This design comes from an exercise in tuning for small area on the open sky130 flow, not from production work. RTL that was checked went through simulation tests only; none was proved equivalent to the original. Not every run is shown, and edits may drop behaviour that the tests do not exercise. No functional check of the RTL was part of runs 2 to 5, 15 and 17. The clock cells of runs 16 and 17 come from the design's own scripts or RTL, not from TritonCTS. The clock input has no modelled driver; a real chip could not lean on it and would need a root buffer or a full tree.

$ cat flow/constraint.sdc
create_clock -name core_clock -period 10.0 [get_ports {clk}]
set_input_delay 2.0000 -clock core_clock [delete_from_list [all_inputs] [get_ports {clk}]]
set_output_delay 2.0000 -clock core_clock [all_outputs]
set_load 0.01 [all_outputs]
$ cat flow/run.sh
#!/bin/bash
# synth_recipe.tcl (not shown) runs the flow's synth.tcl, then flattens the netlist and writes it again
# the make line also repeats each setting of config.mk as NAME=value (left out here)
make -C /OpenROAD-flow-scripts/flow DESIGN_CONFIG=/design/flow/config.mk WORK_HOME=/design/flow/orfs CLKGATE_MAP_FILE= SYNTH_SCRIPT=/design/flow/synth_recipe.tcl finish
$ cat flow/design.v
module controlx(
  input  wire        clk,
  input  wire [31:0] inp1, inp2,
  output wire [31:0] out,
  output wire        underflow,
  output wire        overflow
);
  reg  [5:0]  cnt;
  reg         bq;       
  reg  [24:0] acc;      
  reg  [22:0] mant;
  reg         nf;
  wire [63:0] bsel = {40'd0, 1'b1, inp2[22:0]};
  wire [23:0] ma   = {1'b1, inp1[22:0]};
  always @(posedge clk) begin
    cnt <= cnt + 6'd1;
    bq  <= bsel[cnt];
    acc <= {1'b0, acc[24:1]} + (bq ? {1'b0, ma} : 25'd0);
  end
  always @(posedge clk) begin
    if ((cnt == 6'd25 && !acc[24]) || (cnt == 6'd26 && acc[23])) begin
      mant <= acc[22:0];
      nf   <= cnt[1];
    end
  end
  wire [8:0] esum = {1'b0, inp1[30:23]} + {1'b0, inp2[30:23]};
  wire [9:0] d    = {1'b0, esum} - 10'd127;
  assign underflow = d[9];
  wire [8:0] st   = underflow ? 9'd1 : d[8:0];
  assign overflow  = st[8];
  assign out[31]    = inp1[31] ^ inp2[31];
  assign out[30:23] = st[7:0] + {7'd0, nf};
  assign out[22:0]  = mant;
endmodule
$ cat flow/config.mk
export PLATFORM = sky130hd
export DESIGN_NAME = controlx
export DESIGN_NICKNAME = controlx
export VERILOG_FILES = /design/flow/design.v
export SDC_FILE = /design/flow/constraint.sdc
export NUM_CORES = 4
export LEC_CHECK = 0
export CAP_MARGIN = 20
export CORE_MARGIN = 2
export CORE_UTILIZATION = 40
export SLEW_MARGIN = 20
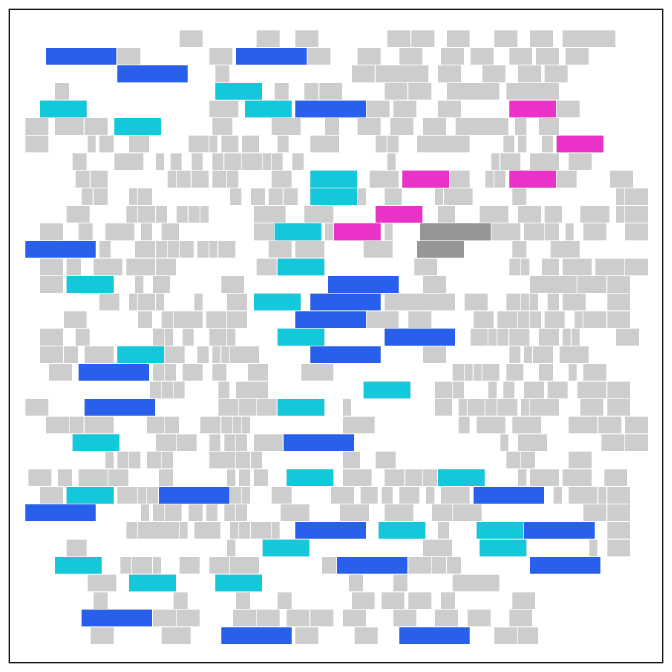
(run_1/flops_by_reg.png)
Other sequential cells in the stronger gray, the rest of the logic in the fainter gray.
[cyan] acc | flops: 25
[magenta] cnt | flops: 6
[blue] mant | flops: 23 | where: spread over the die
not colored: 2
register area: 1360 um2
Core Util, Final: 53.6%

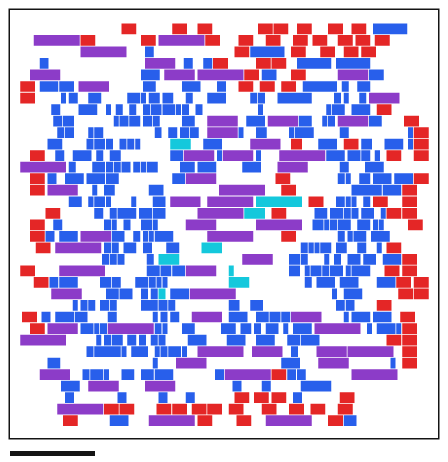
(run_1/placement_by_type.png)
Bar = 20 um.
[cyan] clock drivers and dummy loads | cells: 8 | share of their area: 2.2%
[red] other buffers and delay cells | cells: 99 | share of their area: 21%
[blue] combinational and other logic | cells: 310 | share of their area: 49%
[purple] flops | cells: 56 | share of their area: 28%

==> results.toml, run 1 <==
[sta]
post-route-period-util_pct = 78.9
slew_headroom_pct = 54.7
finalWorstSetupSlack_ns = 2.11
fin_skew_ns = 0.0105
worstMarginPinSlew_ns = 0.678
fin_hold_ws_ns = 0.431
rsz0062_at_grt = "no"
hold_violations = 0
fin_tns_setup_ns = 0

[detailed_routing]
ant_nets = 0
wl_met3_um = 433
via_per_inst = 5.23
drtIter0Drc = 65
wl_mm = 8.45
first_pass_iters = 4

[global_route]
grt_pass1_wl_mm = 13.7
grt-ovfl-total = 0
grt_pass1_vias = 3011
grtUsageMet2_pct = 28.7
grt_max_degree = 25

[place]
placed_cells = 576
port-buffer-count = 98
gp_congestion = 0.814
place_area_um2 = 4820

[setup_path]
r2r_setup_slack_ns = 7.01
startpoint = "inp1[24]"
cp_top_family = "adder cells"
setup.worst_path.end = "out[29]"

[synth]
synth_most_common_cell = "ha_1"
netlist_area_um2 = 3760
synth-edff-count = 24
synth-seq-cells = 56
synth-adder-area-share_pct = 15.7
synth.distinct_cells = 56
synthMuxAreaShare_pct = 4.39
synth_nets = 495
yosys.area_share.simple_pct = 15.7

[floorplanning]
dieArea_um2 = 10200
nWellTaps = 111

[layout]
regMostFlops = "acc"
multiInputGateArea_um2 = 2270
n_antenna_cell = 0

[cts]
post_cts_resized = 0
clk_pin_slew_ns = 0.10
cts_setup_buffers = 0

[outcome]
status = "timing/DRC/antenna clean"

[min_path]
hold_path_end = "mant[0]"
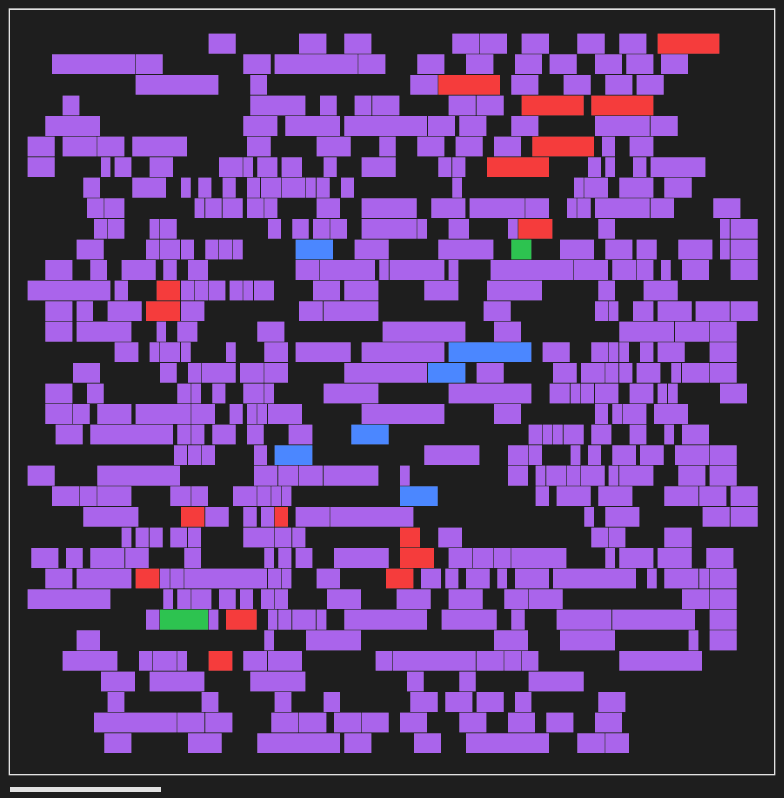
(run_1/sizes.png)
Bar = 20 um.
[blue] _6 and larger | cells: 6 | most used: clkbuf_8
[green] _3 and _4 cells | cells: 2
[purple] _0 and _1 cells | cells: 448 | most used: clkdlybuf4s50_1
[red] _2 cells | cells: 17 | most used: mux4_2
post-route cell area: 4930 um2
Layout Area Growth over Synthesis: 30.9%

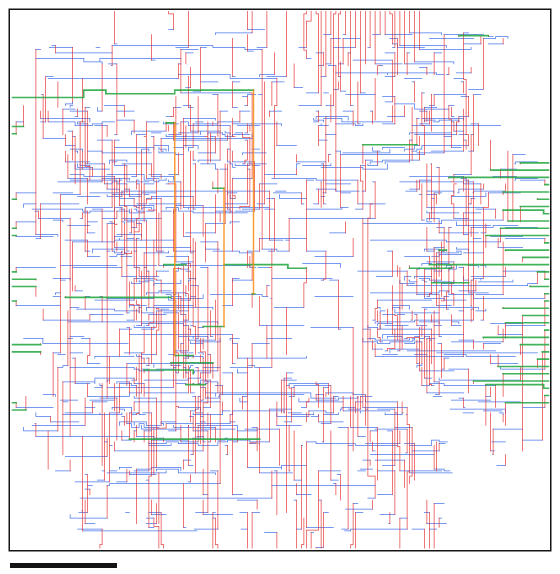
(run_1/wires.png)
Bar = 20 um.
[green] metal 3 | wire length: 434 um
[red] metal 2 | wire length: 4050 um
[blue] metal 1 | wire length: 3850 um
[orange] metal 4 | wire length: 107 um

==> inputs of run 2 (changes only) <==
==> flow/design.v (replaced) <==
module fa(
  input  wire a, b, ci,
  output wire s, co
);
  assign s  = a ^ b ^ ci;
  assign co = (a & b) | (a & ci) | (b & ci);
endmodule
module controlx(
  input  wire        clk,
  input  wire [31:0] inp1, inp2,
  output wire [31:0] out,
  output wire        underflow,
  output wire        overflow
);
  reg  [5:0]  cnt;
  reg         bq;       
  reg  [24:0] acc;      
  reg  [22:0] mant;
  reg         nf;
  wire [63:0] bsel = {40'd0, 1'b1, inp2[22:0]};
  wire [23:0] ma   = {1'b1, inp1[22:0]};
  always @(posedge clk) begin
    cnt <= cnt + 6'd1;
    bq  <= bsel[cnt];
    acc <= sum;
  end
  wire [23:0] x = acc[24:1];
  wire [23:0] y = ma & {24{bq}};
  wire [24:0] c;
  wire [24:0] sum;
  assign c[0] = 1'b0;
  genvar i;
  generate for (i = 0; i < 24; i = i + 1) begin : rc
    fa u (.a(x[i]), .b(y[i]), .ci(c[i]), .s(sum[i]), .co(c[i+1]));
  end endgenerate
  assign sum[24] = c[24];
  always @(posedge clk) begin
    if ((cnt == 6'd25 && !acc[24]) || (cnt == 6'd26 && acc[23])) begin
      mant <= acc[22:0];
      nf   <= cnt[1];
    end
  end
  wire [7:0] ea = inp1[30:23];
  wire [7:0] eb = inp2[30:23];
  wire [8:0] ec;
  wire [7:0] E;
  assign ec[0] = nf;
  generate for (i = 0; i < 8; i = i + 1) begin : ex
    fa u (.a(ea[i]), .b(eb[i]), .ci(ec[i]), .s(E[i]), .co(ec[i+1]));
  end endgenerate
  wire [7:0] ic;
  assign ic[0] = 1'b1;
  generate for (i = 0; i < 7; i = i + 1) begin : inc
    assign ic[i+1] = ic[i] & E[i];
  end endgenerate
  wire [7:0] e = (E ^ ic) ^ 8'h80;
  assign underflow = ~ec[8] & ~E[7] & (nf | ~ic[7]);
  assign overflow  = ec[8] & (E[7] | (~nf & ic[7]));
  assign out[31]    = inp1[31] ^ inp2[31];
  assign out[30:23] = underflow ? {6'd0, nf, ~nf} : e;
  assign out[22:0]  = mant;
endmodule
--- a/flow/config.mk
+++ b/flow/config.mk
@@ -7,5 +7,7 @@
 export LEC_CHECK = 0
 export CAP_MARGIN = 20
 export CORE_MARGIN = 2
-export CORE_UTILIZATION = 40
+export CORE_UTILIZATION = 70
 export SLEW_MARGIN = 20
+export SYNTH_HIERARCHICAL = 1
+export SYNTH_MINIMUM_KEEP_SIZE = 0
==> run 2 against run 1 <==
Net effect: the run now fails in global placement; synthesized cell count shrank 55%; area after synthesis down 29%.
==> results.toml, run 2 <==
[outcome]
status = "aborted with a tool error"
stop_stage = "global placement"
error = "[ERROR GPL-0301] Utilization 106.563 % exceeds 100%."

[synth]
synth_top_area_share_pct = 26.9
synth_top_family_by_area = "adder cells"
netlist_area_um2 = 2680
yosys_warnings = 7
yosysTopAreaCell = "edfxtp_1"
synth.distinct_cells = 28
synth-seq-cells = 56
synth-adder-area-share_pct = 28.1
yosys.area_share.simple_pct = 9.72
synth_nets = 280
synth-edff-count = 24
avgSynthCellArea_um2 = 15.4
async_flop_share_pct = 0
postSynthCellCount = 174
synth-seq-area-share_pct = 50.8
synthMuxAreaShare_pct = 6.45
ys_top_cells_by_area = "edfxtp_1 27%, dfxtp_1 24%, fa_1 24%"
synth_compound_area_share_pct = 1.45
yosys-top-cells-count = "32 x dfxtp_1, 32 x fa_1, 24 x edfxtp_1"
synthXorXnorAreaFrac_pct = 1.63
synth-main-ff-cell = "dfxtp_1"

[floorplanning]
row_count = 22
die_h_um = 65.9
fp.dieW_um = 65.9
start_util_pct = 73.2
ioPinCount = 99

[place]
port-buffer-count = 98
==> inputs of run 3 (changes only) <==
==> flow/flow/run.sh (new file) <==
#!/bin/bash
# The standard layout, with the smallest buffer on the ports.
set -euo pipefail
bash standard.sh BUFFER_PORTS_ARGS="-buffer_cell sky130_fd_sc_hd__buf_1" finish > make.log 2>&1
==> flow/standard.sh (new file) <==
#!/bin/bash
# synth_recipe.tcl (not shown) runs the flow's synth.tcl, then flattens the netlist and writes it again
# the make line also repeats each setting of config.mk as NAME=value (left out here)
make -C /OpenROAD-flow-scripts/flow DESIGN_CONFIG=/design/flow/config.mk WORK_HOME=/design/flow/orfs CLKGATE_MAP_FILE= SYNTH_SCRIPT=/design/flow/synth_recipe.tcl "${@:-finish}"
removed: flow/run.sh
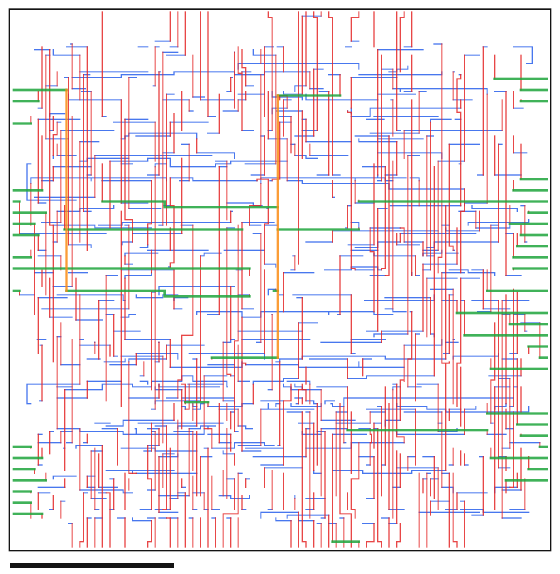
(run_3/wires.png)
Bar = 20 um.
[blue] metal 1 | wire length: 1720 um
[green] metal 3 | wire length: 327 um
[red] metal 2 | wire length: 2820 um
[orange] metal 4 | wire length: 56.4 um

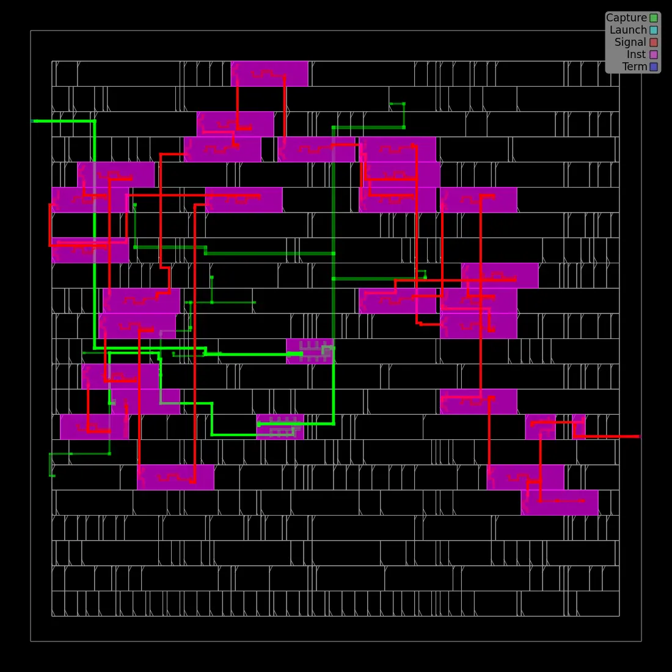
(run_3/worst_path.png)
TNS Setup: -1.15 ns
Cell Count, Final, Fillers Out: 326

==> run 3 against run 2 <==
Net effect: now fails the layout checks on setup timing; area after synthesis unchanged; synthesized cell count unchanged.
==> results.toml, run 3 <==
[global_route]
gr-usage-met1_pct = 28.9
top_usage_layer = "met2"
grt-ovfl-total = 0
grtUsageMet2_pct = 47.7

[floorplanning]
row_count = 22
nWellTaps = 48
fp.dieW_um = 65.9
ioPinCount = 99
die_h_um = 65.9
start_util_pct = 73.2

[synth]
yosysTopAreaCell = "edfxtp_1"
yosys_warnings = 7
async_flop_share_pct = 0
synth-edff-count = 24
synth-seq-cells = 56
synthXorXnorAreaFrac_pct = 1.63
synth_top_area_share_pct = 26.9
synth_nets = 280
postSynthCellCount = 174
ys_top_cells_by_area = "edfxtp_1 27%, dfxtp_1 24%, fa_1 24%"
synthMuxAreaShare_pct = 6.45
netlist_area_um2 = 2680
yosys-top-cells-count = "32 x dfxtp_1, 32 x fa_1, 24 x edfxtp_1"
synth-adder-area-share_pct = 28.1
synth-seq-area-share_pct = 50.8
yosys.area_share.simple_pct = 9.72
synth-main-ff-cell = "dfxtp_1"
synth_compound_area_share_pct = 1.45
avgSynthCellArea_um2 = 15.4
synth_top_family_by_area = "adder cells"
synth.distinct_cells = 28

[cts]
clk_pin_slew_ns = 0.10
cts_setup_buffers = 0

[sta]
finalWorstSetupSlack_ns = -0.506
fin_hold_ws_ns = 0.415
setup_viol = 3

[detailed_routing]
drc = 0
wl_mm = 4.93

[setup_path]
cp.depth = 26
end_kind = "flop"
critPathBufInv = 1

[outcome]
status = "finished with violations"
violatedChecks = "setup timing"

[min_path]
hold_depth = 0

[place]
port-buffer-count = 98
pre_cts_ws_ns = -0.851

[layout]
fin_nets = 383
fin_util_pct = 89.1
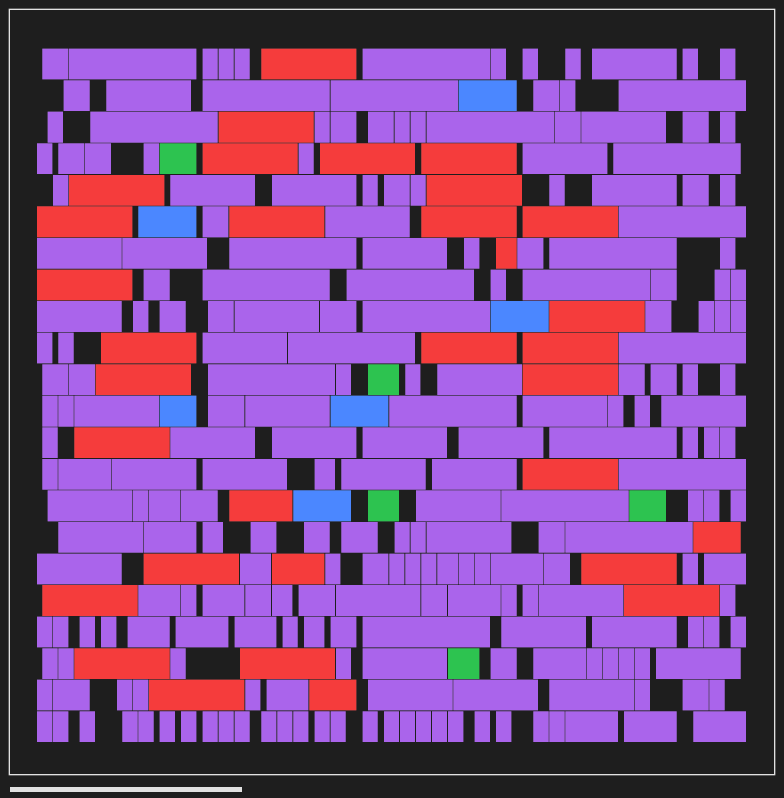
(run_3/sizes.png)
Bar = 20 um.
[red] _2 cells | cells: 32 | most used: fa_2
[green] _3 and _4 cells | cells: 5 | most used: buf_4
[blue] _6 and larger | cells: 6 | most used: clkbuf_8
[purple] _0 and _1 cells | cells: 235 | most used: buf_1
post-route cell area: 3260 um2
nonclk buf count: 101
Layout Area Growth over Synthesis: 21.7%
Final WS setup: -0.506 ns

==> run_3/placement_by_type.png <==
Bar = 20 um.
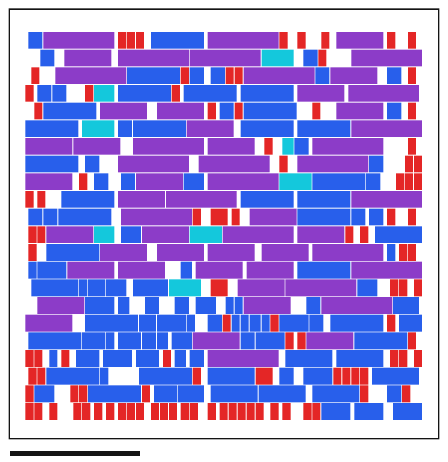

==> inputs of run 4 (changes only) <==
--- a/flow/design.v
+++ b/flow/design.v
@@ -4,6 +4,13 @@
 );
   assign s  = a ^ b ^ ci;
   assign co = (a & b) | (a & ci) | (b & ci);
+endmodule
+module ha(
+  input  wire a, b,
+  output wire s, co
+);
+  assign s  = a ^ b;
+  assign co = a & b;
 endmodule
 module controlx(
   input  wire        clk,
@@ -14,6 +21,7 @@
 );
   reg  [5:0]  cnt;
   reg         bq;       
+  reg  [1:0]  yq;       
   reg  [24:0] acc;      
   reg  [22:0] mant;
   reg         nf;
@@ -22,15 +30,16 @@
   always @(posedge clk) begin
     cnt <= cnt + 6'd1;
     bq  <= bsel[cnt];
+    yq  <= inp1[1:0] & {2{bsel[cnt]}};
     acc <= sum;
   end
   wire [23:0] x = acc[24:1];
-  wire [23:0] y = ma & {24{bq}};
+  wire [23:0] y = {ma[23:2] & {22{bq}}, yq};
   wire [24:0] c;
   wire [24:0] sum;
-  assign c[0] = 1'b0;
   genvar i;
-  generate for (i = 0; i < 24; i = i + 1) begin : rc
+  ha u0 (.a(x[0]), .b(y[0]), .s(sum[0]), .co(c[1]));
+  generate for (i = 1; i < 24; i = i + 1) begin : rc
     fa u (.a(x[i]), .b(y[i]), .ci(c[i]), .s(sum[i]), .co(c[i+1]));
   end endgenerate
   assign sum[24] = c[24];
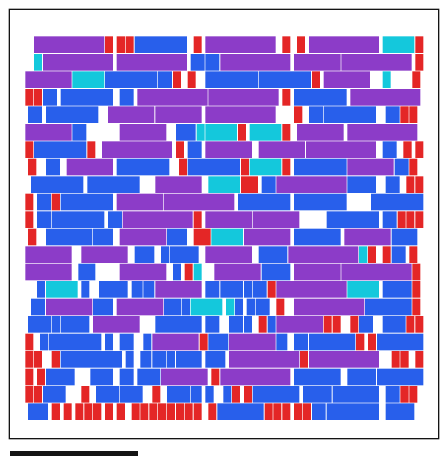
(run_4/placement_by_type.png)
Bar = 20 um.
[red] other buffers and delay cells | cells: 100 | share of their area: 12%
[cyan] clock drivers and dummy loads | cells: 16 | share of their area: 4.8%
[purple] flops | cells: 58 | share of their area: 42%
[blue] combinational and other logic | cells: 122 | share of their area: 41%

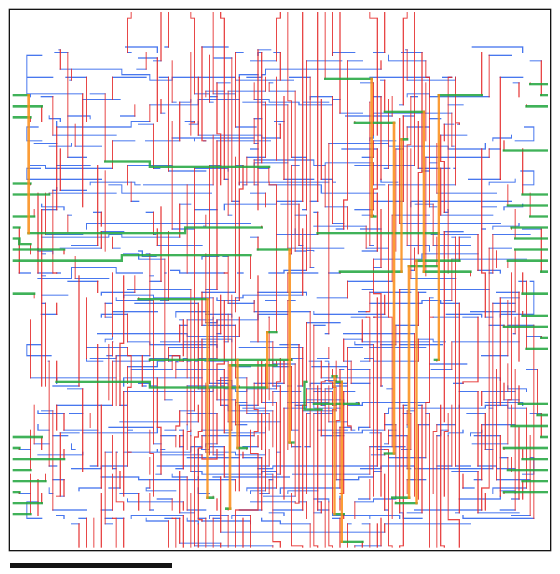
(run_4/wires.png)
Bar = 20 um.
[green] metal 3 | wire length: 361 um
[red] metal 2 | wire length: 3290 um
[orange] metal 4 | wire length: 322 um
[blue] metal 1 | wire length: 2130 um
Via Count: 1838
aggregate global-route resource usage: 31.4%

==> run 4 against run 3 <==
Net effect: first-iteration DRC count down 20%; the run now finishes clean; maximum frequency up 6.6%; synthesized cell count up 6.3%; sequential cell count up 2; count of clock-buffer cells in the layout up 11; setup slack gained 0.65 ns; design area rose by 3.7%; worst hold slack worse by 0.0028 ns; non-clock buffer count shrank 1; global-route usage rose by 5.7 points.
==> results.toml, run 4 <==
[outcome]
status = "timing/DRC/antenna clean"

[synth]
synth_top_area_share_pct = 26.3
yosys.area_share.simple_pct = 10.7
avgSynthCellArea_um2 = 14.8
yosys_warnings = 7
synth_top_family_by_area = "adder cells"
synthXorXnorAreaFrac_pct = 1.60
postSynthCellCount = 185
yosysTopAreaCell = "edfxtp_1"
synth-seq-area-share_pct = 51.0
synth-edff-count = 24
synth.distinct_cells = 27
yosys-top-cells-count = "34 x dfxtp_1, 31 x fa_1, 24 x edfxtp_1"
synthMuxAreaShare_pct = 5.88
synth-main-ff-cell = "dfxtp_1"
async_flop_share_pct = 0
synth-seq-cells = 58
synth_nets = 291
synth-adder-area-share_pct = 27.2
ys_top_cells_by_area = "edfxtp_1 26%, dfxtp_1 25%, fa_1 23%"

[sta]
fin_hold_ws_ns = 0.412
fin_tns_setup_ns = 0
setup_viol = 0

[min_path]
hold_depth = 0

[layout]
fin_nets = 397
design_area_um2 = 3380
signal_buffers = 100

[floorplanning]
ioPinCount = 99
start_util_pct = 73.9
fp.dieW_um = 66.6
row_count = 22
nWellTaps = 48
die_h_um = 66.6

[detailed_routing]
wl_mm = 6.10
drc = 0

[cts]
clock_latency_ns = 0.33
clk_pin_slew_ns = 0.06
clock_sink_count = 58
cts_setup_buffers = 0

[setup_path]
end_kind = "flop"
cp.depth = 24

[global_route]
grt-ovfl-total = 0
top_usage_layer = "met2"
gr-usage-met1_pct = 31.3
grtUsageMet2_pct = 55.1

[place]
port-buffer-count = 98
pre_cts_ws_ns = -0.324
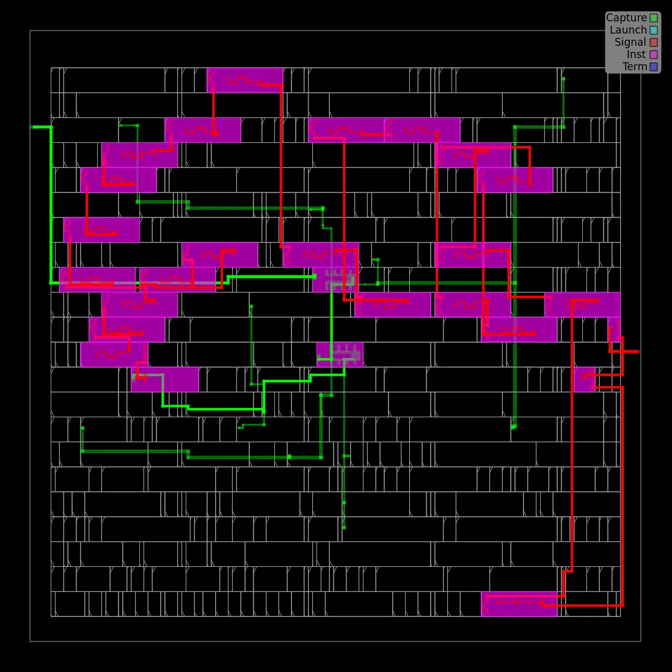
(run_4/worst_path.png)
Core Util, Final: 91.0%
Cell Count, Final, Fillers Out: 344
Final WS setup: 0.143 ns

==> run_4/flops_by_reg.png <==
Other sequential cells in the stronger gray, the rest of the logic in the fainter gray.
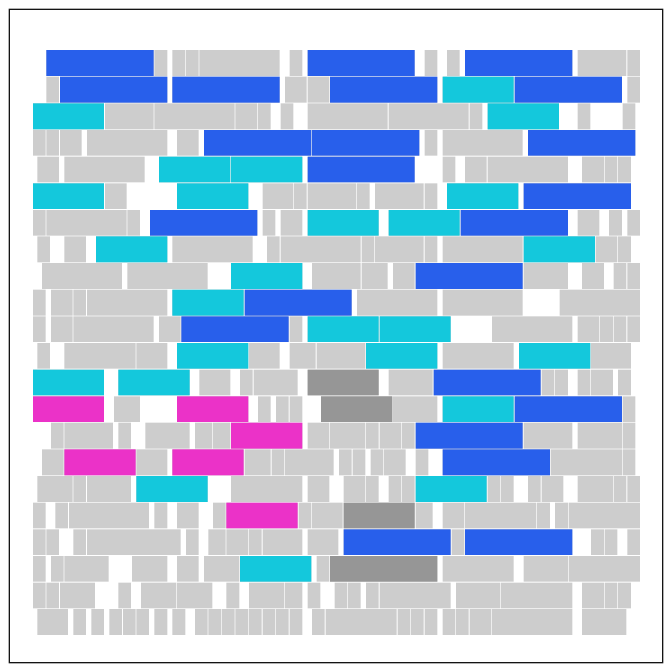

==> inputs of run 5 (changes only) <==
--- a/flow/design.v
+++ b/flow/design.v
@@ -21,7 +21,7 @@
 );
   reg  [5:0]  cnt;
   reg         bq;       
-  reg  [1:0]  yq;       
+  reg  [2:0]  yq;       
   reg  [24:0] acc;      
   reg  [22:0] mant;
   reg         nf;
@@ -30,11 +30,11 @@
   always @(posedge clk) begin
     cnt <= cnt + 6'd1;
     bq  <= bsel[cnt];
-    yq  <= inp1[1:0] & {2{bsel[cnt]}};
+    yq  <= inp1[2:0] & {3{bsel[cnt]}};
     acc <= sum;
   end
   wire [23:0] x = acc[24:1];
-  wire [23:0] y = {ma[23:2] & {22{bq}}, yq};
+  wire [23:0] y = {ma[23:3] & {21{bq}}, yq};
   wire [24:0] c;
   wire [24:0] sum;
   genvar i;
--- a/flow/config.mk
+++ b/flow/config.mk
@@ -7,7 +7,10 @@
 export LEC_CHECK = 0
 export CAP_MARGIN = 20
 export CORE_MARGIN = 2
-export CORE_UTILIZATION = 70
+export CORE_UTILIZATION = 75
+export CTS_BUF_LIST = sky130_fd_sc_hd__clkbuf_4
+export CTS_CLUSTER_DIAMETER = 200
+export CTS_CLUSTER_SIZE = 30
 export SLEW_MARGIN = 20
 export SYNTH_HIERARCHICAL = 1
 export SYNTH_MINIMUM_KEEP_SIZE = 0
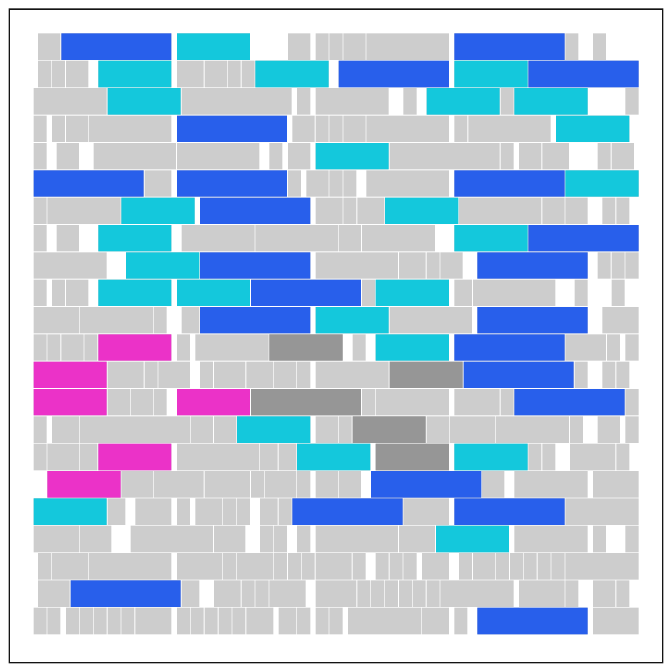
(run_5/flops_by_reg.png)
Other sequential cells in the stronger gray, the rest of the logic in the fainter gray.
[magenta] cnt | flops: 6 | where: left middle
[cyan] acc | flops: 25
[blue] mant | flops: 23 | where: spread over the die
not colored: 5
Core Util, Final: 94.0%
fraction of area in registers: 41.9%
register area: 1420 um2

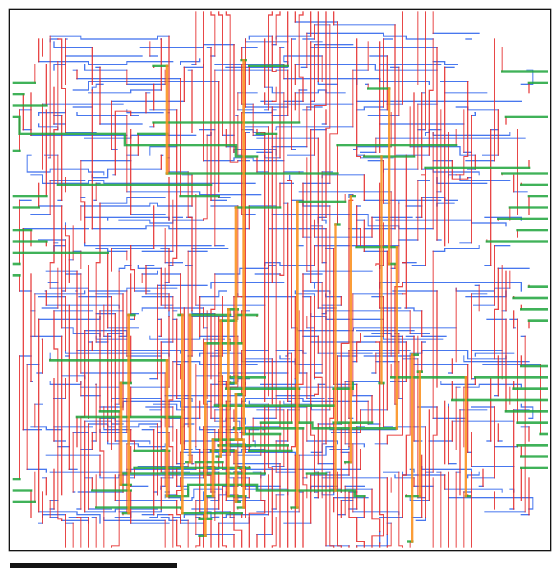
(run_5/wires.png)
Bar = 20 um.
[green] metal 3 | wire length: 540 um
[orange] metal 4 | wire length: 484 um
[red] metal 2 | wire length: 3650 um
[blue] metal 1 | wire length: 2350 um
WL/cell: 20.4 um
final wirelength: 7.02 mm

==> run 5 against run 4 <==
Net effect: non-clock buffer count decreased by 1; wire length increased by 15%; via count rose by 8.0%; maximum frequency hardly changed; synthesized cell count is 1.6% higher; critical endpoint unchanged; core utilization up 3.1 points; global-route usage is 6.4 points higher.
==> results.toml, run 5 <==
[floorplanning]
ioPinCount = 99
fp.dieW_um = 64.9
row_count = 22

[place]
port-buffer-count = 98
pre_cts_ws_ns = -0.337

[synth]
synth-seq-cells = 59
synth.distinct_cells = 29
synthXorXnorAreaFrac_pct = 1.58
ys_top_cells_by_area = "edfxtp_1 26%, dfxtp_1 25%, fa_1 22%"
synth-adder-area-share_pct = 26.8
synth-seq-area-share_pct = 51.2
postSynthCellCount = 188
synthMuxAreaShare_pct = 5.68
yosys_warnings = 7
synth_top_area_share_pct = 25.9
yosysTopAreaCell = "edfxtp_1"
synth_nets = 294
async_flop_share_pct = 0
synth_top_family_by_area = "adder cells"
synth-main-ff-cell = "dfxtp_1"
yosys.area_share.simple_pct = 9.82
avgSynthCellArea_um2 = 14.8
synth-edff-count = 24

[global_route]
gr-usage-met1_pct = 39.7
grt_usage_pct = 37.8
top_usage_layer = "met2"
grt-ovfl-total = 0
grtUsageMet2_pct = 66.0

[cts]
clk_pin_slew_ns = 0.11
cts_setup_buffers = 0
clock_sink_count = 59

[sta]
fin_tns_setup_ns = 0
fin_hold_ws_ns = 0.438
setup_viol = 0
finalWorstSetupSlack_ns = 0.145

[min_path]
hold_depth = 0

[layout]
stdcell_count = 345
fin_nets = 398
design_area_um2 = 3390

[detailed_routing]
drc = 0

[outcome]
status = "timing/DRC/antenna clean"

[setup_path]
cp.depth = 23
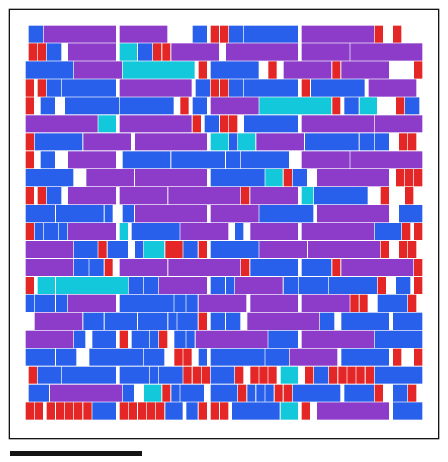
(run_5/placement_by_type.png)
Bar = 20 um.
[red] other buffers and delay cells | cells: 99 | share of their area: 11%
[cyan] clock drivers and dummy loads | cells: 16 | share of their area: 5.5%
[blue] combinational and other logic | cells: 123 | share of their area: 41%
[purple] flops | cells: 59 | share of their area: 43%

==> run_5/sizes.png <==
Bar = 20 um.
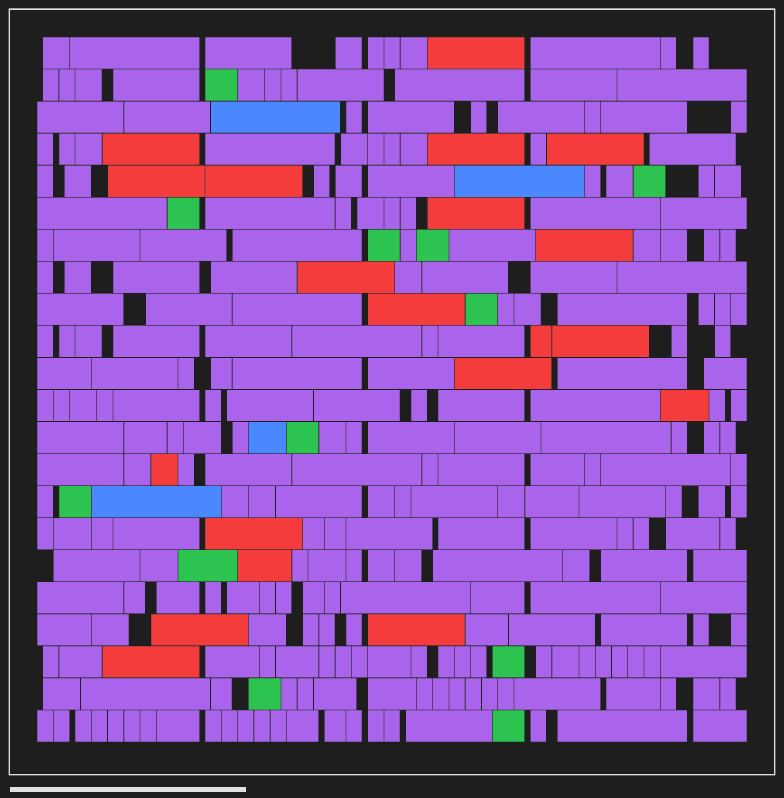

==> inputs of run 6 (changes only) <==
--- a/flow/design.v
+++ b/flow/design.v
@@ -21,7 +21,7 @@
 );
   reg  [5:0]  cnt;
   reg         bq;       
-  reg  [2:0]  yq;       
+  reg  [4:0]  yq;       
   reg  [24:0] acc;      
   reg  [22:0] mant;
   reg         nf;
@@ -30,11 +30,11 @@
   always @(posedge clk) begin
     cnt <= cnt + 6'd1;
     bq  <= bsel[cnt];
-    yq  <= inp1[2:0] & {3{bsel[cnt]}};
+    yq  <= inp1[4:0] & {5{bsel[cnt]}};
     acc <= sum;
   end
   wire [23:0] x = acc[24:1];
-  wire [23:0] y = {ma[23:3] & {21{bq}}, yq};
+  wire [23:0] y = {ma[23:5] & {19{bq}}, yq};
   wire [24:0] c;
   wire [24:0] sum;
   genvar i;
==> flow/flow/run.sh (replaced) <==
#!/bin/bash
# The standard layout, with the smallest buffer on the ports and a clock tree
# of few large buffers without dummy loads.
set -euo pipefail
bash standard.sh \
  BUFFER_PORTS_ARGS="-buffer_cell sky130_fd_sc_hd__buf_1" \
  CTS_ARGS="-sink_clustering_enable -repair_clock_nets -dont_use_dummy_load -buf_list sky130_fd_sc_hd__clkbuf_16 -sink_clustering_size 64 -sink_clustering_max_diameter 500" \
  finish > make.log 2>&1
--- a/flow/config.mk
+++ b/flow/config.mk
@@ -8,9 +8,7 @@
 export CAP_MARGIN = 20
 export CORE_MARGIN = 2
 export CORE_UTILIZATION = 75
-export CTS_BUF_LIST = sky130_fd_sc_hd__clkbuf_4
-export CTS_CLUSTER_DIAMETER = 200
-export CTS_CLUSTER_SIZE = 30
+export SETUP_SLACK_MARGIN = 0.1
 export SLEW_MARGIN = 20
 export SYNTH_HIERARCHICAL = 1
 export SYNTH_MINIMUM_KEEP_SIZE = 0
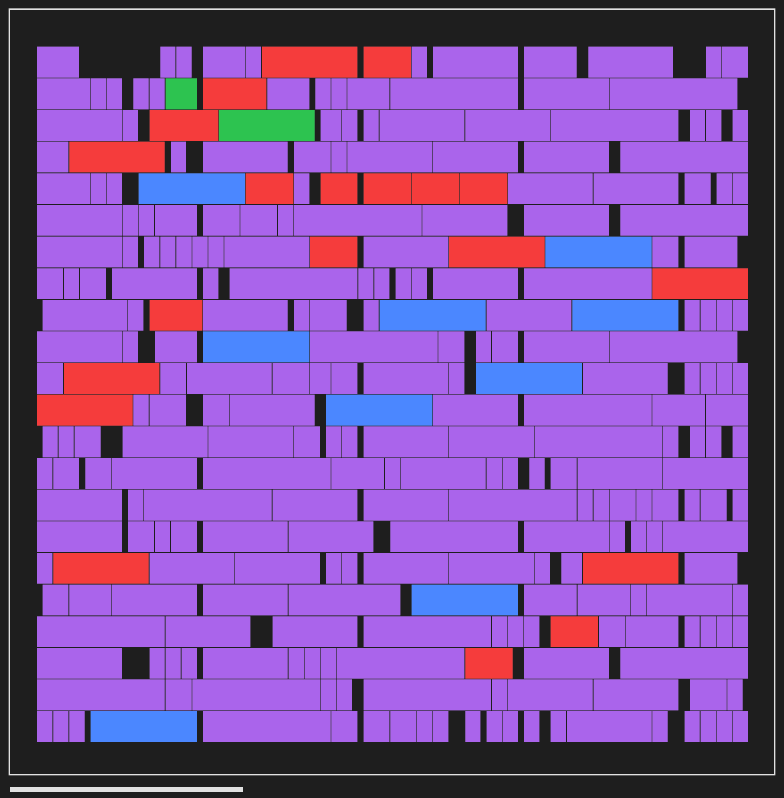
(run_6/sizes.png)
Bar = 20 um.
[red] _2 cells | cells: 20 | most used: fa_2
[purple] _0 and _1 cells | cells: 257 | most used: buf_1
[blue] _6 and larger | cells: 9 | most used: clkbuf_16
[green] _3 and _4 cells | cells: 2

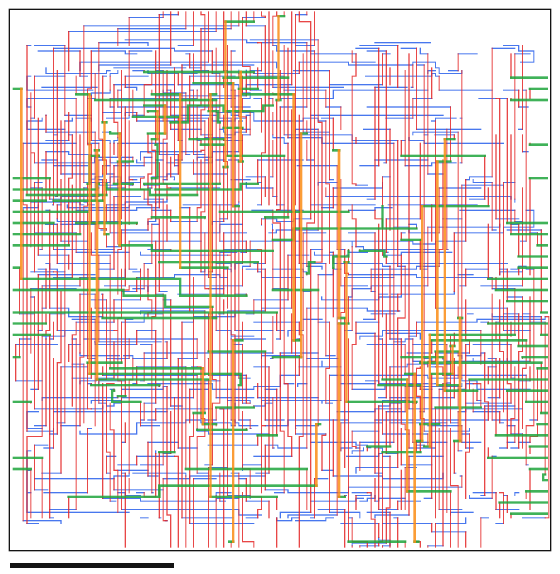
(run_6/wires.png)
Bar = 20 um.
[green] metal 3 | wire length: 839 um
[orange] metal 4 | wire length: 549 um
[red] metal 2 | wire length: 4510 um
[blue] metal 1 | wire length: 2680 um
Via Count: 2125
aggregate global-route resource usage: 43.3%
WL/cell: 25.5 um

==> run 6 against run 5 <==
Net effect: still clean on timing, DRC and antenna; global-route usage up 5.5 points; area after synthesis increased by 2.7%; critical path type is now flop to flop; critical endpoint unchanged; highest routed layer unchanged.
==> results.toml, run 6 <==
[outcome]
status = "timing/DRC/antenna clean"

[synth]
avgSynthCellArea_um2 = 15.4
synth-adder-area-share_pct = 26.1
yosys.area_share.simple_pct = 8.37
yosys-top-cells-count = "37 x dfxtp_1, 31 x fa_1, 24 x edfxtp_1"
postSynthCellCount = 185
synth-seq-cells = 61
yosysTopAreaCell = "dfxtp_1"
synth_top_area_share_pct = 26.0
synthMuxAreaShare_pct = 5.35
synth_top_family_by_area = "adder cells"
synth.distinct_cells = 31
synth_nets = 291
synth-edff-count = 24
async_flop_share_pct = 0
synth-main-ff-cell = "dfxtp_1"
yosys_warnings = 7

[global_route]
grt-ovfl-total = 0
top_usage_layer = "met2"
grtUsageMet2_pct = 76.0
gr-usage-met1_pct = 44.3

[place]
port-buffer-count = 98
pre_cts_ws_ns = 0.0270

[layout]
fin_nets = 396
inverters = 5
clkCellAreaFrac_pct = 6.44
design_area_um2 = 3500
signal_buffers = 99
stdcell_count = 336

[floorplanning]
row_count = 22
dieArea_um2 = 4310
fp.dieW_um = 65.7
ioPinCount = 99

[min_path]
hold_depth = 0

[detailed_routing]
wl_mm = 8.58
via_per_inst = 6.32
first_pass_iters = 5
drc = 0

[setup_path]
cp.depth = 24
crit_slowest_cell = "fa_1"

[sta]
fin_tns_setup_ns = 0
finalMaxSlewViolations = 0
finalWorstSetupSlack_ns = 0.302
slew_headroom_pct = 46.2
setup_viol = 0
hold_violations = 0

[cts]
cts_made_buffers = 9
clock_sink_count = 61
cts_setup_buffers = 0
clk_pin_slew_ns = 0.05
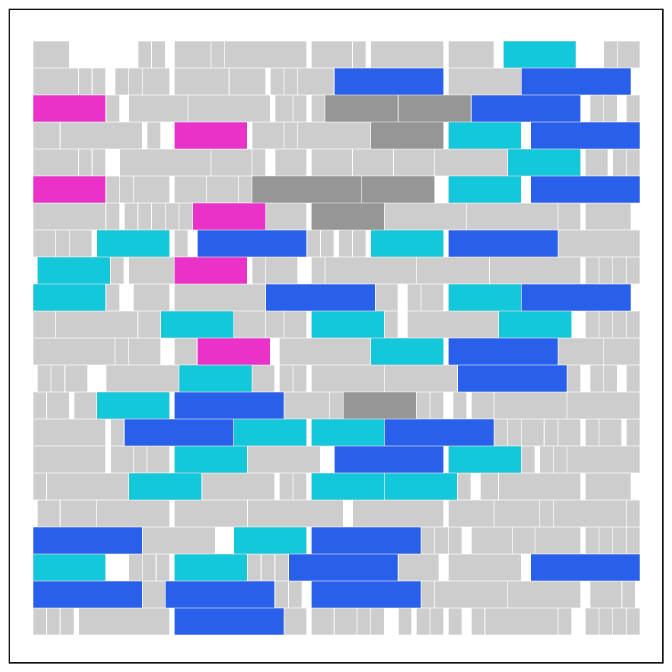
(run_6/flops_by_reg.png)
Other sequential cells in the stronger gray, the rest of the logic in the fainter gray.
[magenta] cnt | flops: 6
[cyan] acc | flops: 25
[blue] mant | flops: 23 | where: spread over the die
not colored: 7
Core Util, Final: 95.5%
fraction of area in registers: 41.8%
register area: 1460 um2

==> run_6/placement_by_type.png <==
Bar = 20 um.
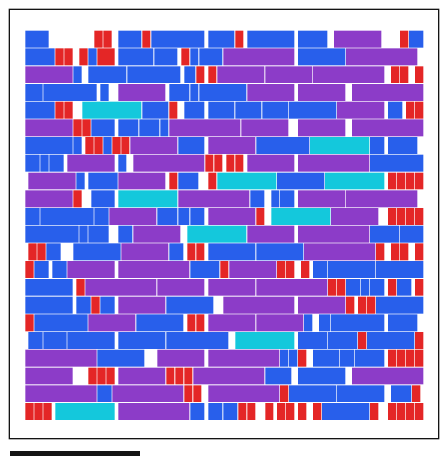

==> inputs of run 7 (changes only) <==
==> flow/flow/run.sh (replaced) <==
#!/bin/bash
# The standard layout, with the smallest buffer on the ports and a clock tree
# of few large buffers without dummy loads.
set -euo pipefail
bash standard.sh \
  BUFFER_PORTS_ARGS="-buffer_cell sky130_fd_sc_hd__buf_1" \
  CTS_ARGS="-sink_clustering_enable -repair_clock_nets -dont_use_dummy_load -buf_list sky130_fd_sc_hd__clkbuf_8 -sink_clustering_size 32 -sink_clustering_max_diameter 300" \
  finish > make.log 2>&1
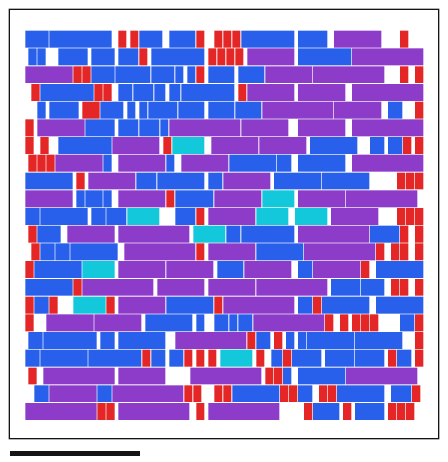
(run_7/placement_by_type.png)
Bar = 20 um.
[red] other buffers and delay cells | cells: 99 | share of their area: 11%
[purple] flops | cells: 61 | share of their area: 44%
[blue] combinational and other logic | cells: 119 | share of their area: 41%
[cyan] clock drivers | cells: 9 | share of their area: 3.7%
post-route cell area: 3390 um2
Site Rows: 22

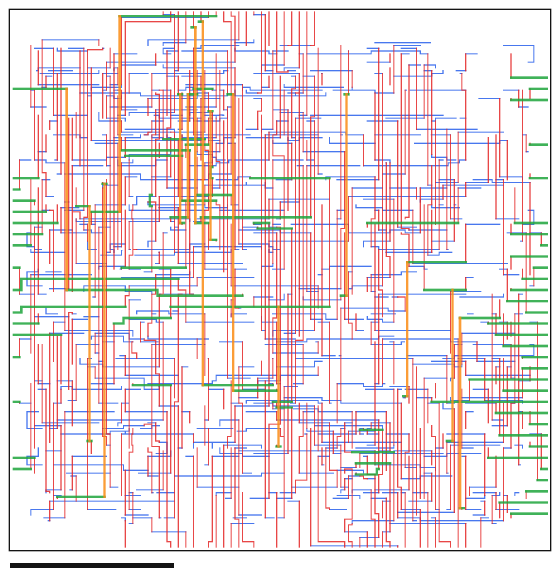
(run_7/wires.png)
Bar = 20 um.
[orange] metal 4 | wire length: 365 um
[green] metal 3 | wire length: 435 um
[blue] metal 1 | wire length: 2230 um
[red] metal 2 | wire length: 3570 um

==> run 7 against run 6 <==
Net effect: wire length is 23% lower; design area is 2.9% lower; still clean; synthesized cell count stayed put; clock skew is 0.0033 ns higher; non-clock buffer count stayed put.
==> results.toml, run 7 <==
[synth]
postSynthCellCount = 185
synth_top_family_by_area = "adder cells"
synth_nets = 291
synth-seq-cells = 61
yosys.area_share.simple_pct = 8.37
synthMuxAreaShare_pct = 5.35
synth-main-ff-cell = "dfxtp_1"
synth_top_area_share_pct = 26.0
avgSynthCellArea_um2 = 15.4
synth-adder-area-share_pct = 26.1
yosysTopAreaCell = "dfxtp_1"
yosys_warnings = 7
synth.distinct_cells = 31
async_flop_share_pct = 0

[detailed_routing]
vias = 1921
via_per_inst = 5.72
routedWlPerCell_um = 19.6
drc = 0
wl_mm = 6.60
first_pass_iters = 4

[layout]
clkCellAreaFrac_pct = 3.65
inverters = 5
signal_buffers = 99
regArea_um2 = 1460

[floorplanning]
fp.dieW_um = 65.7
die_h_um = 65.7
ioPinCount = 99
dieArea_um2 = 4310

[setup_path]
worst_ep_required_time_ns = 10.19
cp.depth = 24
crit_slowest_cell = "fa_1"

[global_route]
grt_usage_pct = 34.1
gr-usage-met1_pct = 35.0
grtUsageMet2_pct = 61.6
top_usage_layer = "met2"

[sta]
hold_violations = 0
slew_headroom_pct = 51.5
finalMaxSlewViolations = 0
setup_viol = 0

[cts]
clk_pin_slew_ns = 0.07
clock_sink_count = 61
cts_setup_buffers = 0
cts_made_buffers = 9

[place]
place_area_um2 = 3250
port-buffer-count = 98
pre_cts_ws_ns = 0.0270

[min_path]
hold_depth = 0

[outcome]
status = "timing/DRC/antenna clean"

[flow_run]
drv_cap = 0
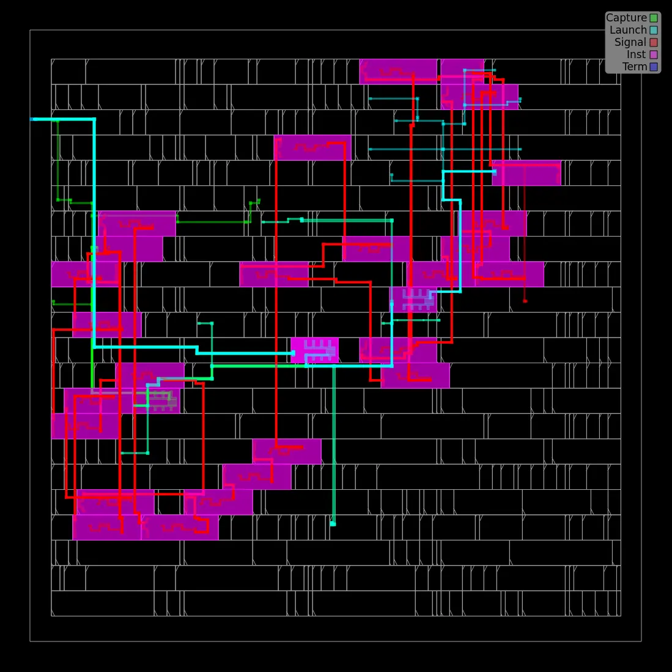
(run_7/worst_path.png)
TNS Setup: 0 ns
fin crit period: 9.72 ns
Final WS setup: 0.281 ns
Cell Count, Final, Fillers Out: 336
Core Util, Final: 92.7%

==> inputs of run 8 (changes only) <==
==> flow/flow/run.sh (replaced) <==
#!/bin/bash
# The standard layout, with the smallest buffer on the ports and a clock tree
# of clkbuf_4 cells without dummy loads.
set -euo pipefail
bash standard.sh \
  BUFFER_PORTS_ARGS="-buffer_cell sky130_fd_sc_hd__buf_1" \
  CTS_ARGS="-sink_clustering_enable -repair_clock_nets -dont_use_dummy_load -buf_list sky130_fd_sc_hd__clkbuf_4" \
  finish > make.log 2>&1
--- a/flow/config.mk
+++ b/flow/config.mk
@@ -7,8 +7,8 @@
 export LEC_CHECK = 0
 export CAP_MARGIN = 20
 export CORE_MARGIN = 2
-export CORE_UTILIZATION = 75
-export SETUP_SLACK_MARGIN = 0.1
+export CORE_UTILIZATION = 88
+export SETUP_SLACK_MARGIN = 0.05
 export SLEW_MARGIN = 20
 export SYNTH_HIERARCHICAL = 1
 export SYNTH_MINIMUM_KEEP_SIZE = 0
==> run 8 against run 7 <==
Net effect: synthesized cell count is the same; area after synthesis is the same; the flow now stops in global placement.
==> results.toml, run 8 <==
[floorplanning]
row_count = 20
ioPinCount = 99
fp.dieW_um = 61.0
start_util_pct = 92.7
die_h_um = 61.0

[synth]
async_flop_share_pct = 0
synthMuxAreaShare_pct = 5.35
avgSynthCellArea_um2 = 15.4
synth-adder-area-share_pct = 26.1
postSynthCellCount = 185
synth_compound_area_share_pct = 5.26
synth_top_area_share_pct = 26.0
yosysTopAreaCell = "dfxtp_1"
synth_top_family_by_area = "adder cells"
synth_nets = 291
yosys.area_share.simple_pct = 8.37
synth-main-ff-cell = "dfxtp_1"
synth-seq-area-share_pct = 51.2
yosys-top-cells-count = "37 x dfxtp_1, 31 x fa_1, 24 x edfxtp_1"
synth-edff-count = 24
synth_most_common_cell = "dfxtp_1"
yosys_warnings = 7
netlist_area_um2 = 2850
ys_top_cells_by_area = "dfxtp_1 26%, edfxtp_1 25%, fa_1 22%"
synth-seq-cells = 61
synth.distinct_cells = 31
synthXorXnorAreaFrac_pct = 1.53

[outcome]
error = "[ERROR GPL-0301] Utilization 105.944 % exceeds 100%."
status = "aborted with a tool error"
stop_stage = "global placement"

[place]
port-buffer-count = 98
==> inputs of run 9 (changes only) <==
--- a/flow/config.mk
+++ b/flow/config.mk
@@ -7,8 +7,8 @@
 export LEC_CHECK = 0
 export CAP_MARGIN = 20
 export CORE_MARGIN = 2
-export CORE_UTILIZATION = 88
-export SETUP_SLACK_MARGIN = 0.05
+export CORE_UTILIZATION = 80
+export SETUP_SLACK_MARGIN = 0.1
 export SLEW_MARGIN = 20
 export SYNTH_HIERARCHICAL = 1
 export SYNTH_MINIMUM_KEEP_SIZE = 0
==> run 9 against run 8 <==
Net effect: synthesized cell count unchanged; the run fails in clock tree synthesis; area after synthesis unchanged.
==> results.toml, run 9 <==
[synth]
synth-main-ff-cell = "dfxtp_1"
avgSynthCellArea_um2 = 15.4
synth_top_area_share_pct = 26.0
synth_top_family_by_area = "adder cells"
synth_nets = 291
ys_top_cells_by_area = "dfxtp_1 26%, edfxtp_1 25%, fa_1 22%"
yosys-top-cells-count = "37 x dfxtp_1, 31 x fa_1, 24 x edfxtp_1"
synth-seq-area-share_pct = 51.2
synth_compound_area_share_pct = 5.26
synthXorXnorAreaFrac_pct = 1.53
netlist_area_um2 = 2850
synth-edff-count = 24
yosysTopAreaCell = "dfxtp_1"
yosys.area_share.simple_pct = 8.37
synth-adder-area-share_pct = 26.1
synth-seq-cells = 61
postSynthCellCount = 185
yosys_warnings = 7
synth_most_common_cell = "dfxtp_1"

[floorplanning]
row_count = 21
ioPinCount = 99
start_util_pct = 84.2
die_h_um = 63.7
fp.dieW_um = 63.7

[cts]
clockRootBuffer = "clkbuf_4"
post_cts_resized = 9
cts_made_buffers = 9

[outcome]
stop_stage = "clock tree synthesis"
error = "[ERROR DPL-0033] detailed placement checks failed during check placement."
status = "aborted with a tool error"

[place]
port-buffer-count = 98
==> inputs of run 10 (changes only) <==
--- a/flow/flow/run.sh
+++ b/flow/flow/run.sh
@@ -5,4 +5,5 @@
 bash standard.sh \
   BUFFER_PORTS_ARGS="-buffer_cell sky130_fd_sc_hd__buf_1" \
   CTS_ARGS="-sink_clustering_enable -repair_clock_nets -dont_use_dummy_load -buf_list sky130_fd_sc_hd__clkbuf_4" \
+  RECOVER_POWER=100 \
   finish > make.log 2>&1
--- a/flow/config.mk
+++ b/flow/config.mk
@@ -7,7 +7,7 @@
 export LEC_CHECK = 0
 export CAP_MARGIN = 20
 export CORE_MARGIN = 2
-export CORE_UTILIZATION = 80
+export CORE_UTILIZATION = 75
 export SETUP_SLACK_MARGIN = 0.1
 export SLEW_MARGIN = 20
 export SYNTH_HIERARCHICAL = 1
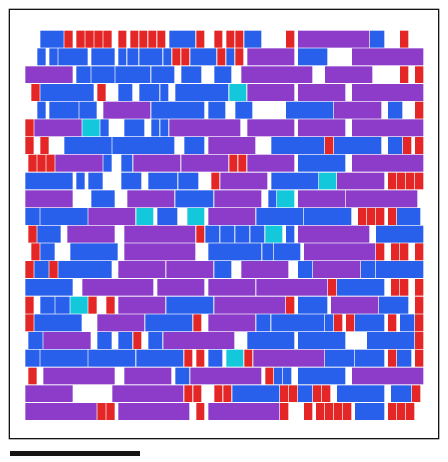
(run_10/placement_by_type.png)
Bar = 20 um.
[purple] flops | cells: 61 | share of their area: 45%
[blue] combinational and other logic | cells: 119 | share of their area: 41%
[cyan] clock drivers | cells: 9 | share of their area: 2.1%
[red] other buffers and delay cells | cells: 99 | share of their area: 11%
post-route cell area: 3300 um2
Core Util, Final: 90.3%
Placeable Area: 3660 um2

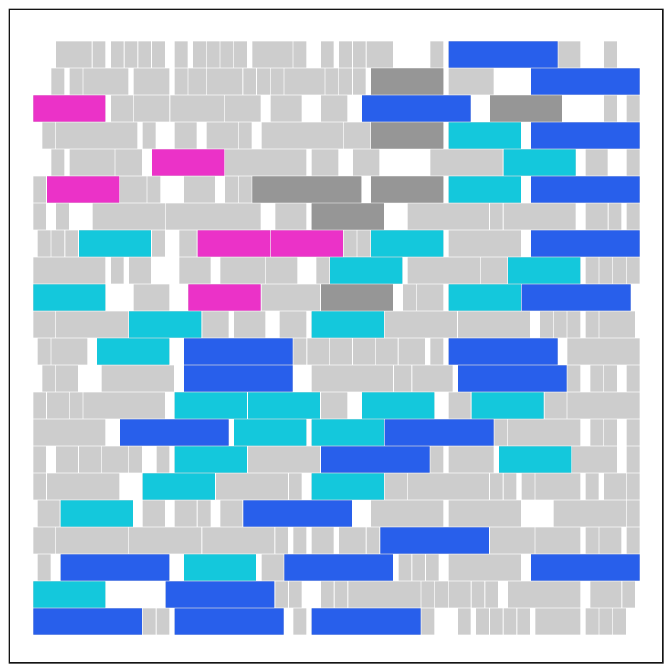
(run_10/flops_by_reg.png)
Other sequential cells in the stronger gray, the rest of the logic in the fainter gray.
[blue] mant | flops: 23 | where: spread over the die
[cyan] acc | flops: 25
[magenta] cnt | flops: 6

==> run 10 against run 9 <==
Net effect: the run now finishes clean; synthesized cell count did not move; area after synthesis is the same.
==> results.toml, run 10 <==
[setup_path]
r2r_end = "acc[23]"
r2r_setup_slack_ns = 0.17
cp_top_family = "adder cells"
path_class = "flop to flop"
critPathArrivalTime_ns = 10.09
startpoint = "acc[1]"

[synth]
postSynthCellCount = 185
yosysTopAreaCell = "dfxtp_1"
synth-seq-area-share_pct = 51.2
synth_compound_area_share_pct = 5.26
avgSynthCellArea_um2 = 15.4
yosys-top-cells-count = "37 x dfxtp_1, 31 x fa_1, 24 x edfxtp_1"
synth_most_common_cell = "dfxtp_1"
synth_top_family_by_area = "adder cells"
synth_top_area_share_pct = 26.0
synth-seq-cells = 61
synth-edff-count = 24
synthXorXnorAreaFrac_pct = 1.53
yosys_warnings = 7
ys_top_cells_by_area = "dfxtp_1 26%, edfxtp_1 25%, fa_1 22%"
netlist_area_um2 = 2850
yosys.area_share.simple_pct = 8.37
synth_nets = 291

[layout]
seq_cells = 61
stdcell_count = 336
multiInputGateArea_um2 = 1330
fillCellCount = 147
seq_share_pct = 44.2
n_antenna_cell = 0

[floorplanning]
fp.dieW_um = 65.7
start_util_pct = 78.0
row_count = 22
die_h_um = 65.7
ioPinCount = 99

[min_path]
hp-start = "acc[0]"

[place]
place_area_um2 = 3250
port-buffer-count = 98

[outcome]
status = "timing/DRC/antenna clean"

[sta]
fin_hold_ws_ns = 0.461

[cts]
cts_made_buffers = 9
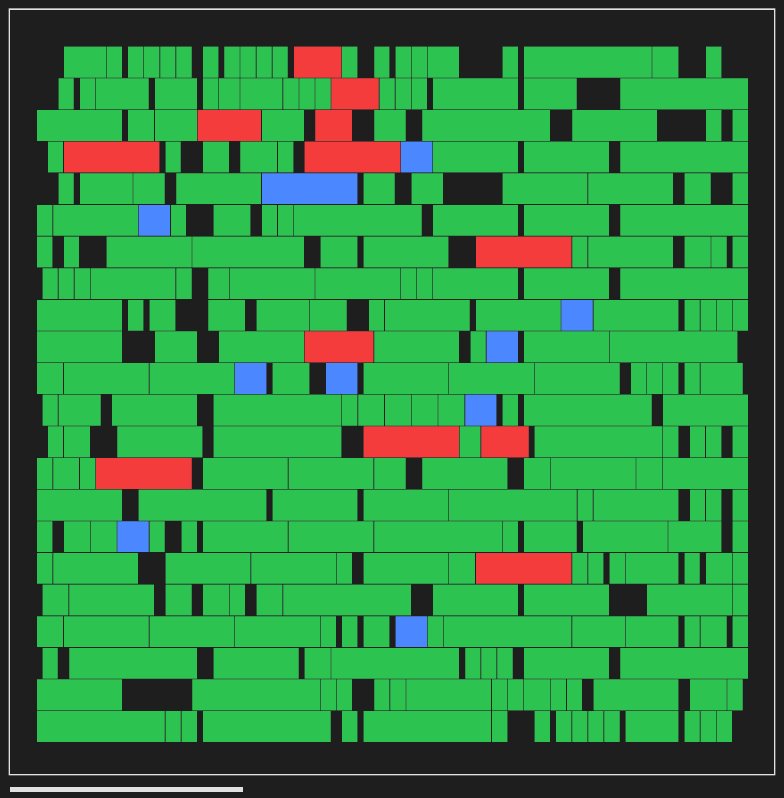
(run_10/sizes.png)
Bar = 20 um.
[green] _0 and _1 cells | cells: 266 | most used: buf_1
[blue] _3 and _4 cells | cells: 10 | most used: clkbuf_4
[red] _2 cells | cells: 12 | most used: fa_2
Final WS setup: 0.171 ns
Layout Area Growth over Synthesis: 15.8%
nonclk buf count: 99

==> run_10/worst_path.png <==
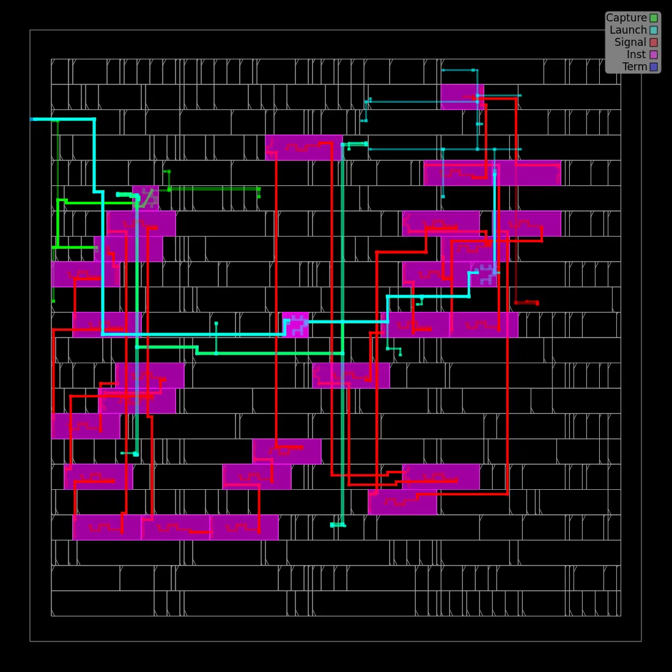

==> inputs of run 11 (changes only) <==
--- a/flow/flow/run.sh
+++ b/flow/flow/run.sh
@@ -5,5 +5,4 @@
 bash standard.sh \
   BUFFER_PORTS_ARGS="-buffer_cell sky130_fd_sc_hd__buf_1" \
   CTS_ARGS="-sink_clustering_enable -repair_clock_nets -dont_use_dummy_load -buf_list sky130_fd_sc_hd__clkbuf_4" \
-  RECOVER_POWER=100 \
   finish > make.log 2>&1
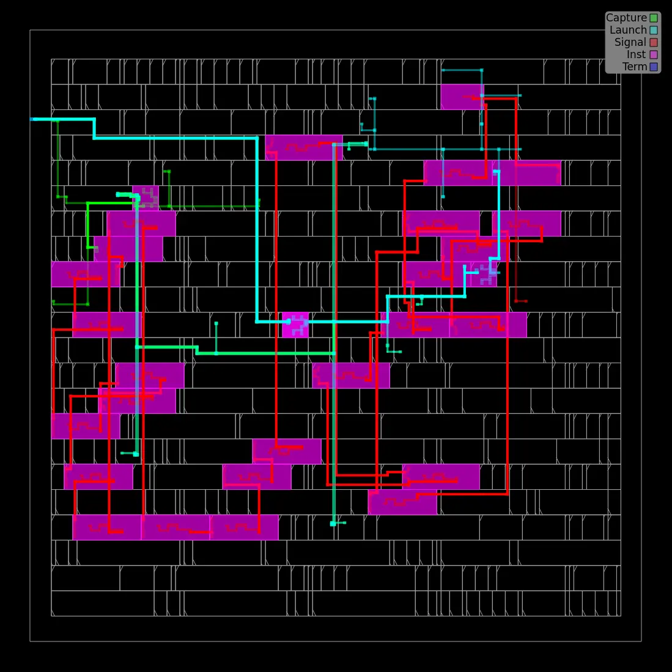
(run_11/worst_path.png)
Core Util, Final: 91.1%
Final WS setup: 0.229 ns
fin crit period: 9.77 ns

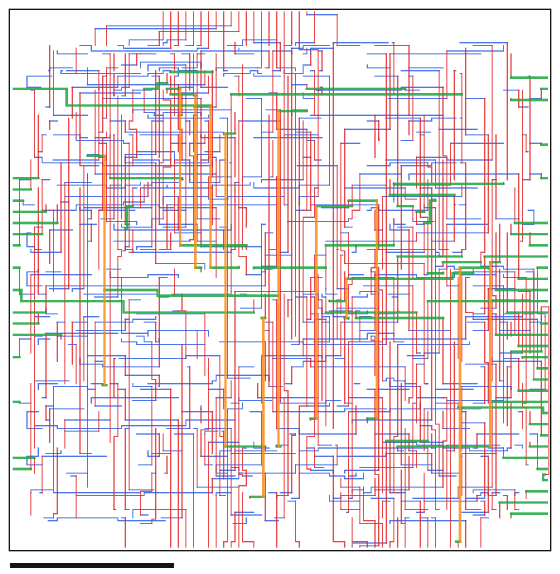
(run_11/wires.png)
Bar = 20 um.
[green] metal 3 | wire length: 464 um
[orange] metal 4 | wire length: 301 um
[blue] metal 1 | wire length: 2260 um
[red] metal 2 | wire length: 3650 um
Via Count: 1878
WL/cell: 19.9 um

==> run 11 against run 10 <==
Net effect: critical endpoint unchanged; maximum frequency grew 0.60%; worst hold slack hardly changed; non-clock buffer count did not move; largest cell class unchanged.
==> results.toml, run 11 <==
[outcome]
status = "timing/DRC/antenna clean"

[synth]
yosysTopAreaCell = "dfxtp_1"
synth-seq-cells = 61
synthXorXnorAreaFrac_pct = 1.53
synth-edff-count = 24
synth_top_family_by_area = "adder cells"
synth_top_area_share_pct = 26.0
ys_top_cells_by_area = "dfxtp_1 26%, edfxtp_1 25%, fa_1 22%"
netlist_area_um2 = 2850
yosys-top-cells-count = "37 x dfxtp_1, 31 x fa_1, 24 x edfxtp_1"
synth_nets = 291
synth_compound_area_share_pct = 5.26
postSynthCellCount = 185
avgSynthCellArea_um2 = 15.4
synth-seq-area-share_pct = 51.2

[layout]
multiInputGateArea_um2 = 1350
stdcell_count = 336
fillCellCount = 136
syn_to_final_growth_pct = 16.9
seq_cells = 61
signal_buffers = 99
design_area_um2 = 3340
n_antenna_cell = 0

[floorplanning]
core_area_um2 = 3660
fp.dieW_um = 65.7
die_h_um = 65.7
row_count = 22
start_util_pct = 78.0

[min_path]
hp-start = "acc[0]"
hold_path.class = "flop to flop"

[sta]
fin_hold_ws_ns = 0.461

[setup_path]
r2r_end = "acc[23]"
path_class = "flop to flop"
r2r_setup_slack_ns = 0.23
critPathArrivalTime_ns = 10.03

[cts]
cts_made_buffers = 9

[place]
port-buffer-count = 98
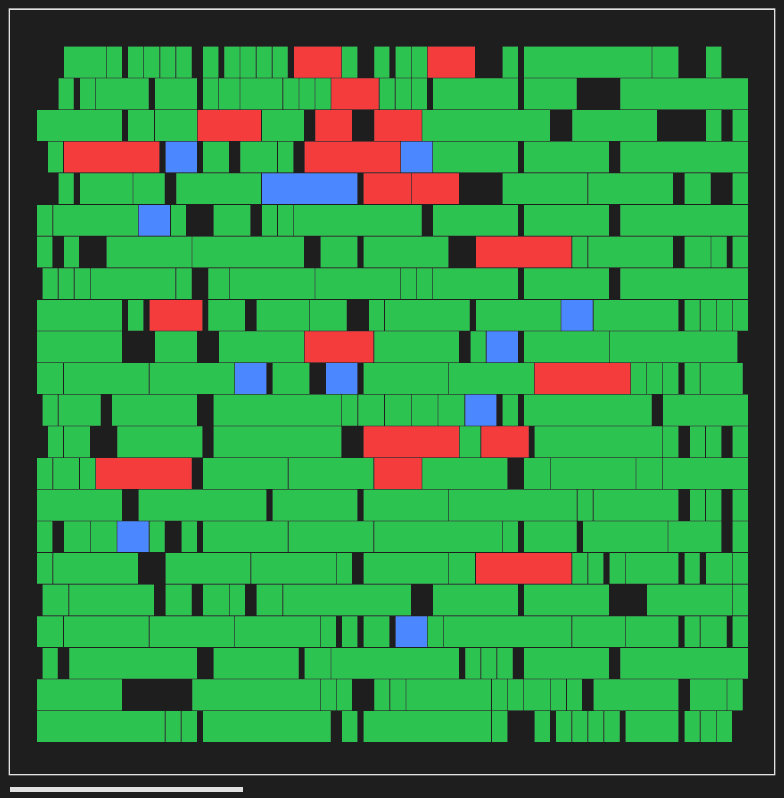
(run_11/sizes.png)
Bar = 20 um.
[green] _0 and _1 cells | cells: 258 | most used: buf_1
[blue] _3 and _4 cells | cells: 11 | most used: clkbuf_4
[red] _2 cells | cells: 19 | most used: fa_2

==> inputs of run 12 (changes only) <==
--- a/flow/config.mk
+++ b/flow/config.mk
@@ -6,8 +6,11 @@
 export NUM_CORES = 4
 export LEC_CHECK = 0
 export CAP_MARGIN = 20
+export CELL_PAD_IN_SITES_DETAIL_PLACEMENT = 0
+export CELL_PAD_IN_SITES_GLOBAL_PLACEMENT = 0
 export CORE_MARGIN = 2
-export CORE_UTILIZATION = 75
+export CORE_UTILIZATION = 82
+export PLACE_DENSITY = 0.9
 export SETUP_SLACK_MARGIN = 0.1
 export SLEW_MARGIN = 20
 export SYNTH_HIERARCHICAL = 1
==> run 12 against run 11 <==
Net effect: synthesized cell count stayed put; the run now fails in detailed placement; area after synthesis stayed put.
==> results.toml, run 12 <==
[outcome]
status = "aborted with a tool error"
stop_stage = "detailed placement"
error = "[ERROR DPL-0033] detailed placement checks failed during check placement."

[synth]
synth-seq-cells = 61
synth-main-ff-cell = "dfxtp_1"
synth.distinct_cells = 31
synth_top_family_by_area = "adder cells"
yosys-top-cells-count = "37 x dfxtp_1, 31 x fa_1, 24 x edfxtp_1"
yosys.area_share.simple_pct = 8.37
synth_compound_area_share_pct = 5.26
netlist_area_um2 = 2850
synth_nets = 291
async_flop_share_pct = 0
yosysTopAreaCell = "dfxtp_1"
synth_top_area_share_pct = 26.0
synth-edff-count = 24
ys_top_cells_by_area = "dfxtp_1 26%, edfxtp_1 25%, fa_1 22%"
postSynthCellCount = 185
yosys_warnings = 7
synthXorXnorAreaFrac_pct = 1.53
synth-seq-area-share_pct = 51.2
avgSynthCellArea_um2 = 15.4

[floorplanning]
fp.dieW_um = 63.0
start_util_pct = 85.5
die_h_um = 63.0
row_count = 21

[place]
gp_congestion = 0.791
dp_hpwl_mm = 6.11
port-buffer-count = 98
==> inputs of run 13 (changes only) <==
--- a/flow/design.v
+++ b/flow/design.v
@@ -19,34 +19,44 @@
   output wire        underflow,
   output wire        overflow
 );
+  localparam integer K = 13;    
   reg  [5:0]  cnt;
   reg         bq;       
-  reg  [4:0]  yq;       
-  reg  [24:0] acc;      
+  reg         cs;       
+  reg  [25:0] acc;      
   reg  [22:0] mant;
   reg         nf;
   wire [63:0] bsel = {40'd0, 1'b1, inp2[22:0]};
   wire [23:0] ma   = {1'b1, inp1[22:0]};
+  wire [24:0] x = acc[25:1];
+  wire [24:0] y = {ma & {24{bq}}, 1'b0};
+  wire [25:0] c;
+  wire [25:0] sum;
+  wire        xs, cx;   
+  genvar i;
+  assign sum[0] = x[0];
+  ha u1 (.a(x[1]), .b(y[1]), .s(sum[1]), .co(c[2]));
+  ha uc (.a(x[K-1]), .b(cs), .s(xs), .co(cx));
+  generate for (i = 2; i < 25; i = i + 1) begin : rc
+    if (i == K - 1) begin : k1
+      fa u (.a(xs), .b(y[i]), .ci(c[i]), .s(sum[i]), .co(c[i+1]));
+    end else if (i == K) begin : k0
+      fa u (.a(x[i]), .b(y[i]), .ci(cx), .s(sum[i]), .co(c[i+1]));
+    end else begin : kn
+      fa u (.a(x[i]), .b(y[i]), .ci(c[i]), .s(sum[i]), .co(c[i+1]));
+    end
+  end endgenerate
+  assign sum[25] = c[25];
   always @(posedge clk) begin
     cnt <= cnt + 6'd1;
     bq  <= bsel[cnt];
-    yq  <= inp1[4:0] & {5{bsel[cnt]}};
+    cs  <= c[K];
     acc <= sum;
   end
-  wire [23:0] x = acc[24:1];
-  wire [23:0] y = {ma[23:5] & {19{bq}}, yq};
-  wire [24:0] c;
-  wire [24:0] sum;
-  genvar i;
-  ha u0 (.a(x[0]), .b(y[0]), .s(sum[0]), .co(c[1]));
-  generate for (i = 1; i < 24; i = i + 1) begin : rc
-    fa u (.a(x[i]), .b(y[i]), .ci(c[i]), .s(sum[i]), .co(c[i+1]));
-  end endgenerate
-  assign sum[24] = c[24];
   always @(posedge clk) begin
-    if ((cnt == 6'd25 && !acc[24]) || (cnt == 6'd26 && acc[23])) begin
+    if ((cnt == 6'd26 && !acc[24]) || (cnt == 6'd27 && acc[23])) begin
       mant <= acc[22:0];
-      nf   <= cnt[1];
+      nf   <= cnt[0];
     end
   end
   wire [7:0] ea = inp1[30:23];
--- a/flow/flow/run.sh
+++ b/flow/flow/run.sh
@@ -5,4 +5,5 @@
 bash standard.sh \
   BUFFER_PORTS_ARGS="-buffer_cell sky130_fd_sc_hd__buf_1" \
   CTS_ARGS="-sink_clustering_enable -repair_clock_nets -dont_use_dummy_load -buf_list sky130_fd_sc_hd__clkbuf_4" \
+  RECOVER_POWER=100 \
   finish > make.log 2>&1
==> flow/config.mk (replaced) <==
export PLATFORM = sky130hd
export DESIGN_NAME = controlx
export DESIGN_NICKNAME = controlx
export VERILOG_FILES = /design/flow/design.v
export SDC_FILE = /design/flow/constraint.sdc
export NUM_CORES = 4
export LEC_CHECK = 0
export CAP_MARGIN = 20
export CORE_MARGIN = 2
export CORE_UTILIZATION = 75
export SETUP_SLACK_MARGIN = 0.1
export SLEW_MARGIN = 20
export SYNTH_HIERARCHICAL = 1
export SYNTH_MINIMUM_KEEP_SIZE = 0
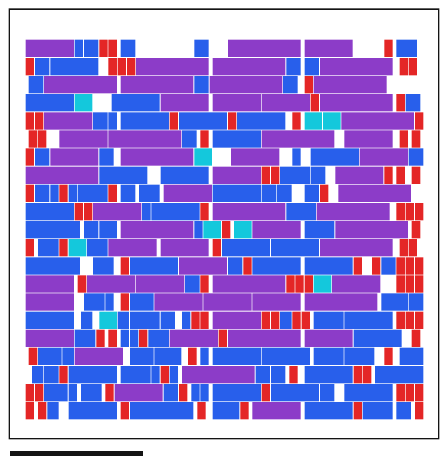
(run_13/placement_by_type.png)
Bar = 20 um.
[purple] flops | cells: 58 | share of their area: 45%
[red] other buffers and delay cells | cells: 99 | share of their area: 12%
[cyan] clock drivers | cells: 9 | share of their area: 2.2%
[blue] combinational and other logic | cells: 118 | share of their area: 41%
Core Util, Final: 93.3%
fraction of area in registers: 44.0%

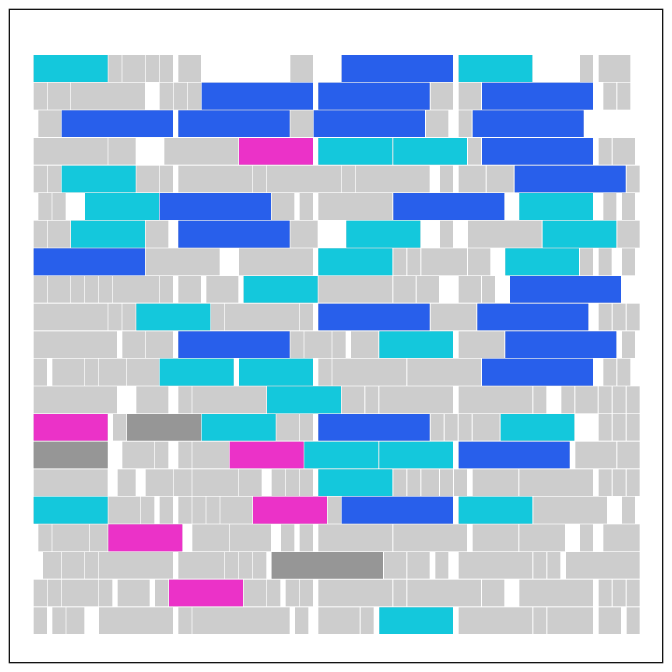
(run_13/flops_by_reg.png)
Other sequential cells in the stronger gray, the rest of the logic in the fainter gray.
[blue] mant | flops: 23
[cyan] acc | flops: 26
[magenta] cnt | flops: 6
not colored: 3
register area: 1400 um2

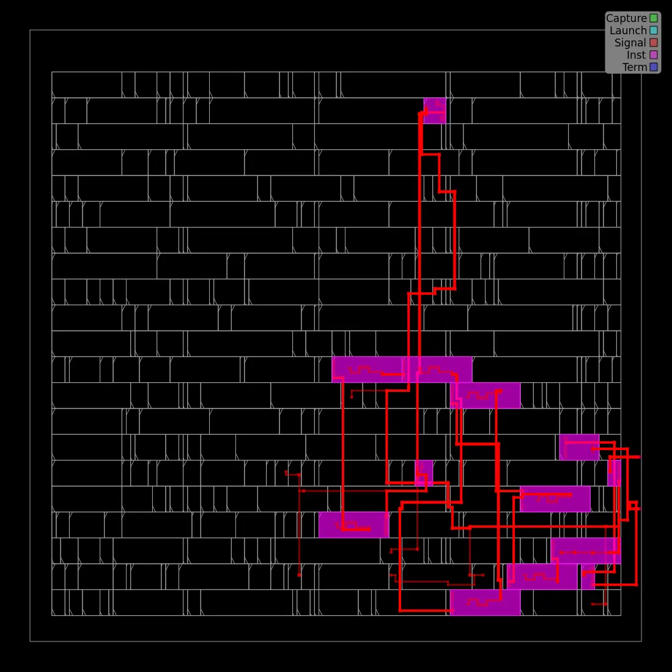
(run_13/worst_path.png)
Final WS setup: 0.939 ns
fin crit period: 9.06 ns
Cell Count, Final, Fillers Out: 330

==> run 13 against run 12 <==
Net effect: now fails the layout checks on capacitance limit, slew limit; synthesized cell count down 1.6%; area after synthesis down 4.6%.
==> results.toml, run 13 <==
[outcome]
status = "finished with violations"
violatedChecks = "capacitance limit, slew limit"

[synth]
synth-seq-area-share_pct = 51.5
yosys.area_share.simple_pct = 10.5
postSynthCellCount = 182
synth_top_area_share_pct = 26.5
synth_compound_area_share_pct = 1.75
ys_top_cells_by_area = "edfxtp_1 26%, dfxtp_1 25%, fa_1 23%"
synth.distinct_cells = 28
yosysTopAreaCell = "edfxtp_1"
yosys_warnings = 7
synthXorXnorAreaFrac_pct = 1.61
synth_top_family_by_area = "adder cells"
synth-edff-count = 24
netlist_area_um2 = 2720
synth-seq-cells = 58
avgSynthCellArea_um2 = 15.0
synth-main-ff-cell = "dfxtp_1"

[flow_run]
drv_cap = 1

[layout]
fin_nets = 392
fillCellCount = 99
n_antenna_cell = 0
final_common_cell = "buf_1"
buf_share_pct = 11.7

[cts]
post_cts_resized = 0

[floorplanning]
row_count = 21
start_util_pct = 79.7
die_h_um = 64.3
fp.dieW_um = 64.3

[place]
gp_congestion = 0.790
port-buffer-count = 98
dp_hpwl_mm = 5.13

[sta]
finalMaxSlewViolations = 11

[setup_path]
r2r_setup_slack_ns = 3.89
==> run_13/wires.png <==
Bar = 20 um.
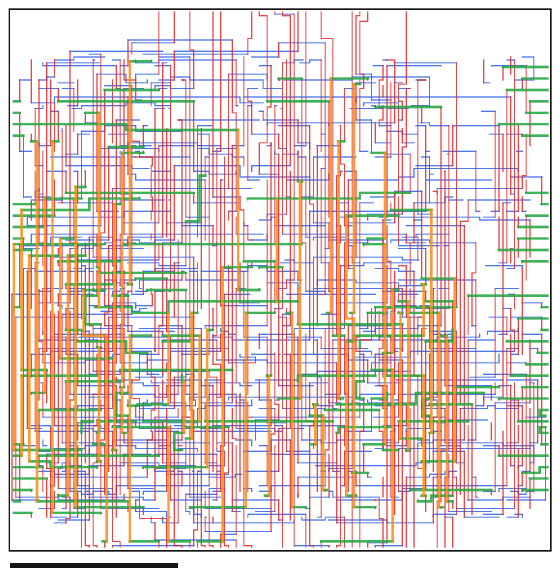

==> inputs of run 14 (changes only) <==
==> flow/flow/run.sh (replaced) <==
#!/bin/bash
# The standard layout, with the smallest buffer on the ports, a clock tree of
# clkbuf_4 cells without dummy loads, and power recovery (downsizing) after
# global routing followed by another slew/capacitance repair.
set -euo pipefail
bash standard.sh \
  BUFFER_PORTS_ARGS="-buffer_cell sky130_fd_sc_hd__buf_1" \
  CTS_ARGS="-sink_clustering_enable -repair_clock_nets -dont_use_dummy_load -buf_list sky130_fd_sc_hd__clkbuf_4" \
  RECOVER_POWER=100 \
  PRE_GLOBAL_ROUTE_TCL="$PWD/flow/grt_hook.tcl" \
  finish > make.log 2>&1
==> flow/flow/grt_hook.tcl (new file) <==
# Sourced before global routing: after the power-recovery downsizing, repair
# slew and capacitance again, since downsizing does not look at them.
proc recover_power_helper { } {
  if { $::env(RECOVER_POWER) == 0 } {
    return
  }
  log_cmd repair_timing -verbose -recover_power $::env(RECOVER_POWER) -match_cell_footprint
  log_cmd repair_design -verbose -slew_margin $::env(SLEW_MARGIN) -cap_margin $::env(CAP_MARGIN) -match_cell_footprint
  log_cmd detailed_placement
}
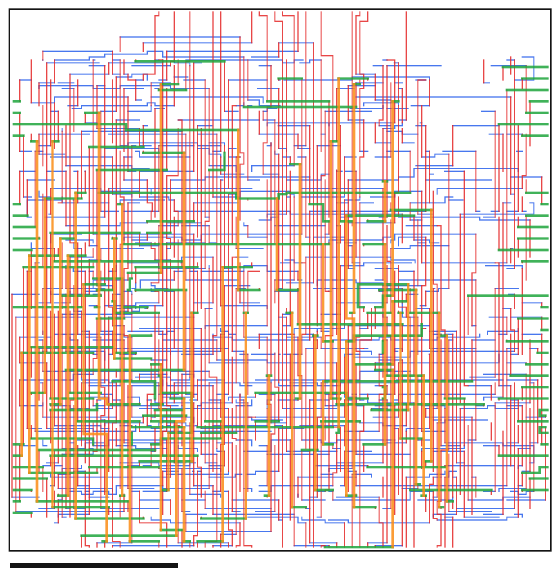
(run_14/wires.png)
Bar = 20 um.
[green] metal 3 | wire length: 877 um
[blue] metal 1 | wire length: 2540 um
[orange] metal 4 | wire length: 1060 um
[red] metal 2 | wire length: 4480 um

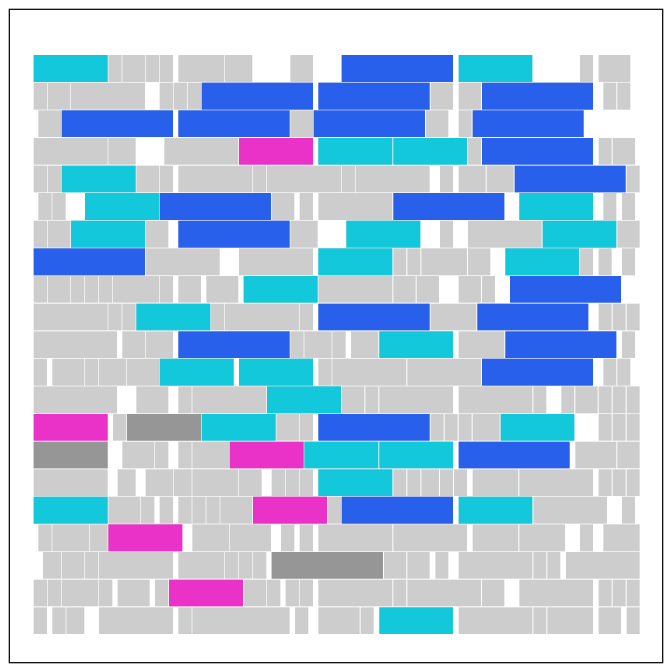
(run_14/flops_by_reg.png)
Other sequential cells in the stronger gray, the rest of the logic in the fainter gray.
[cyan] acc | flops: 26
[magenta] cnt | flops: 6
[blue] mant | flops: 23
fraction of area in registers: 43.8%
Core Util, Final: 93.7%

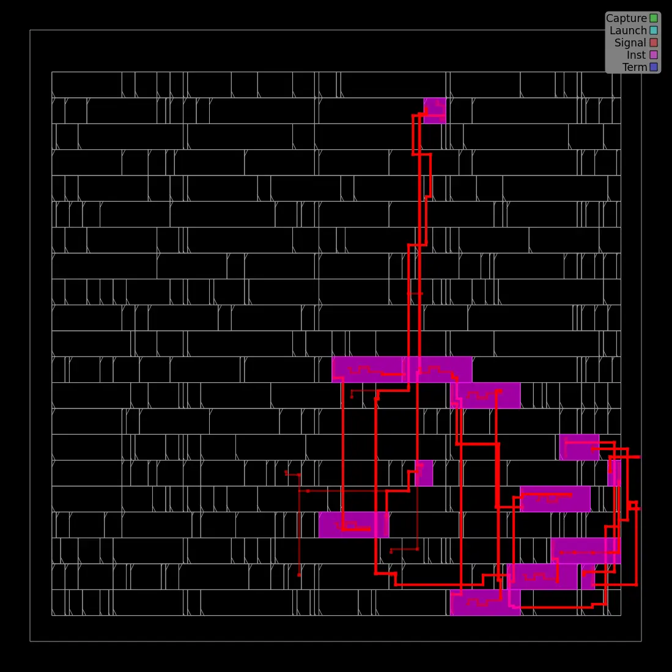
(run_14/worst_path.png)
Final WS setup: 0.978 ns
Cell Count, Final, Fillers Out: 331
fin crit period: 9.02 ns

==> run 14 against run 13 <==
Net effect: the run now finishes clean; critical endpoint unchanged; clock skew down 0.0023 ns; sequential cell count unchanged; global-route usage unchanged; cell count up 0.30%; synthesized cell count unchanged; worst hold slack better by 0.0015 ns; first-iteration DRC count up 38%; area after synthesis unchanged; die area unchanged; wire length down 0.23%.
==> results.toml, run 14 <==
[floorplanning]
start_util_pct = 79.7
die_h_um = 64.3
fp.dieW_um = 64.3

[synth]
yosysTopAreaCell = "edfxtp_1"
synth.distinct_cells = 28
yosys_warnings = 7
synth-main-ff-cell = "dfxtp_1"
synth_compound_area_share_pct = 1.75
postSynthCellCount = 182
netlist_area_um2 = 2720
synth_top_family_by_area = "adder cells"
avgSynthCellArea_um2 = 15.0
yosys.area_share.simple_pct = 10.5
ys_top_cells_by_area = "edfxtp_1 26%, dfxtp_1 25%, fa_1 23%"
synth-seq-area-share_pct = 51.5
synth-edff-count = 24
synth_top_area_share_pct = 26.5

[cts]
clock_sink_count = 58
post_cts_resized = 0

[place]
dp_hpwl_mm = 5.13
gp_congestion = 0.790
place_area_um2 = 3130
port-buffer-count = 98

[flow_run]
drv_cap = 0

[layout]
fin_nets = 393
final_common_cell = "buf_1"
buf_share_pct = 11.8
regArea_um2 = 1400
fillCellCount = 96
clkCellAreaFrac_pct = 2.11
n_antenna_cell = 0

[detailed_routing]
routedWlPerCell_um = 27.1

[setup_path]
r2r_setup_slack_ns = 3.87
worst_setup_path_start_kind = "input port"

[sta]
post-route-period-util_pct = 90.2
finalMaxSlewViolations = 0
worstMarginPinSlew_ns = 0.852

[outcome]
status = "timing/DRC/antenna clean"
==> run_14/sizes.png <==
Bar = 20 um.
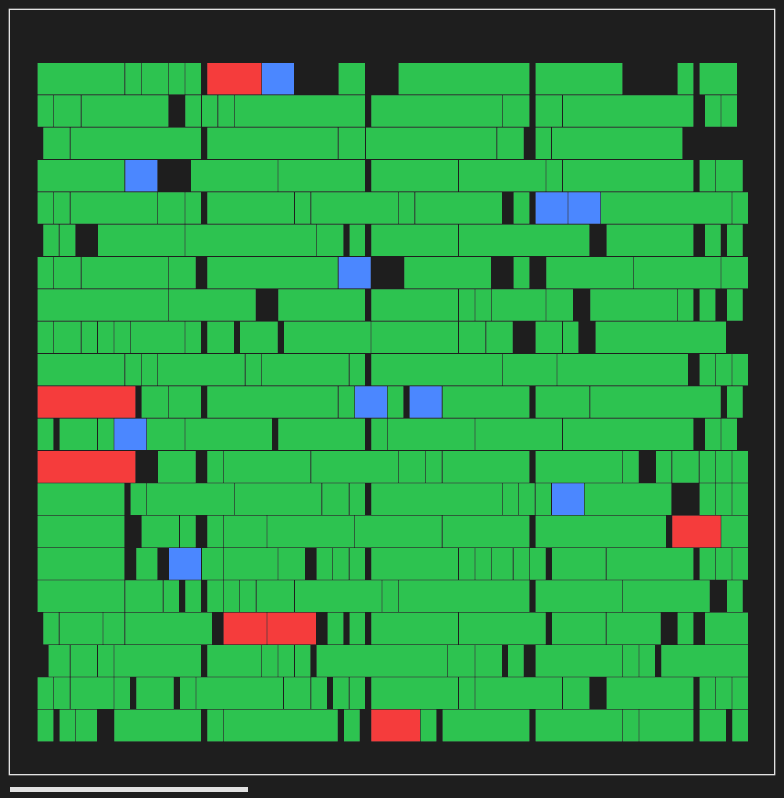

==> inputs of run 15 (changes only) <==
--- a/flow/design.v
+++ b/flow/design.v
@@ -21,12 +21,12 @@
 );
   localparam integer K = 13;    
   reg  [5:0]  cnt;
-  reg         bq;       
   reg         cs;       
   reg  [25:0] acc;      
   reg  [22:0] mant;
   reg         nf;
   wire [63:0] bsel = {40'd0, 1'b1, inp2[22:0]};
+  wire        bq   = bsel[cnt];    
   wire [23:0] ma   = {1'b1, inp1[22:0]};
   wire [24:0] x = acc[25:1];
   wire [24:0] y = {ma & {24{bq}}, 1'b0};
@@ -49,14 +49,13 @@
   assign sum[25] = c[25];
   always @(posedge clk) begin
     cnt <= cnt + 6'd1;
-    bq  <= bsel[cnt];
     cs  <= c[K];
     acc <= sum;
   end
   always @(posedge clk) begin
-    if ((cnt == 6'd26 && !acc[24]) || (cnt == 6'd27 && acc[23])) begin
+    if ((cnt == 6'd25 && !acc[24]) || (cnt == 6'd26 && acc[23])) begin
       mant <= acc[22:0];
-      nf   <= cnt[0];
+      nf   <= cnt[1];
     end
   end
   wire [7:0] ea = inp1[30:23];
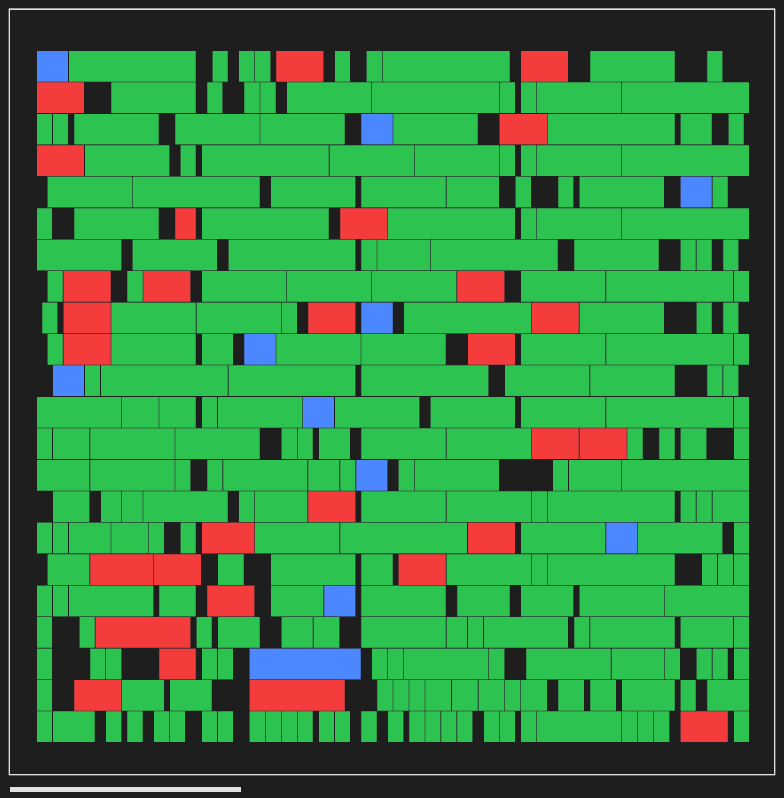
(run_15/sizes.png)
Bar = 20 um.
[blue] _3 and _4 cells | cells: 11 | most used: clkbuf_4
[red] _2 cells | cells: 29 | most used: a21boi_2
[green] _0 and _1 cells | cells: 247 | most used: buf_1
post-route cell area: 3330 um2
nonclk buf count: 101

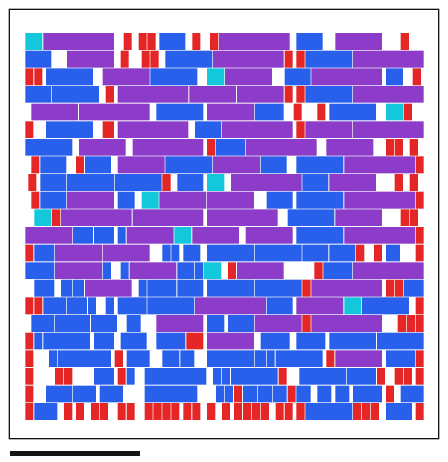
(run_15/placement_by_type.png)
Bar = 20 um.
[purple] flops | cells: 57 | share of their area: 42%
[blue] combinational and other logic | cells: 120 | share of their area: 44%
[red] other buffers and delay cells | cells: 101 | share of their area: 12%
[cyan] clock drivers | cells: 9 | share of their area: 2.1%
fraction of area in registers: 41.5%
Placeable Area: 3690 um2
Core Util, Final: 90.3%

==> run 15 against run 14 <==
Net effect: cell count is 1.2% higher; count of clock-buffer cells in the layout stayed put; die area grew 5.7%; core utilization fell by 3.4 points; critical path type unchanged.
==> results.toml, run 15 <==
[sta]
period_minus_slack_ns = 8.54
post-route-period-util_pct = 85.4
fin_skew_ns = 0.0182
fin_hold_ws_ns = 0.369
worstMarginPinSlew_ns = 0.953
fin_tns_setup_ns = 0
finalMaxSlewViolations = 0
finalWorstSetupSlack_ns = 1.46

[floorplanning]
dieArea_um2 = 4360
fp.dieW_um = 66.1
row_count = 22
die_h_um = 66.1

[detailed_routing]
first_pass_iters = 4
routedWlPerCell_um = 16.3
wl_mm = 5.46

[outcome]
status = "timing/DRC/antenna clean"

[setup_path]
worst_setup_path_start_kind = "input port"
r2r_setup_slack_ns = 2.59
cp_max_fo = 8
startpoint = "inp1[23]"

[synth]
ys_top_cells_by_area = "edfxtp_1 25%, dfxtp_1 23%, fa_1 21%"
avgSynthCellArea_um2 = 15.6
yosysTopAreaCell = "edfxtp_1"
synth-edff-count = 24
synth-seq-area-share_pct = 47.8
yosys.area_share.simple_pct = 4.37
synth_top_family_by_area = "adder cells"
synth-main-ff-cell = "dfxtp_1"
yosys_warnings = 7
synth-seq-cells = 57
synth_compound_area_share_pct = 11.3
synth_most_common_cell = "dfxtp_1"
synth.distinct_cells = 30
netlist_area_um2 = 2890
synth_top_area_share_pct = 24.9

[layout]
fillCellCount = 155
final_common_cell = "buf_1"
clkCellAreaFrac_pct = 2.03
stdcell_count = 335
fin_nets = 396
n_antenna_cell = 0
syn_to_final_growth_pct = 15.2
layout_common_cells = "99 x buf_1, 33 x dfxtp_1, 31 x fa_1"
buf_share_pct = 11.5

[cts]
clock_sink_count = 57
post_cts_resized = 0
h-tree-depth = 3

[place]
place_area_um2 = 3260
port-buffer-count = 98
dp_hpwl_mm = 4.22

[min_path]
hold_depth = 0
hold_path_end = "acc[0]"

[flow_run]
drv_cap = 0
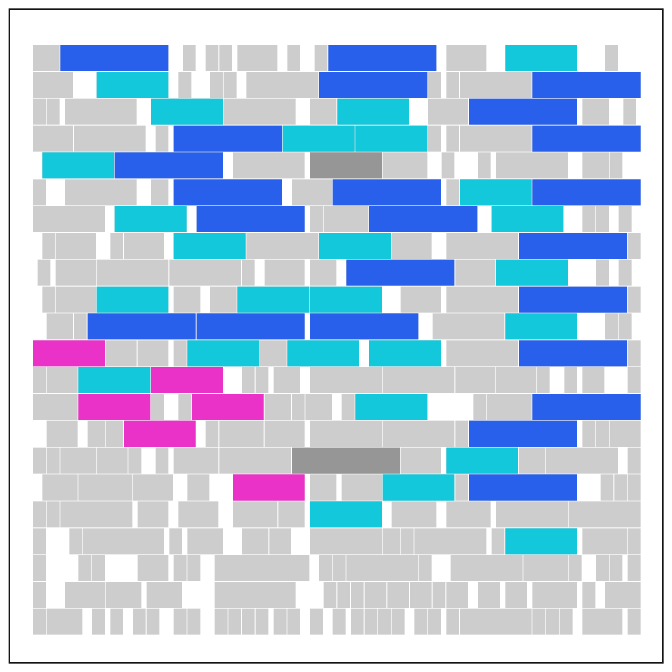
(run_15/flops_by_reg.png)
Other sequential cells in the stronger gray, the rest of the logic in the fainter gray.
[cyan] acc | flops: 26
[blue] mant | flops: 23
[magenta] cnt | flops: 6 | where: left middle
not colored: 2
register area: 1380 um2

==> run_15/worst_path.png <==
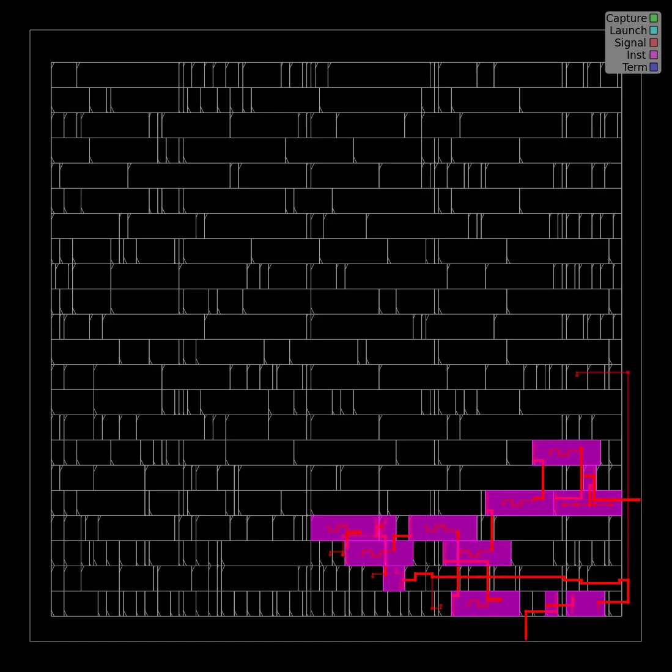

==> inputs of run 16 (changes only) <==
--- a/flow/design.v
+++ b/flow/design.v
@@ -21,12 +21,12 @@
 );
   localparam integer K = 13;    
   reg  [5:0]  cnt;
+  reg         bq;       
   reg         cs;       
   reg  [25:0] acc;      
   reg  [22:0] mant;
   reg         nf;
   wire [63:0] bsel = {40'd0, 1'b1, inp2[22:0]};
-  wire        bq   = bsel[cnt];    
   wire [23:0] ma   = {1'b1, inp1[22:0]};
   wire [24:0] x = acc[25:1];
   wire [24:0] y = {ma & {24{bq}}, 1'b0};
@@ -49,13 +49,14 @@
   assign sum[25] = c[25];
   always @(posedge clk) begin
     cnt <= cnt + 6'd1;
+    bq  <= bsel[cnt];
     cs  <= c[K];
     acc <= sum;
   end
   always @(posedge clk) begin
-    if ((cnt == 6'd25 && !acc[24]) || (cnt == 6'd26 && acc[23])) begin
+    if ((cnt == 6'd26 && !acc[24]) || (cnt == 6'd27 && acc[23])) begin
       mant <= acc[22:0];
-      nf   <= cnt[1];
+      nf   <= cnt[0];
     end
   end
   wire [7:0] ea = inp1[30:23];
==> flow/flow/run.sh (replaced) <==
#!/bin/bash
# The standard layout, with the smallest buffer on the ports, a hand-built
# clock tree of two clkbuf_16 cells (flow/cts_hook.tcl), and power recovery (downsizing) after
# global routing followed by another slew/capacitance repair.
set -euo pipefail
bash standard.sh \
  BUFFER_PORTS_ARGS="-buffer_cell sky130_fd_sc_hd__buf_1" \
  PRE_CTS_TCL="$PWD/flow/cts_hook.tcl" \
  RECOVER_POWER=100 \
  PRE_GLOBAL_ROUTE_TCL="$PWD/flow/grt_hook.tcl" \
  finish > make.log 2>&1
==> flow/flow/cts_hook.tcl (new file) <==
# Sourced before clock tree synthesis. The clock tree is built by hand: the
# clock port drives NX*NY buffers directly, each driving the flip-flops of one
# region of the placement (sinks split into NX columns by x, each column into
# NY groups by y). clock_tree_synthesis is replaced by this construction.
proc manual_clock_tree {master_name nx ny} {
  set block [ord::get_db_block]
  set db [ord::get_db]
  set master [$db findMaster $master_name]
  set clknet [$block findNet clk]
  set sinks {}
  foreach it [$clknet getITerms] {
    set i [$it getInst]
    set loc [$i getLocation]
    lappend sinks [list $it [lindex $loc 0] [lindex $loc 1]]
  }
  set n [llength $sinks]
  set byx [lsort -integer -index 1 $sinks]
  set per_col [expr {int(ceil(double($n) / $nx))}]
  set k 0
  for {set cx 0} {$cx < $nx} {incr cx} {
    set col [lrange $byx [expr {$cx * $per_col}] [expr {($cx + 1) * $per_col - 1}]]
    set col [lsort -integer -index 2 $col]
    set m [llength $col]
    set per_cell [expr {int(ceil(double($m) / $ny))}]
    for {set cy 0} {$cy < $ny} {incr cy} {
      set grp [lrange $col [expr {$cy * $per_cell}] [expr {($cy + 1) * $per_cell - 1}]]
      if {[llength $grp] == 0} continue
      set net [odb::dbNet_create $block clknet_leaf_$k]
      $net setSigType CLOCK
      set inst [odb::dbInst_create $block $master clkbuf_leaf_$k]
      set xs 0; set ys 0
      foreach s $grp {
        set it [lindex $s 0]
        $it disconnect
        $it connect $net
        set xs [expr {$xs + [lindex $s 1]}]; set ys [expr {$ys + [lindex $s 2]}]
      }
      [$inst findITerm A] connect $clknet
      [$inst findITerm X] connect $net
      $inst setLocation [expr {$xs / [llength $grp]}] [expr {$ys / [llength $grp]}]
      $inst setPlacementStatus PLACED
      puts "clock leaf $k drives [llength $grp] sinks"
      incr k
    }
  }
}

rename clock_tree_synthesis orfs_clock_tree_synthesis
proc clock_tree_synthesis { args } {
  manual_clock_tree sky130_fd_sc_hd__clkbuf_16 1 2
  set_propagated_clock [all_clocks]
}
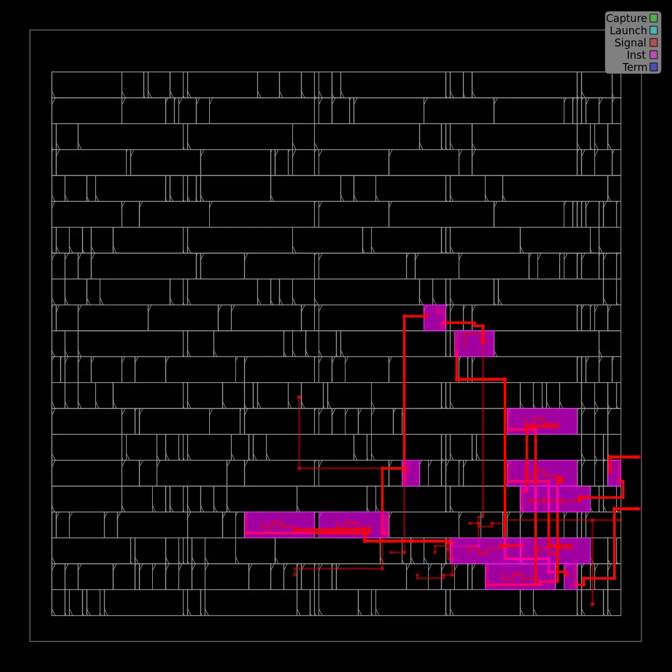
(run_16/worst_path.png)
Final WS setup: 1.18 ns
Cell Count, Final, Fillers Out: 324

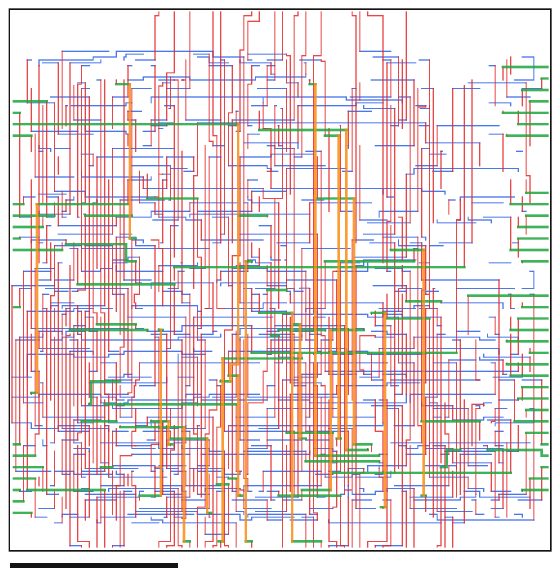
(run_16/wires.png)
Bar = 20 um.
[green] metal 3 | wire length: 505 um
[blue] metal 1 | wire length: 2230 um
[red] metal 2 | wire length: 3950 um
[orange] metal 4 | wire length: 446 um
aggregate global-route resource usage: 37.9%
final wirelength: 7.13 mm
Via Count: 1902
WL/cell: 22.0 um

==> run 16 against run 15 <==
Net effect: maximum frequency shrank 3.2%; setup slack lost 0.28 ns; global-route usage rose by 8.7 points; synthesized cell count down 1.6%; wire length up 31%; critical path type unchanged; critical endpoint unchanged; highest routed layer unchanged.
==> results.toml, run 16 <==
[outcome]
status = "timing/DRC/antenna clean"

[place]
port-buffer-count = 98
place_area_um2 = 3130
dp_hpwl_mm = 5.13

[setup_path]
r2r_setup_slack_ns = 3.95
startpoint = "inp1[23]"
cp_max_fo = 8

[detailed_routing]
first_pass_iters = 4

[sta]
finalMaxSlewViolations = 0
fin_tns_setup_ns = 0
fin_hold_ws_ns = 0.369

[synth]
synth-main-ff-cell = "dfxtp_1"
netlist_area_um2 = 2720
synth.distinct_cells = 28
yosys_warnings = 7
synth_top_family_by_area = "adder cells"
synth_most_common_cell = "dfxtp_1"
synth-seq-cells = 58

[cts]
post_cts_resized = 0

[layout]
fin_nets = 386
layout_common_cells = "99 x buf_1, 34 x dfxtp_1, 31 x fa_1"
n_antenna_cell = 0

[floorplanning]
dieArea_um2 = 4130
fp.dieW_um = 64.3

[min_path]
hold_path_end = "acc[0]"
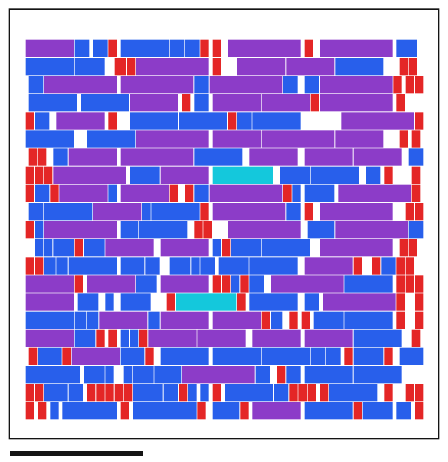
(run_16/placement_by_type.png)
Bar = 20 um.
[red] other buffers and delay cells | cells: 100 | share of their area: 12%
[blue] combinational and other logic | cells: 118 | share of their area: 41%
[purple] flops | cells: 58 | share of their area: 45%
[cyan] clock drivers | cells: 2 | share of their area: 1.6%
fraction of area in registers: 44.1%
Core Util, Final: 93.1%
Placeable Area: 3420 um2
post-route cell area: 3180 um2
Site Rows: 21

==> run_16/sizes.png <==
Bar = 20 um.
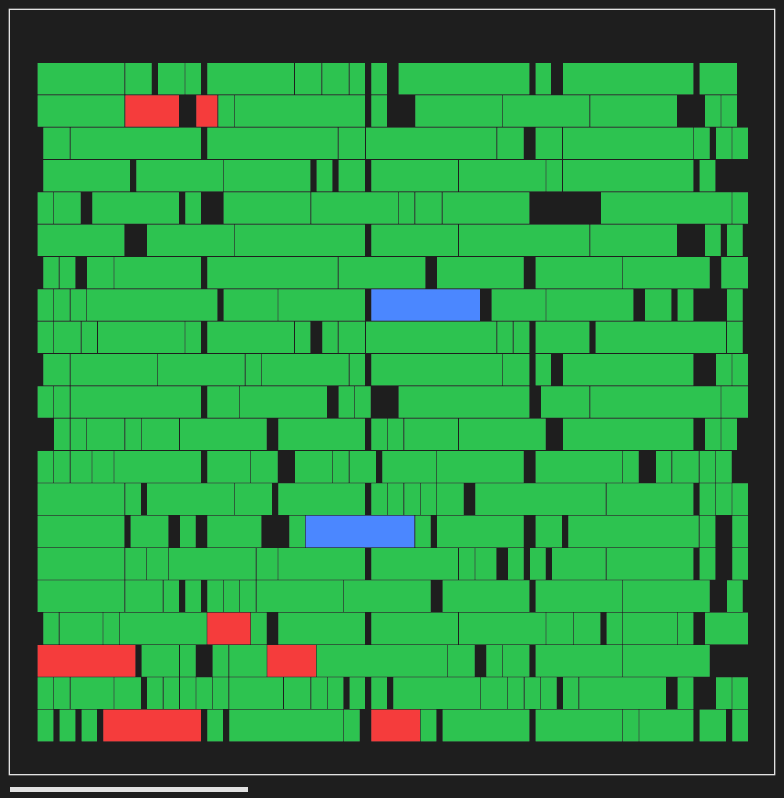

==> inputs of run 17 (changes only) <==
--- a/flow/design.v
+++ b/flow/design.v
@@ -12,6 +12,18 @@
   assign s  = a ^ b;
   assign co = a & b;
 endmodule
+module aoi222(
+  input  wire a0, b0, a1, b1, a2, b2,
+  output wire y
+);
+  assign y = ~((a0 & b0) | (a1 & b1) | (a2 & b2));
+endmodule
+module aoi221(
+  input  wire a0, b0, a1, b1, c,
+  output wire y
+);
+  assign y = ~((a0 & b0) | (a1 & b1) | c);
+endmodule
 module controlx(
   input  wire        clk,
   input  wire [31:0] inp1, inp2,
@@ -20,20 +32,27 @@
   output wire        overflow
 );
   localparam integer K = 13;    
+  genvar i;
   reg  [5:0]  cnt;
   reg         bq;       
   reg         cs;       
   reg  [25:0] acc;      
   reg  [22:0] mant;
   reg         nf;
-  wire [63:0] bsel = {40'd0, 1'b1, inp2[22:0]};
+  wire [23:0] mb = {1'b1, inp2[22:0]};
+  wire [2:0]  grp = {cnt[5:3] == 3'd2, cnt[5:3] == 3'd1, cnt[5:3] == 3'd0};
+  wire [7:0]  col;      
+  generate for (i = 0; i < 7; i = i + 1) begin : bs
+    aoi222 u (.a0(grp[0]), .b0(mb[i]), .a1(grp[1]), .b1(mb[8+i]), .a2(grp[2]), .b2(mb[16+i]), .y(col[i]));
+  end endgenerate
+  aoi221 u7 (.a0(grp[0]), .b0(mb[7]), .a1(grp[1]), .b1(mb[15]), .c(grp[2]), .y(col[7]));   
+  wire bnext = ~col[cnt[2:0]];
   wire [23:0] ma   = {1'b1, inp1[22:0]};
   wire [24:0] x = acc[25:1];
   wire [24:0] y = {ma & {24{bq}}, 1'b0};
   wire [25:0] c;
   wire [25:0] sum;
   wire        xs, cx;   
-  genvar i;
   assign sum[0] = x[0];
   ha u1 (.a(x[1]), .b(y[1]), .s(sum[1]), .co(c[2]));
   ha uc (.a(x[K-1]), .b(cs), .s(xs), .co(cx));
@@ -49,7 +68,7 @@
   assign sum[25] = c[25];
   always @(posedge clk) begin
     cnt <= cnt + 6'd1;
-    bq  <= bsel[cnt];
+    bq  <= bnext;
     cs  <= c[K];
     acc <= sum;
   end
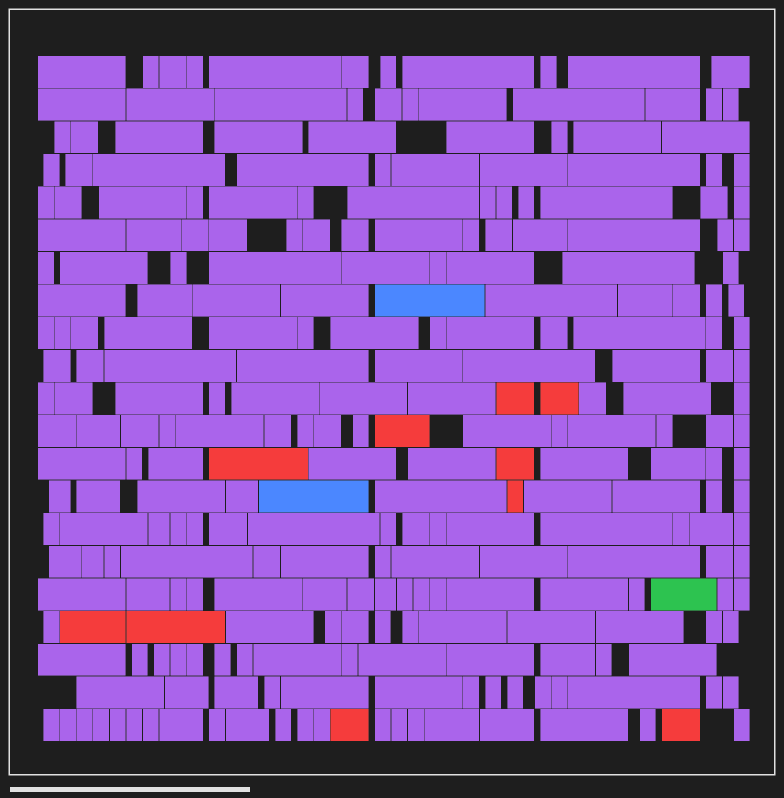
(run_17/sizes.png)
Bar = 20 um.
[purple] _0 and _1 cells | cells: 254 | most used: buf_1
[red] _2 cells | cells: 10 | most used: and2b_2
[green] _3 and _4 cells | cells: 1 | most used: mux2_4
[blue] _6 and larger | cells: 2 | most used: clkbuf_16
Layout Area Growth over Synthesis: 17.5%
Final WS setup: 1.38 ns
post-route cell area: 3140 um2

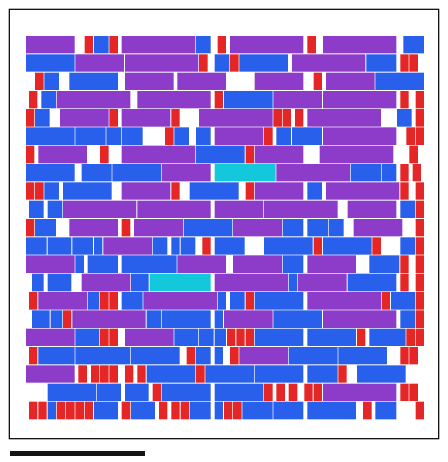
(run_17/placement_by_type.png)
Bar = 20 um.
[blue] combinational and other logic | cells: 107 | share of their area: 41%
[cyan] clock drivers | cells: 2 | share of their area: 1.6%
[red] other buffers and delay cells | cells: 100 | share of their area: 12%
[purple] flops | cells: 58 | share of their area: 46%
fraction of area in registers: 44.7%
Core Util, Final: 92.5%

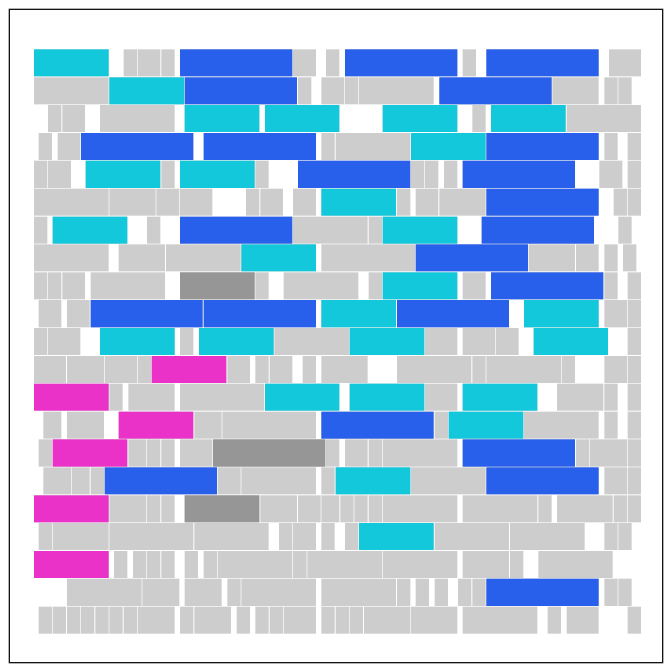
(run_17/flops_by_reg.png)
Other sequential cells in the stronger gray, the rest of the logic in the fainter gray.
[blue] mant | flops: 23
[cyan] acc | flops: 26
[magenta] cnt | flops: 6
register area: 1400 um2

==> run 17 against run 16 <==
Net effect: clock skew down 0.0028 ns; critical path type unchanged; critical path depth decreased by 1; first-iteration DRC count is 34% higher; worst hold slack better by 0.014 ns.
==> results.toml, run 17 <==
[synth]
synth-edff-count = 24
async_flop_share_pct = 0
synth_most_common_cell = "dfxtp_1"
synth-seq-cells = 58
synth-main-ff-cell = "dfxtp_1"
yosys_warnings = 7
synth.distinct_cells = 28
synthXorXnorAreaFrac_pct = 1.64
netlist_area_um2 = 2670
synth_top_family_by_area = "adder cells"

[floorplanning]
dieArea_um2 = 4050
row_count = 21
start_util_pct = 78.7
core_area_um2 = 3390
fp.dieW_um = 63.6

[setup_path]
startpoint = "inp1[23]"
cp_max_fo = 8
cp.depth = 12
crit_slowest_cell = "a211oi_2"

[sta]
fin_tns_setup_ns = 0
fin_hold_ws_ns = 0.383
finalMaxSlewViolations = 0

[detailed_routing]
first_pass_iters = 4
vias = 1901
wl_met3_um = 396
wirelength_met1_mm = 2.37
routedWlPerCell_um = 23.3
wl_mm = 7.29

[place]
dp_hpwl_mm = 4.93
pre_cts_ws_ns = 1.64
port-buffer-count = 98
place_area_um2 = 3110

[layout]
stdcell_count = 313
layout_common_cells = "100 x buf_1, 34 x dfxtp_1, 31 x fa_1"
fin_nets = 375
n_antenna_cell = 0

[global_route]
grtUsageMet3_pct = 5.00
grt_usage_pct = 38.7

[min_path]
hold_path.class = "flop to flop"
hold_path_end = "acc[0]"

[cts]
post_cts_resized = 0
cts_setup_buffers = 0

[outcome]
status = "timing/DRC/antenna clean"

==> notes/layouts.md <==
Pictures saved along the way, in no particular order.

Cell sizes after repair.
Bar = 20 um.
shot_01.png
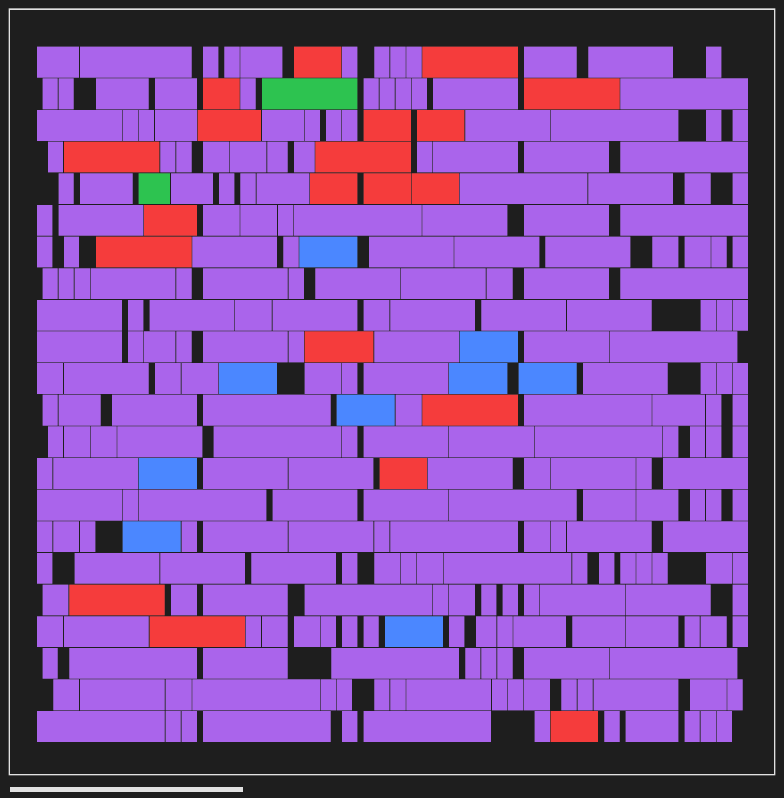
shot_02.png
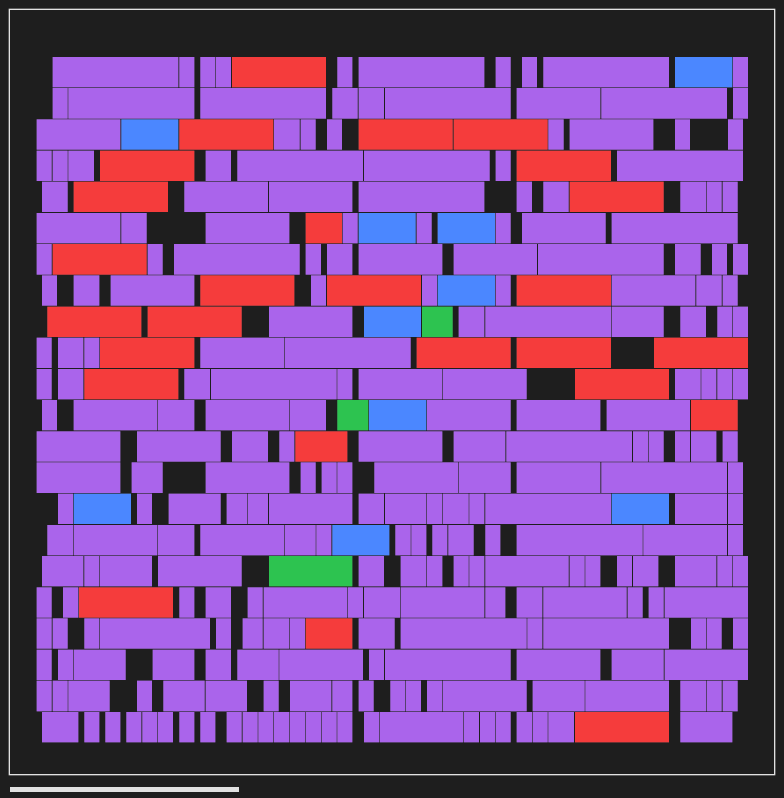
shot_03.png
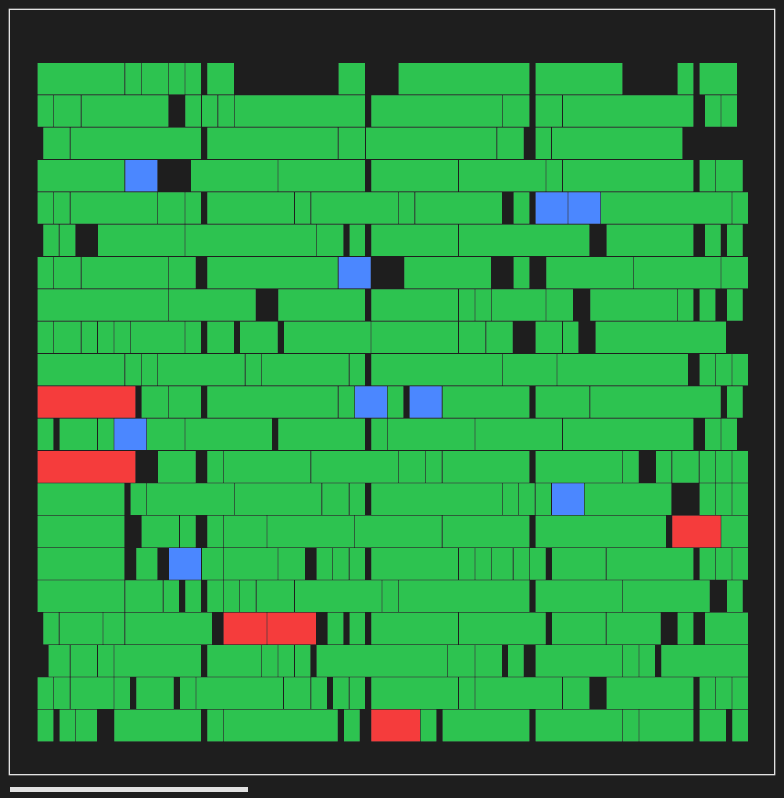
Run 13 is shot_03.png.
Run 4 is shot_02.png.
Run 7 is shot_01.png.

Key to shot_03.png:
[green] _0 and _1 cells | cells: 269 | most used: buf_1
[blue] _3 and _4 cells | cells: 9 | most used: clkbuf_4
[red] _2 cells | cells: 6 | most used: mux2_2

[port drivers added, routing unchanged]
The results above use ideal ports. As a check the final layouts listed here were re-extracted and re-timed, cells and wires unchanged. Step 1, drivers: a clkbuf_16 drives clk and a buf_2 each remaining input, both assumed. Step 2 moves the port delays by t, midway between the first and last clock arrival at a register: inputs arrive t later, outputs are due t later. That takes back most of the time a late clock gives input paths. a / b / c = ideal / step 1 / step 2; a / b = the first two.
run | t (ns) | slack for setup (ns) | worst data-port slew with drivers (ns) | cell pins on the clock port's net
run 1 | 0.331 | 2.113 / 2.083 / 2.083 | 0.04 | 1
run 3 | 0.334 | -0.506 / -0.501 / -0.835 | 0.04 | 1
run 4 | 0.350 | 0.143 / 0.147 / -0.203 | 0.05 | 1
run 5 | 0.428 | 0.145 / 0.143 / -0.285 | 0.05 | 1
run 6 | 0.347 | 0.302 / 0.302 / 0.137 | 0.06 | 1
run 7 | 0.340 | 0.281 / 0.281 / 0.091 | 0.07 | 1
run 10 | 0.404 | 0.171 / 0.171 / 0.171 | 0.06 | 1
run 11 | 0.404 | 0.229 / 0.230 / 0.180 | 0.06 | 1
run 13 | 0.403 | 0.939 / 0.918 / 0.918 | 0.08 | 1
run 14 | 0.401 | 0.978 / 0.957 / 0.957 | 0.07 | 1
run 15 | 0.400 | 1.460 / 1.436 / 1.395 | 0.05 | 1
run 16 | 0.207 | 1.180 / 1.159 / 1.159 | 0.06 | 2
run 17 | 0.207 | 1.381 / 1.358 / 1.358 | 0.05 | 2
With both steps, setup timing fails in run 4 and run 5, where it was met with ideal ports. The setup slack of run 5, which loses most, moves by -0.002 ns with the drivers and by -0.430 ns with both steps.
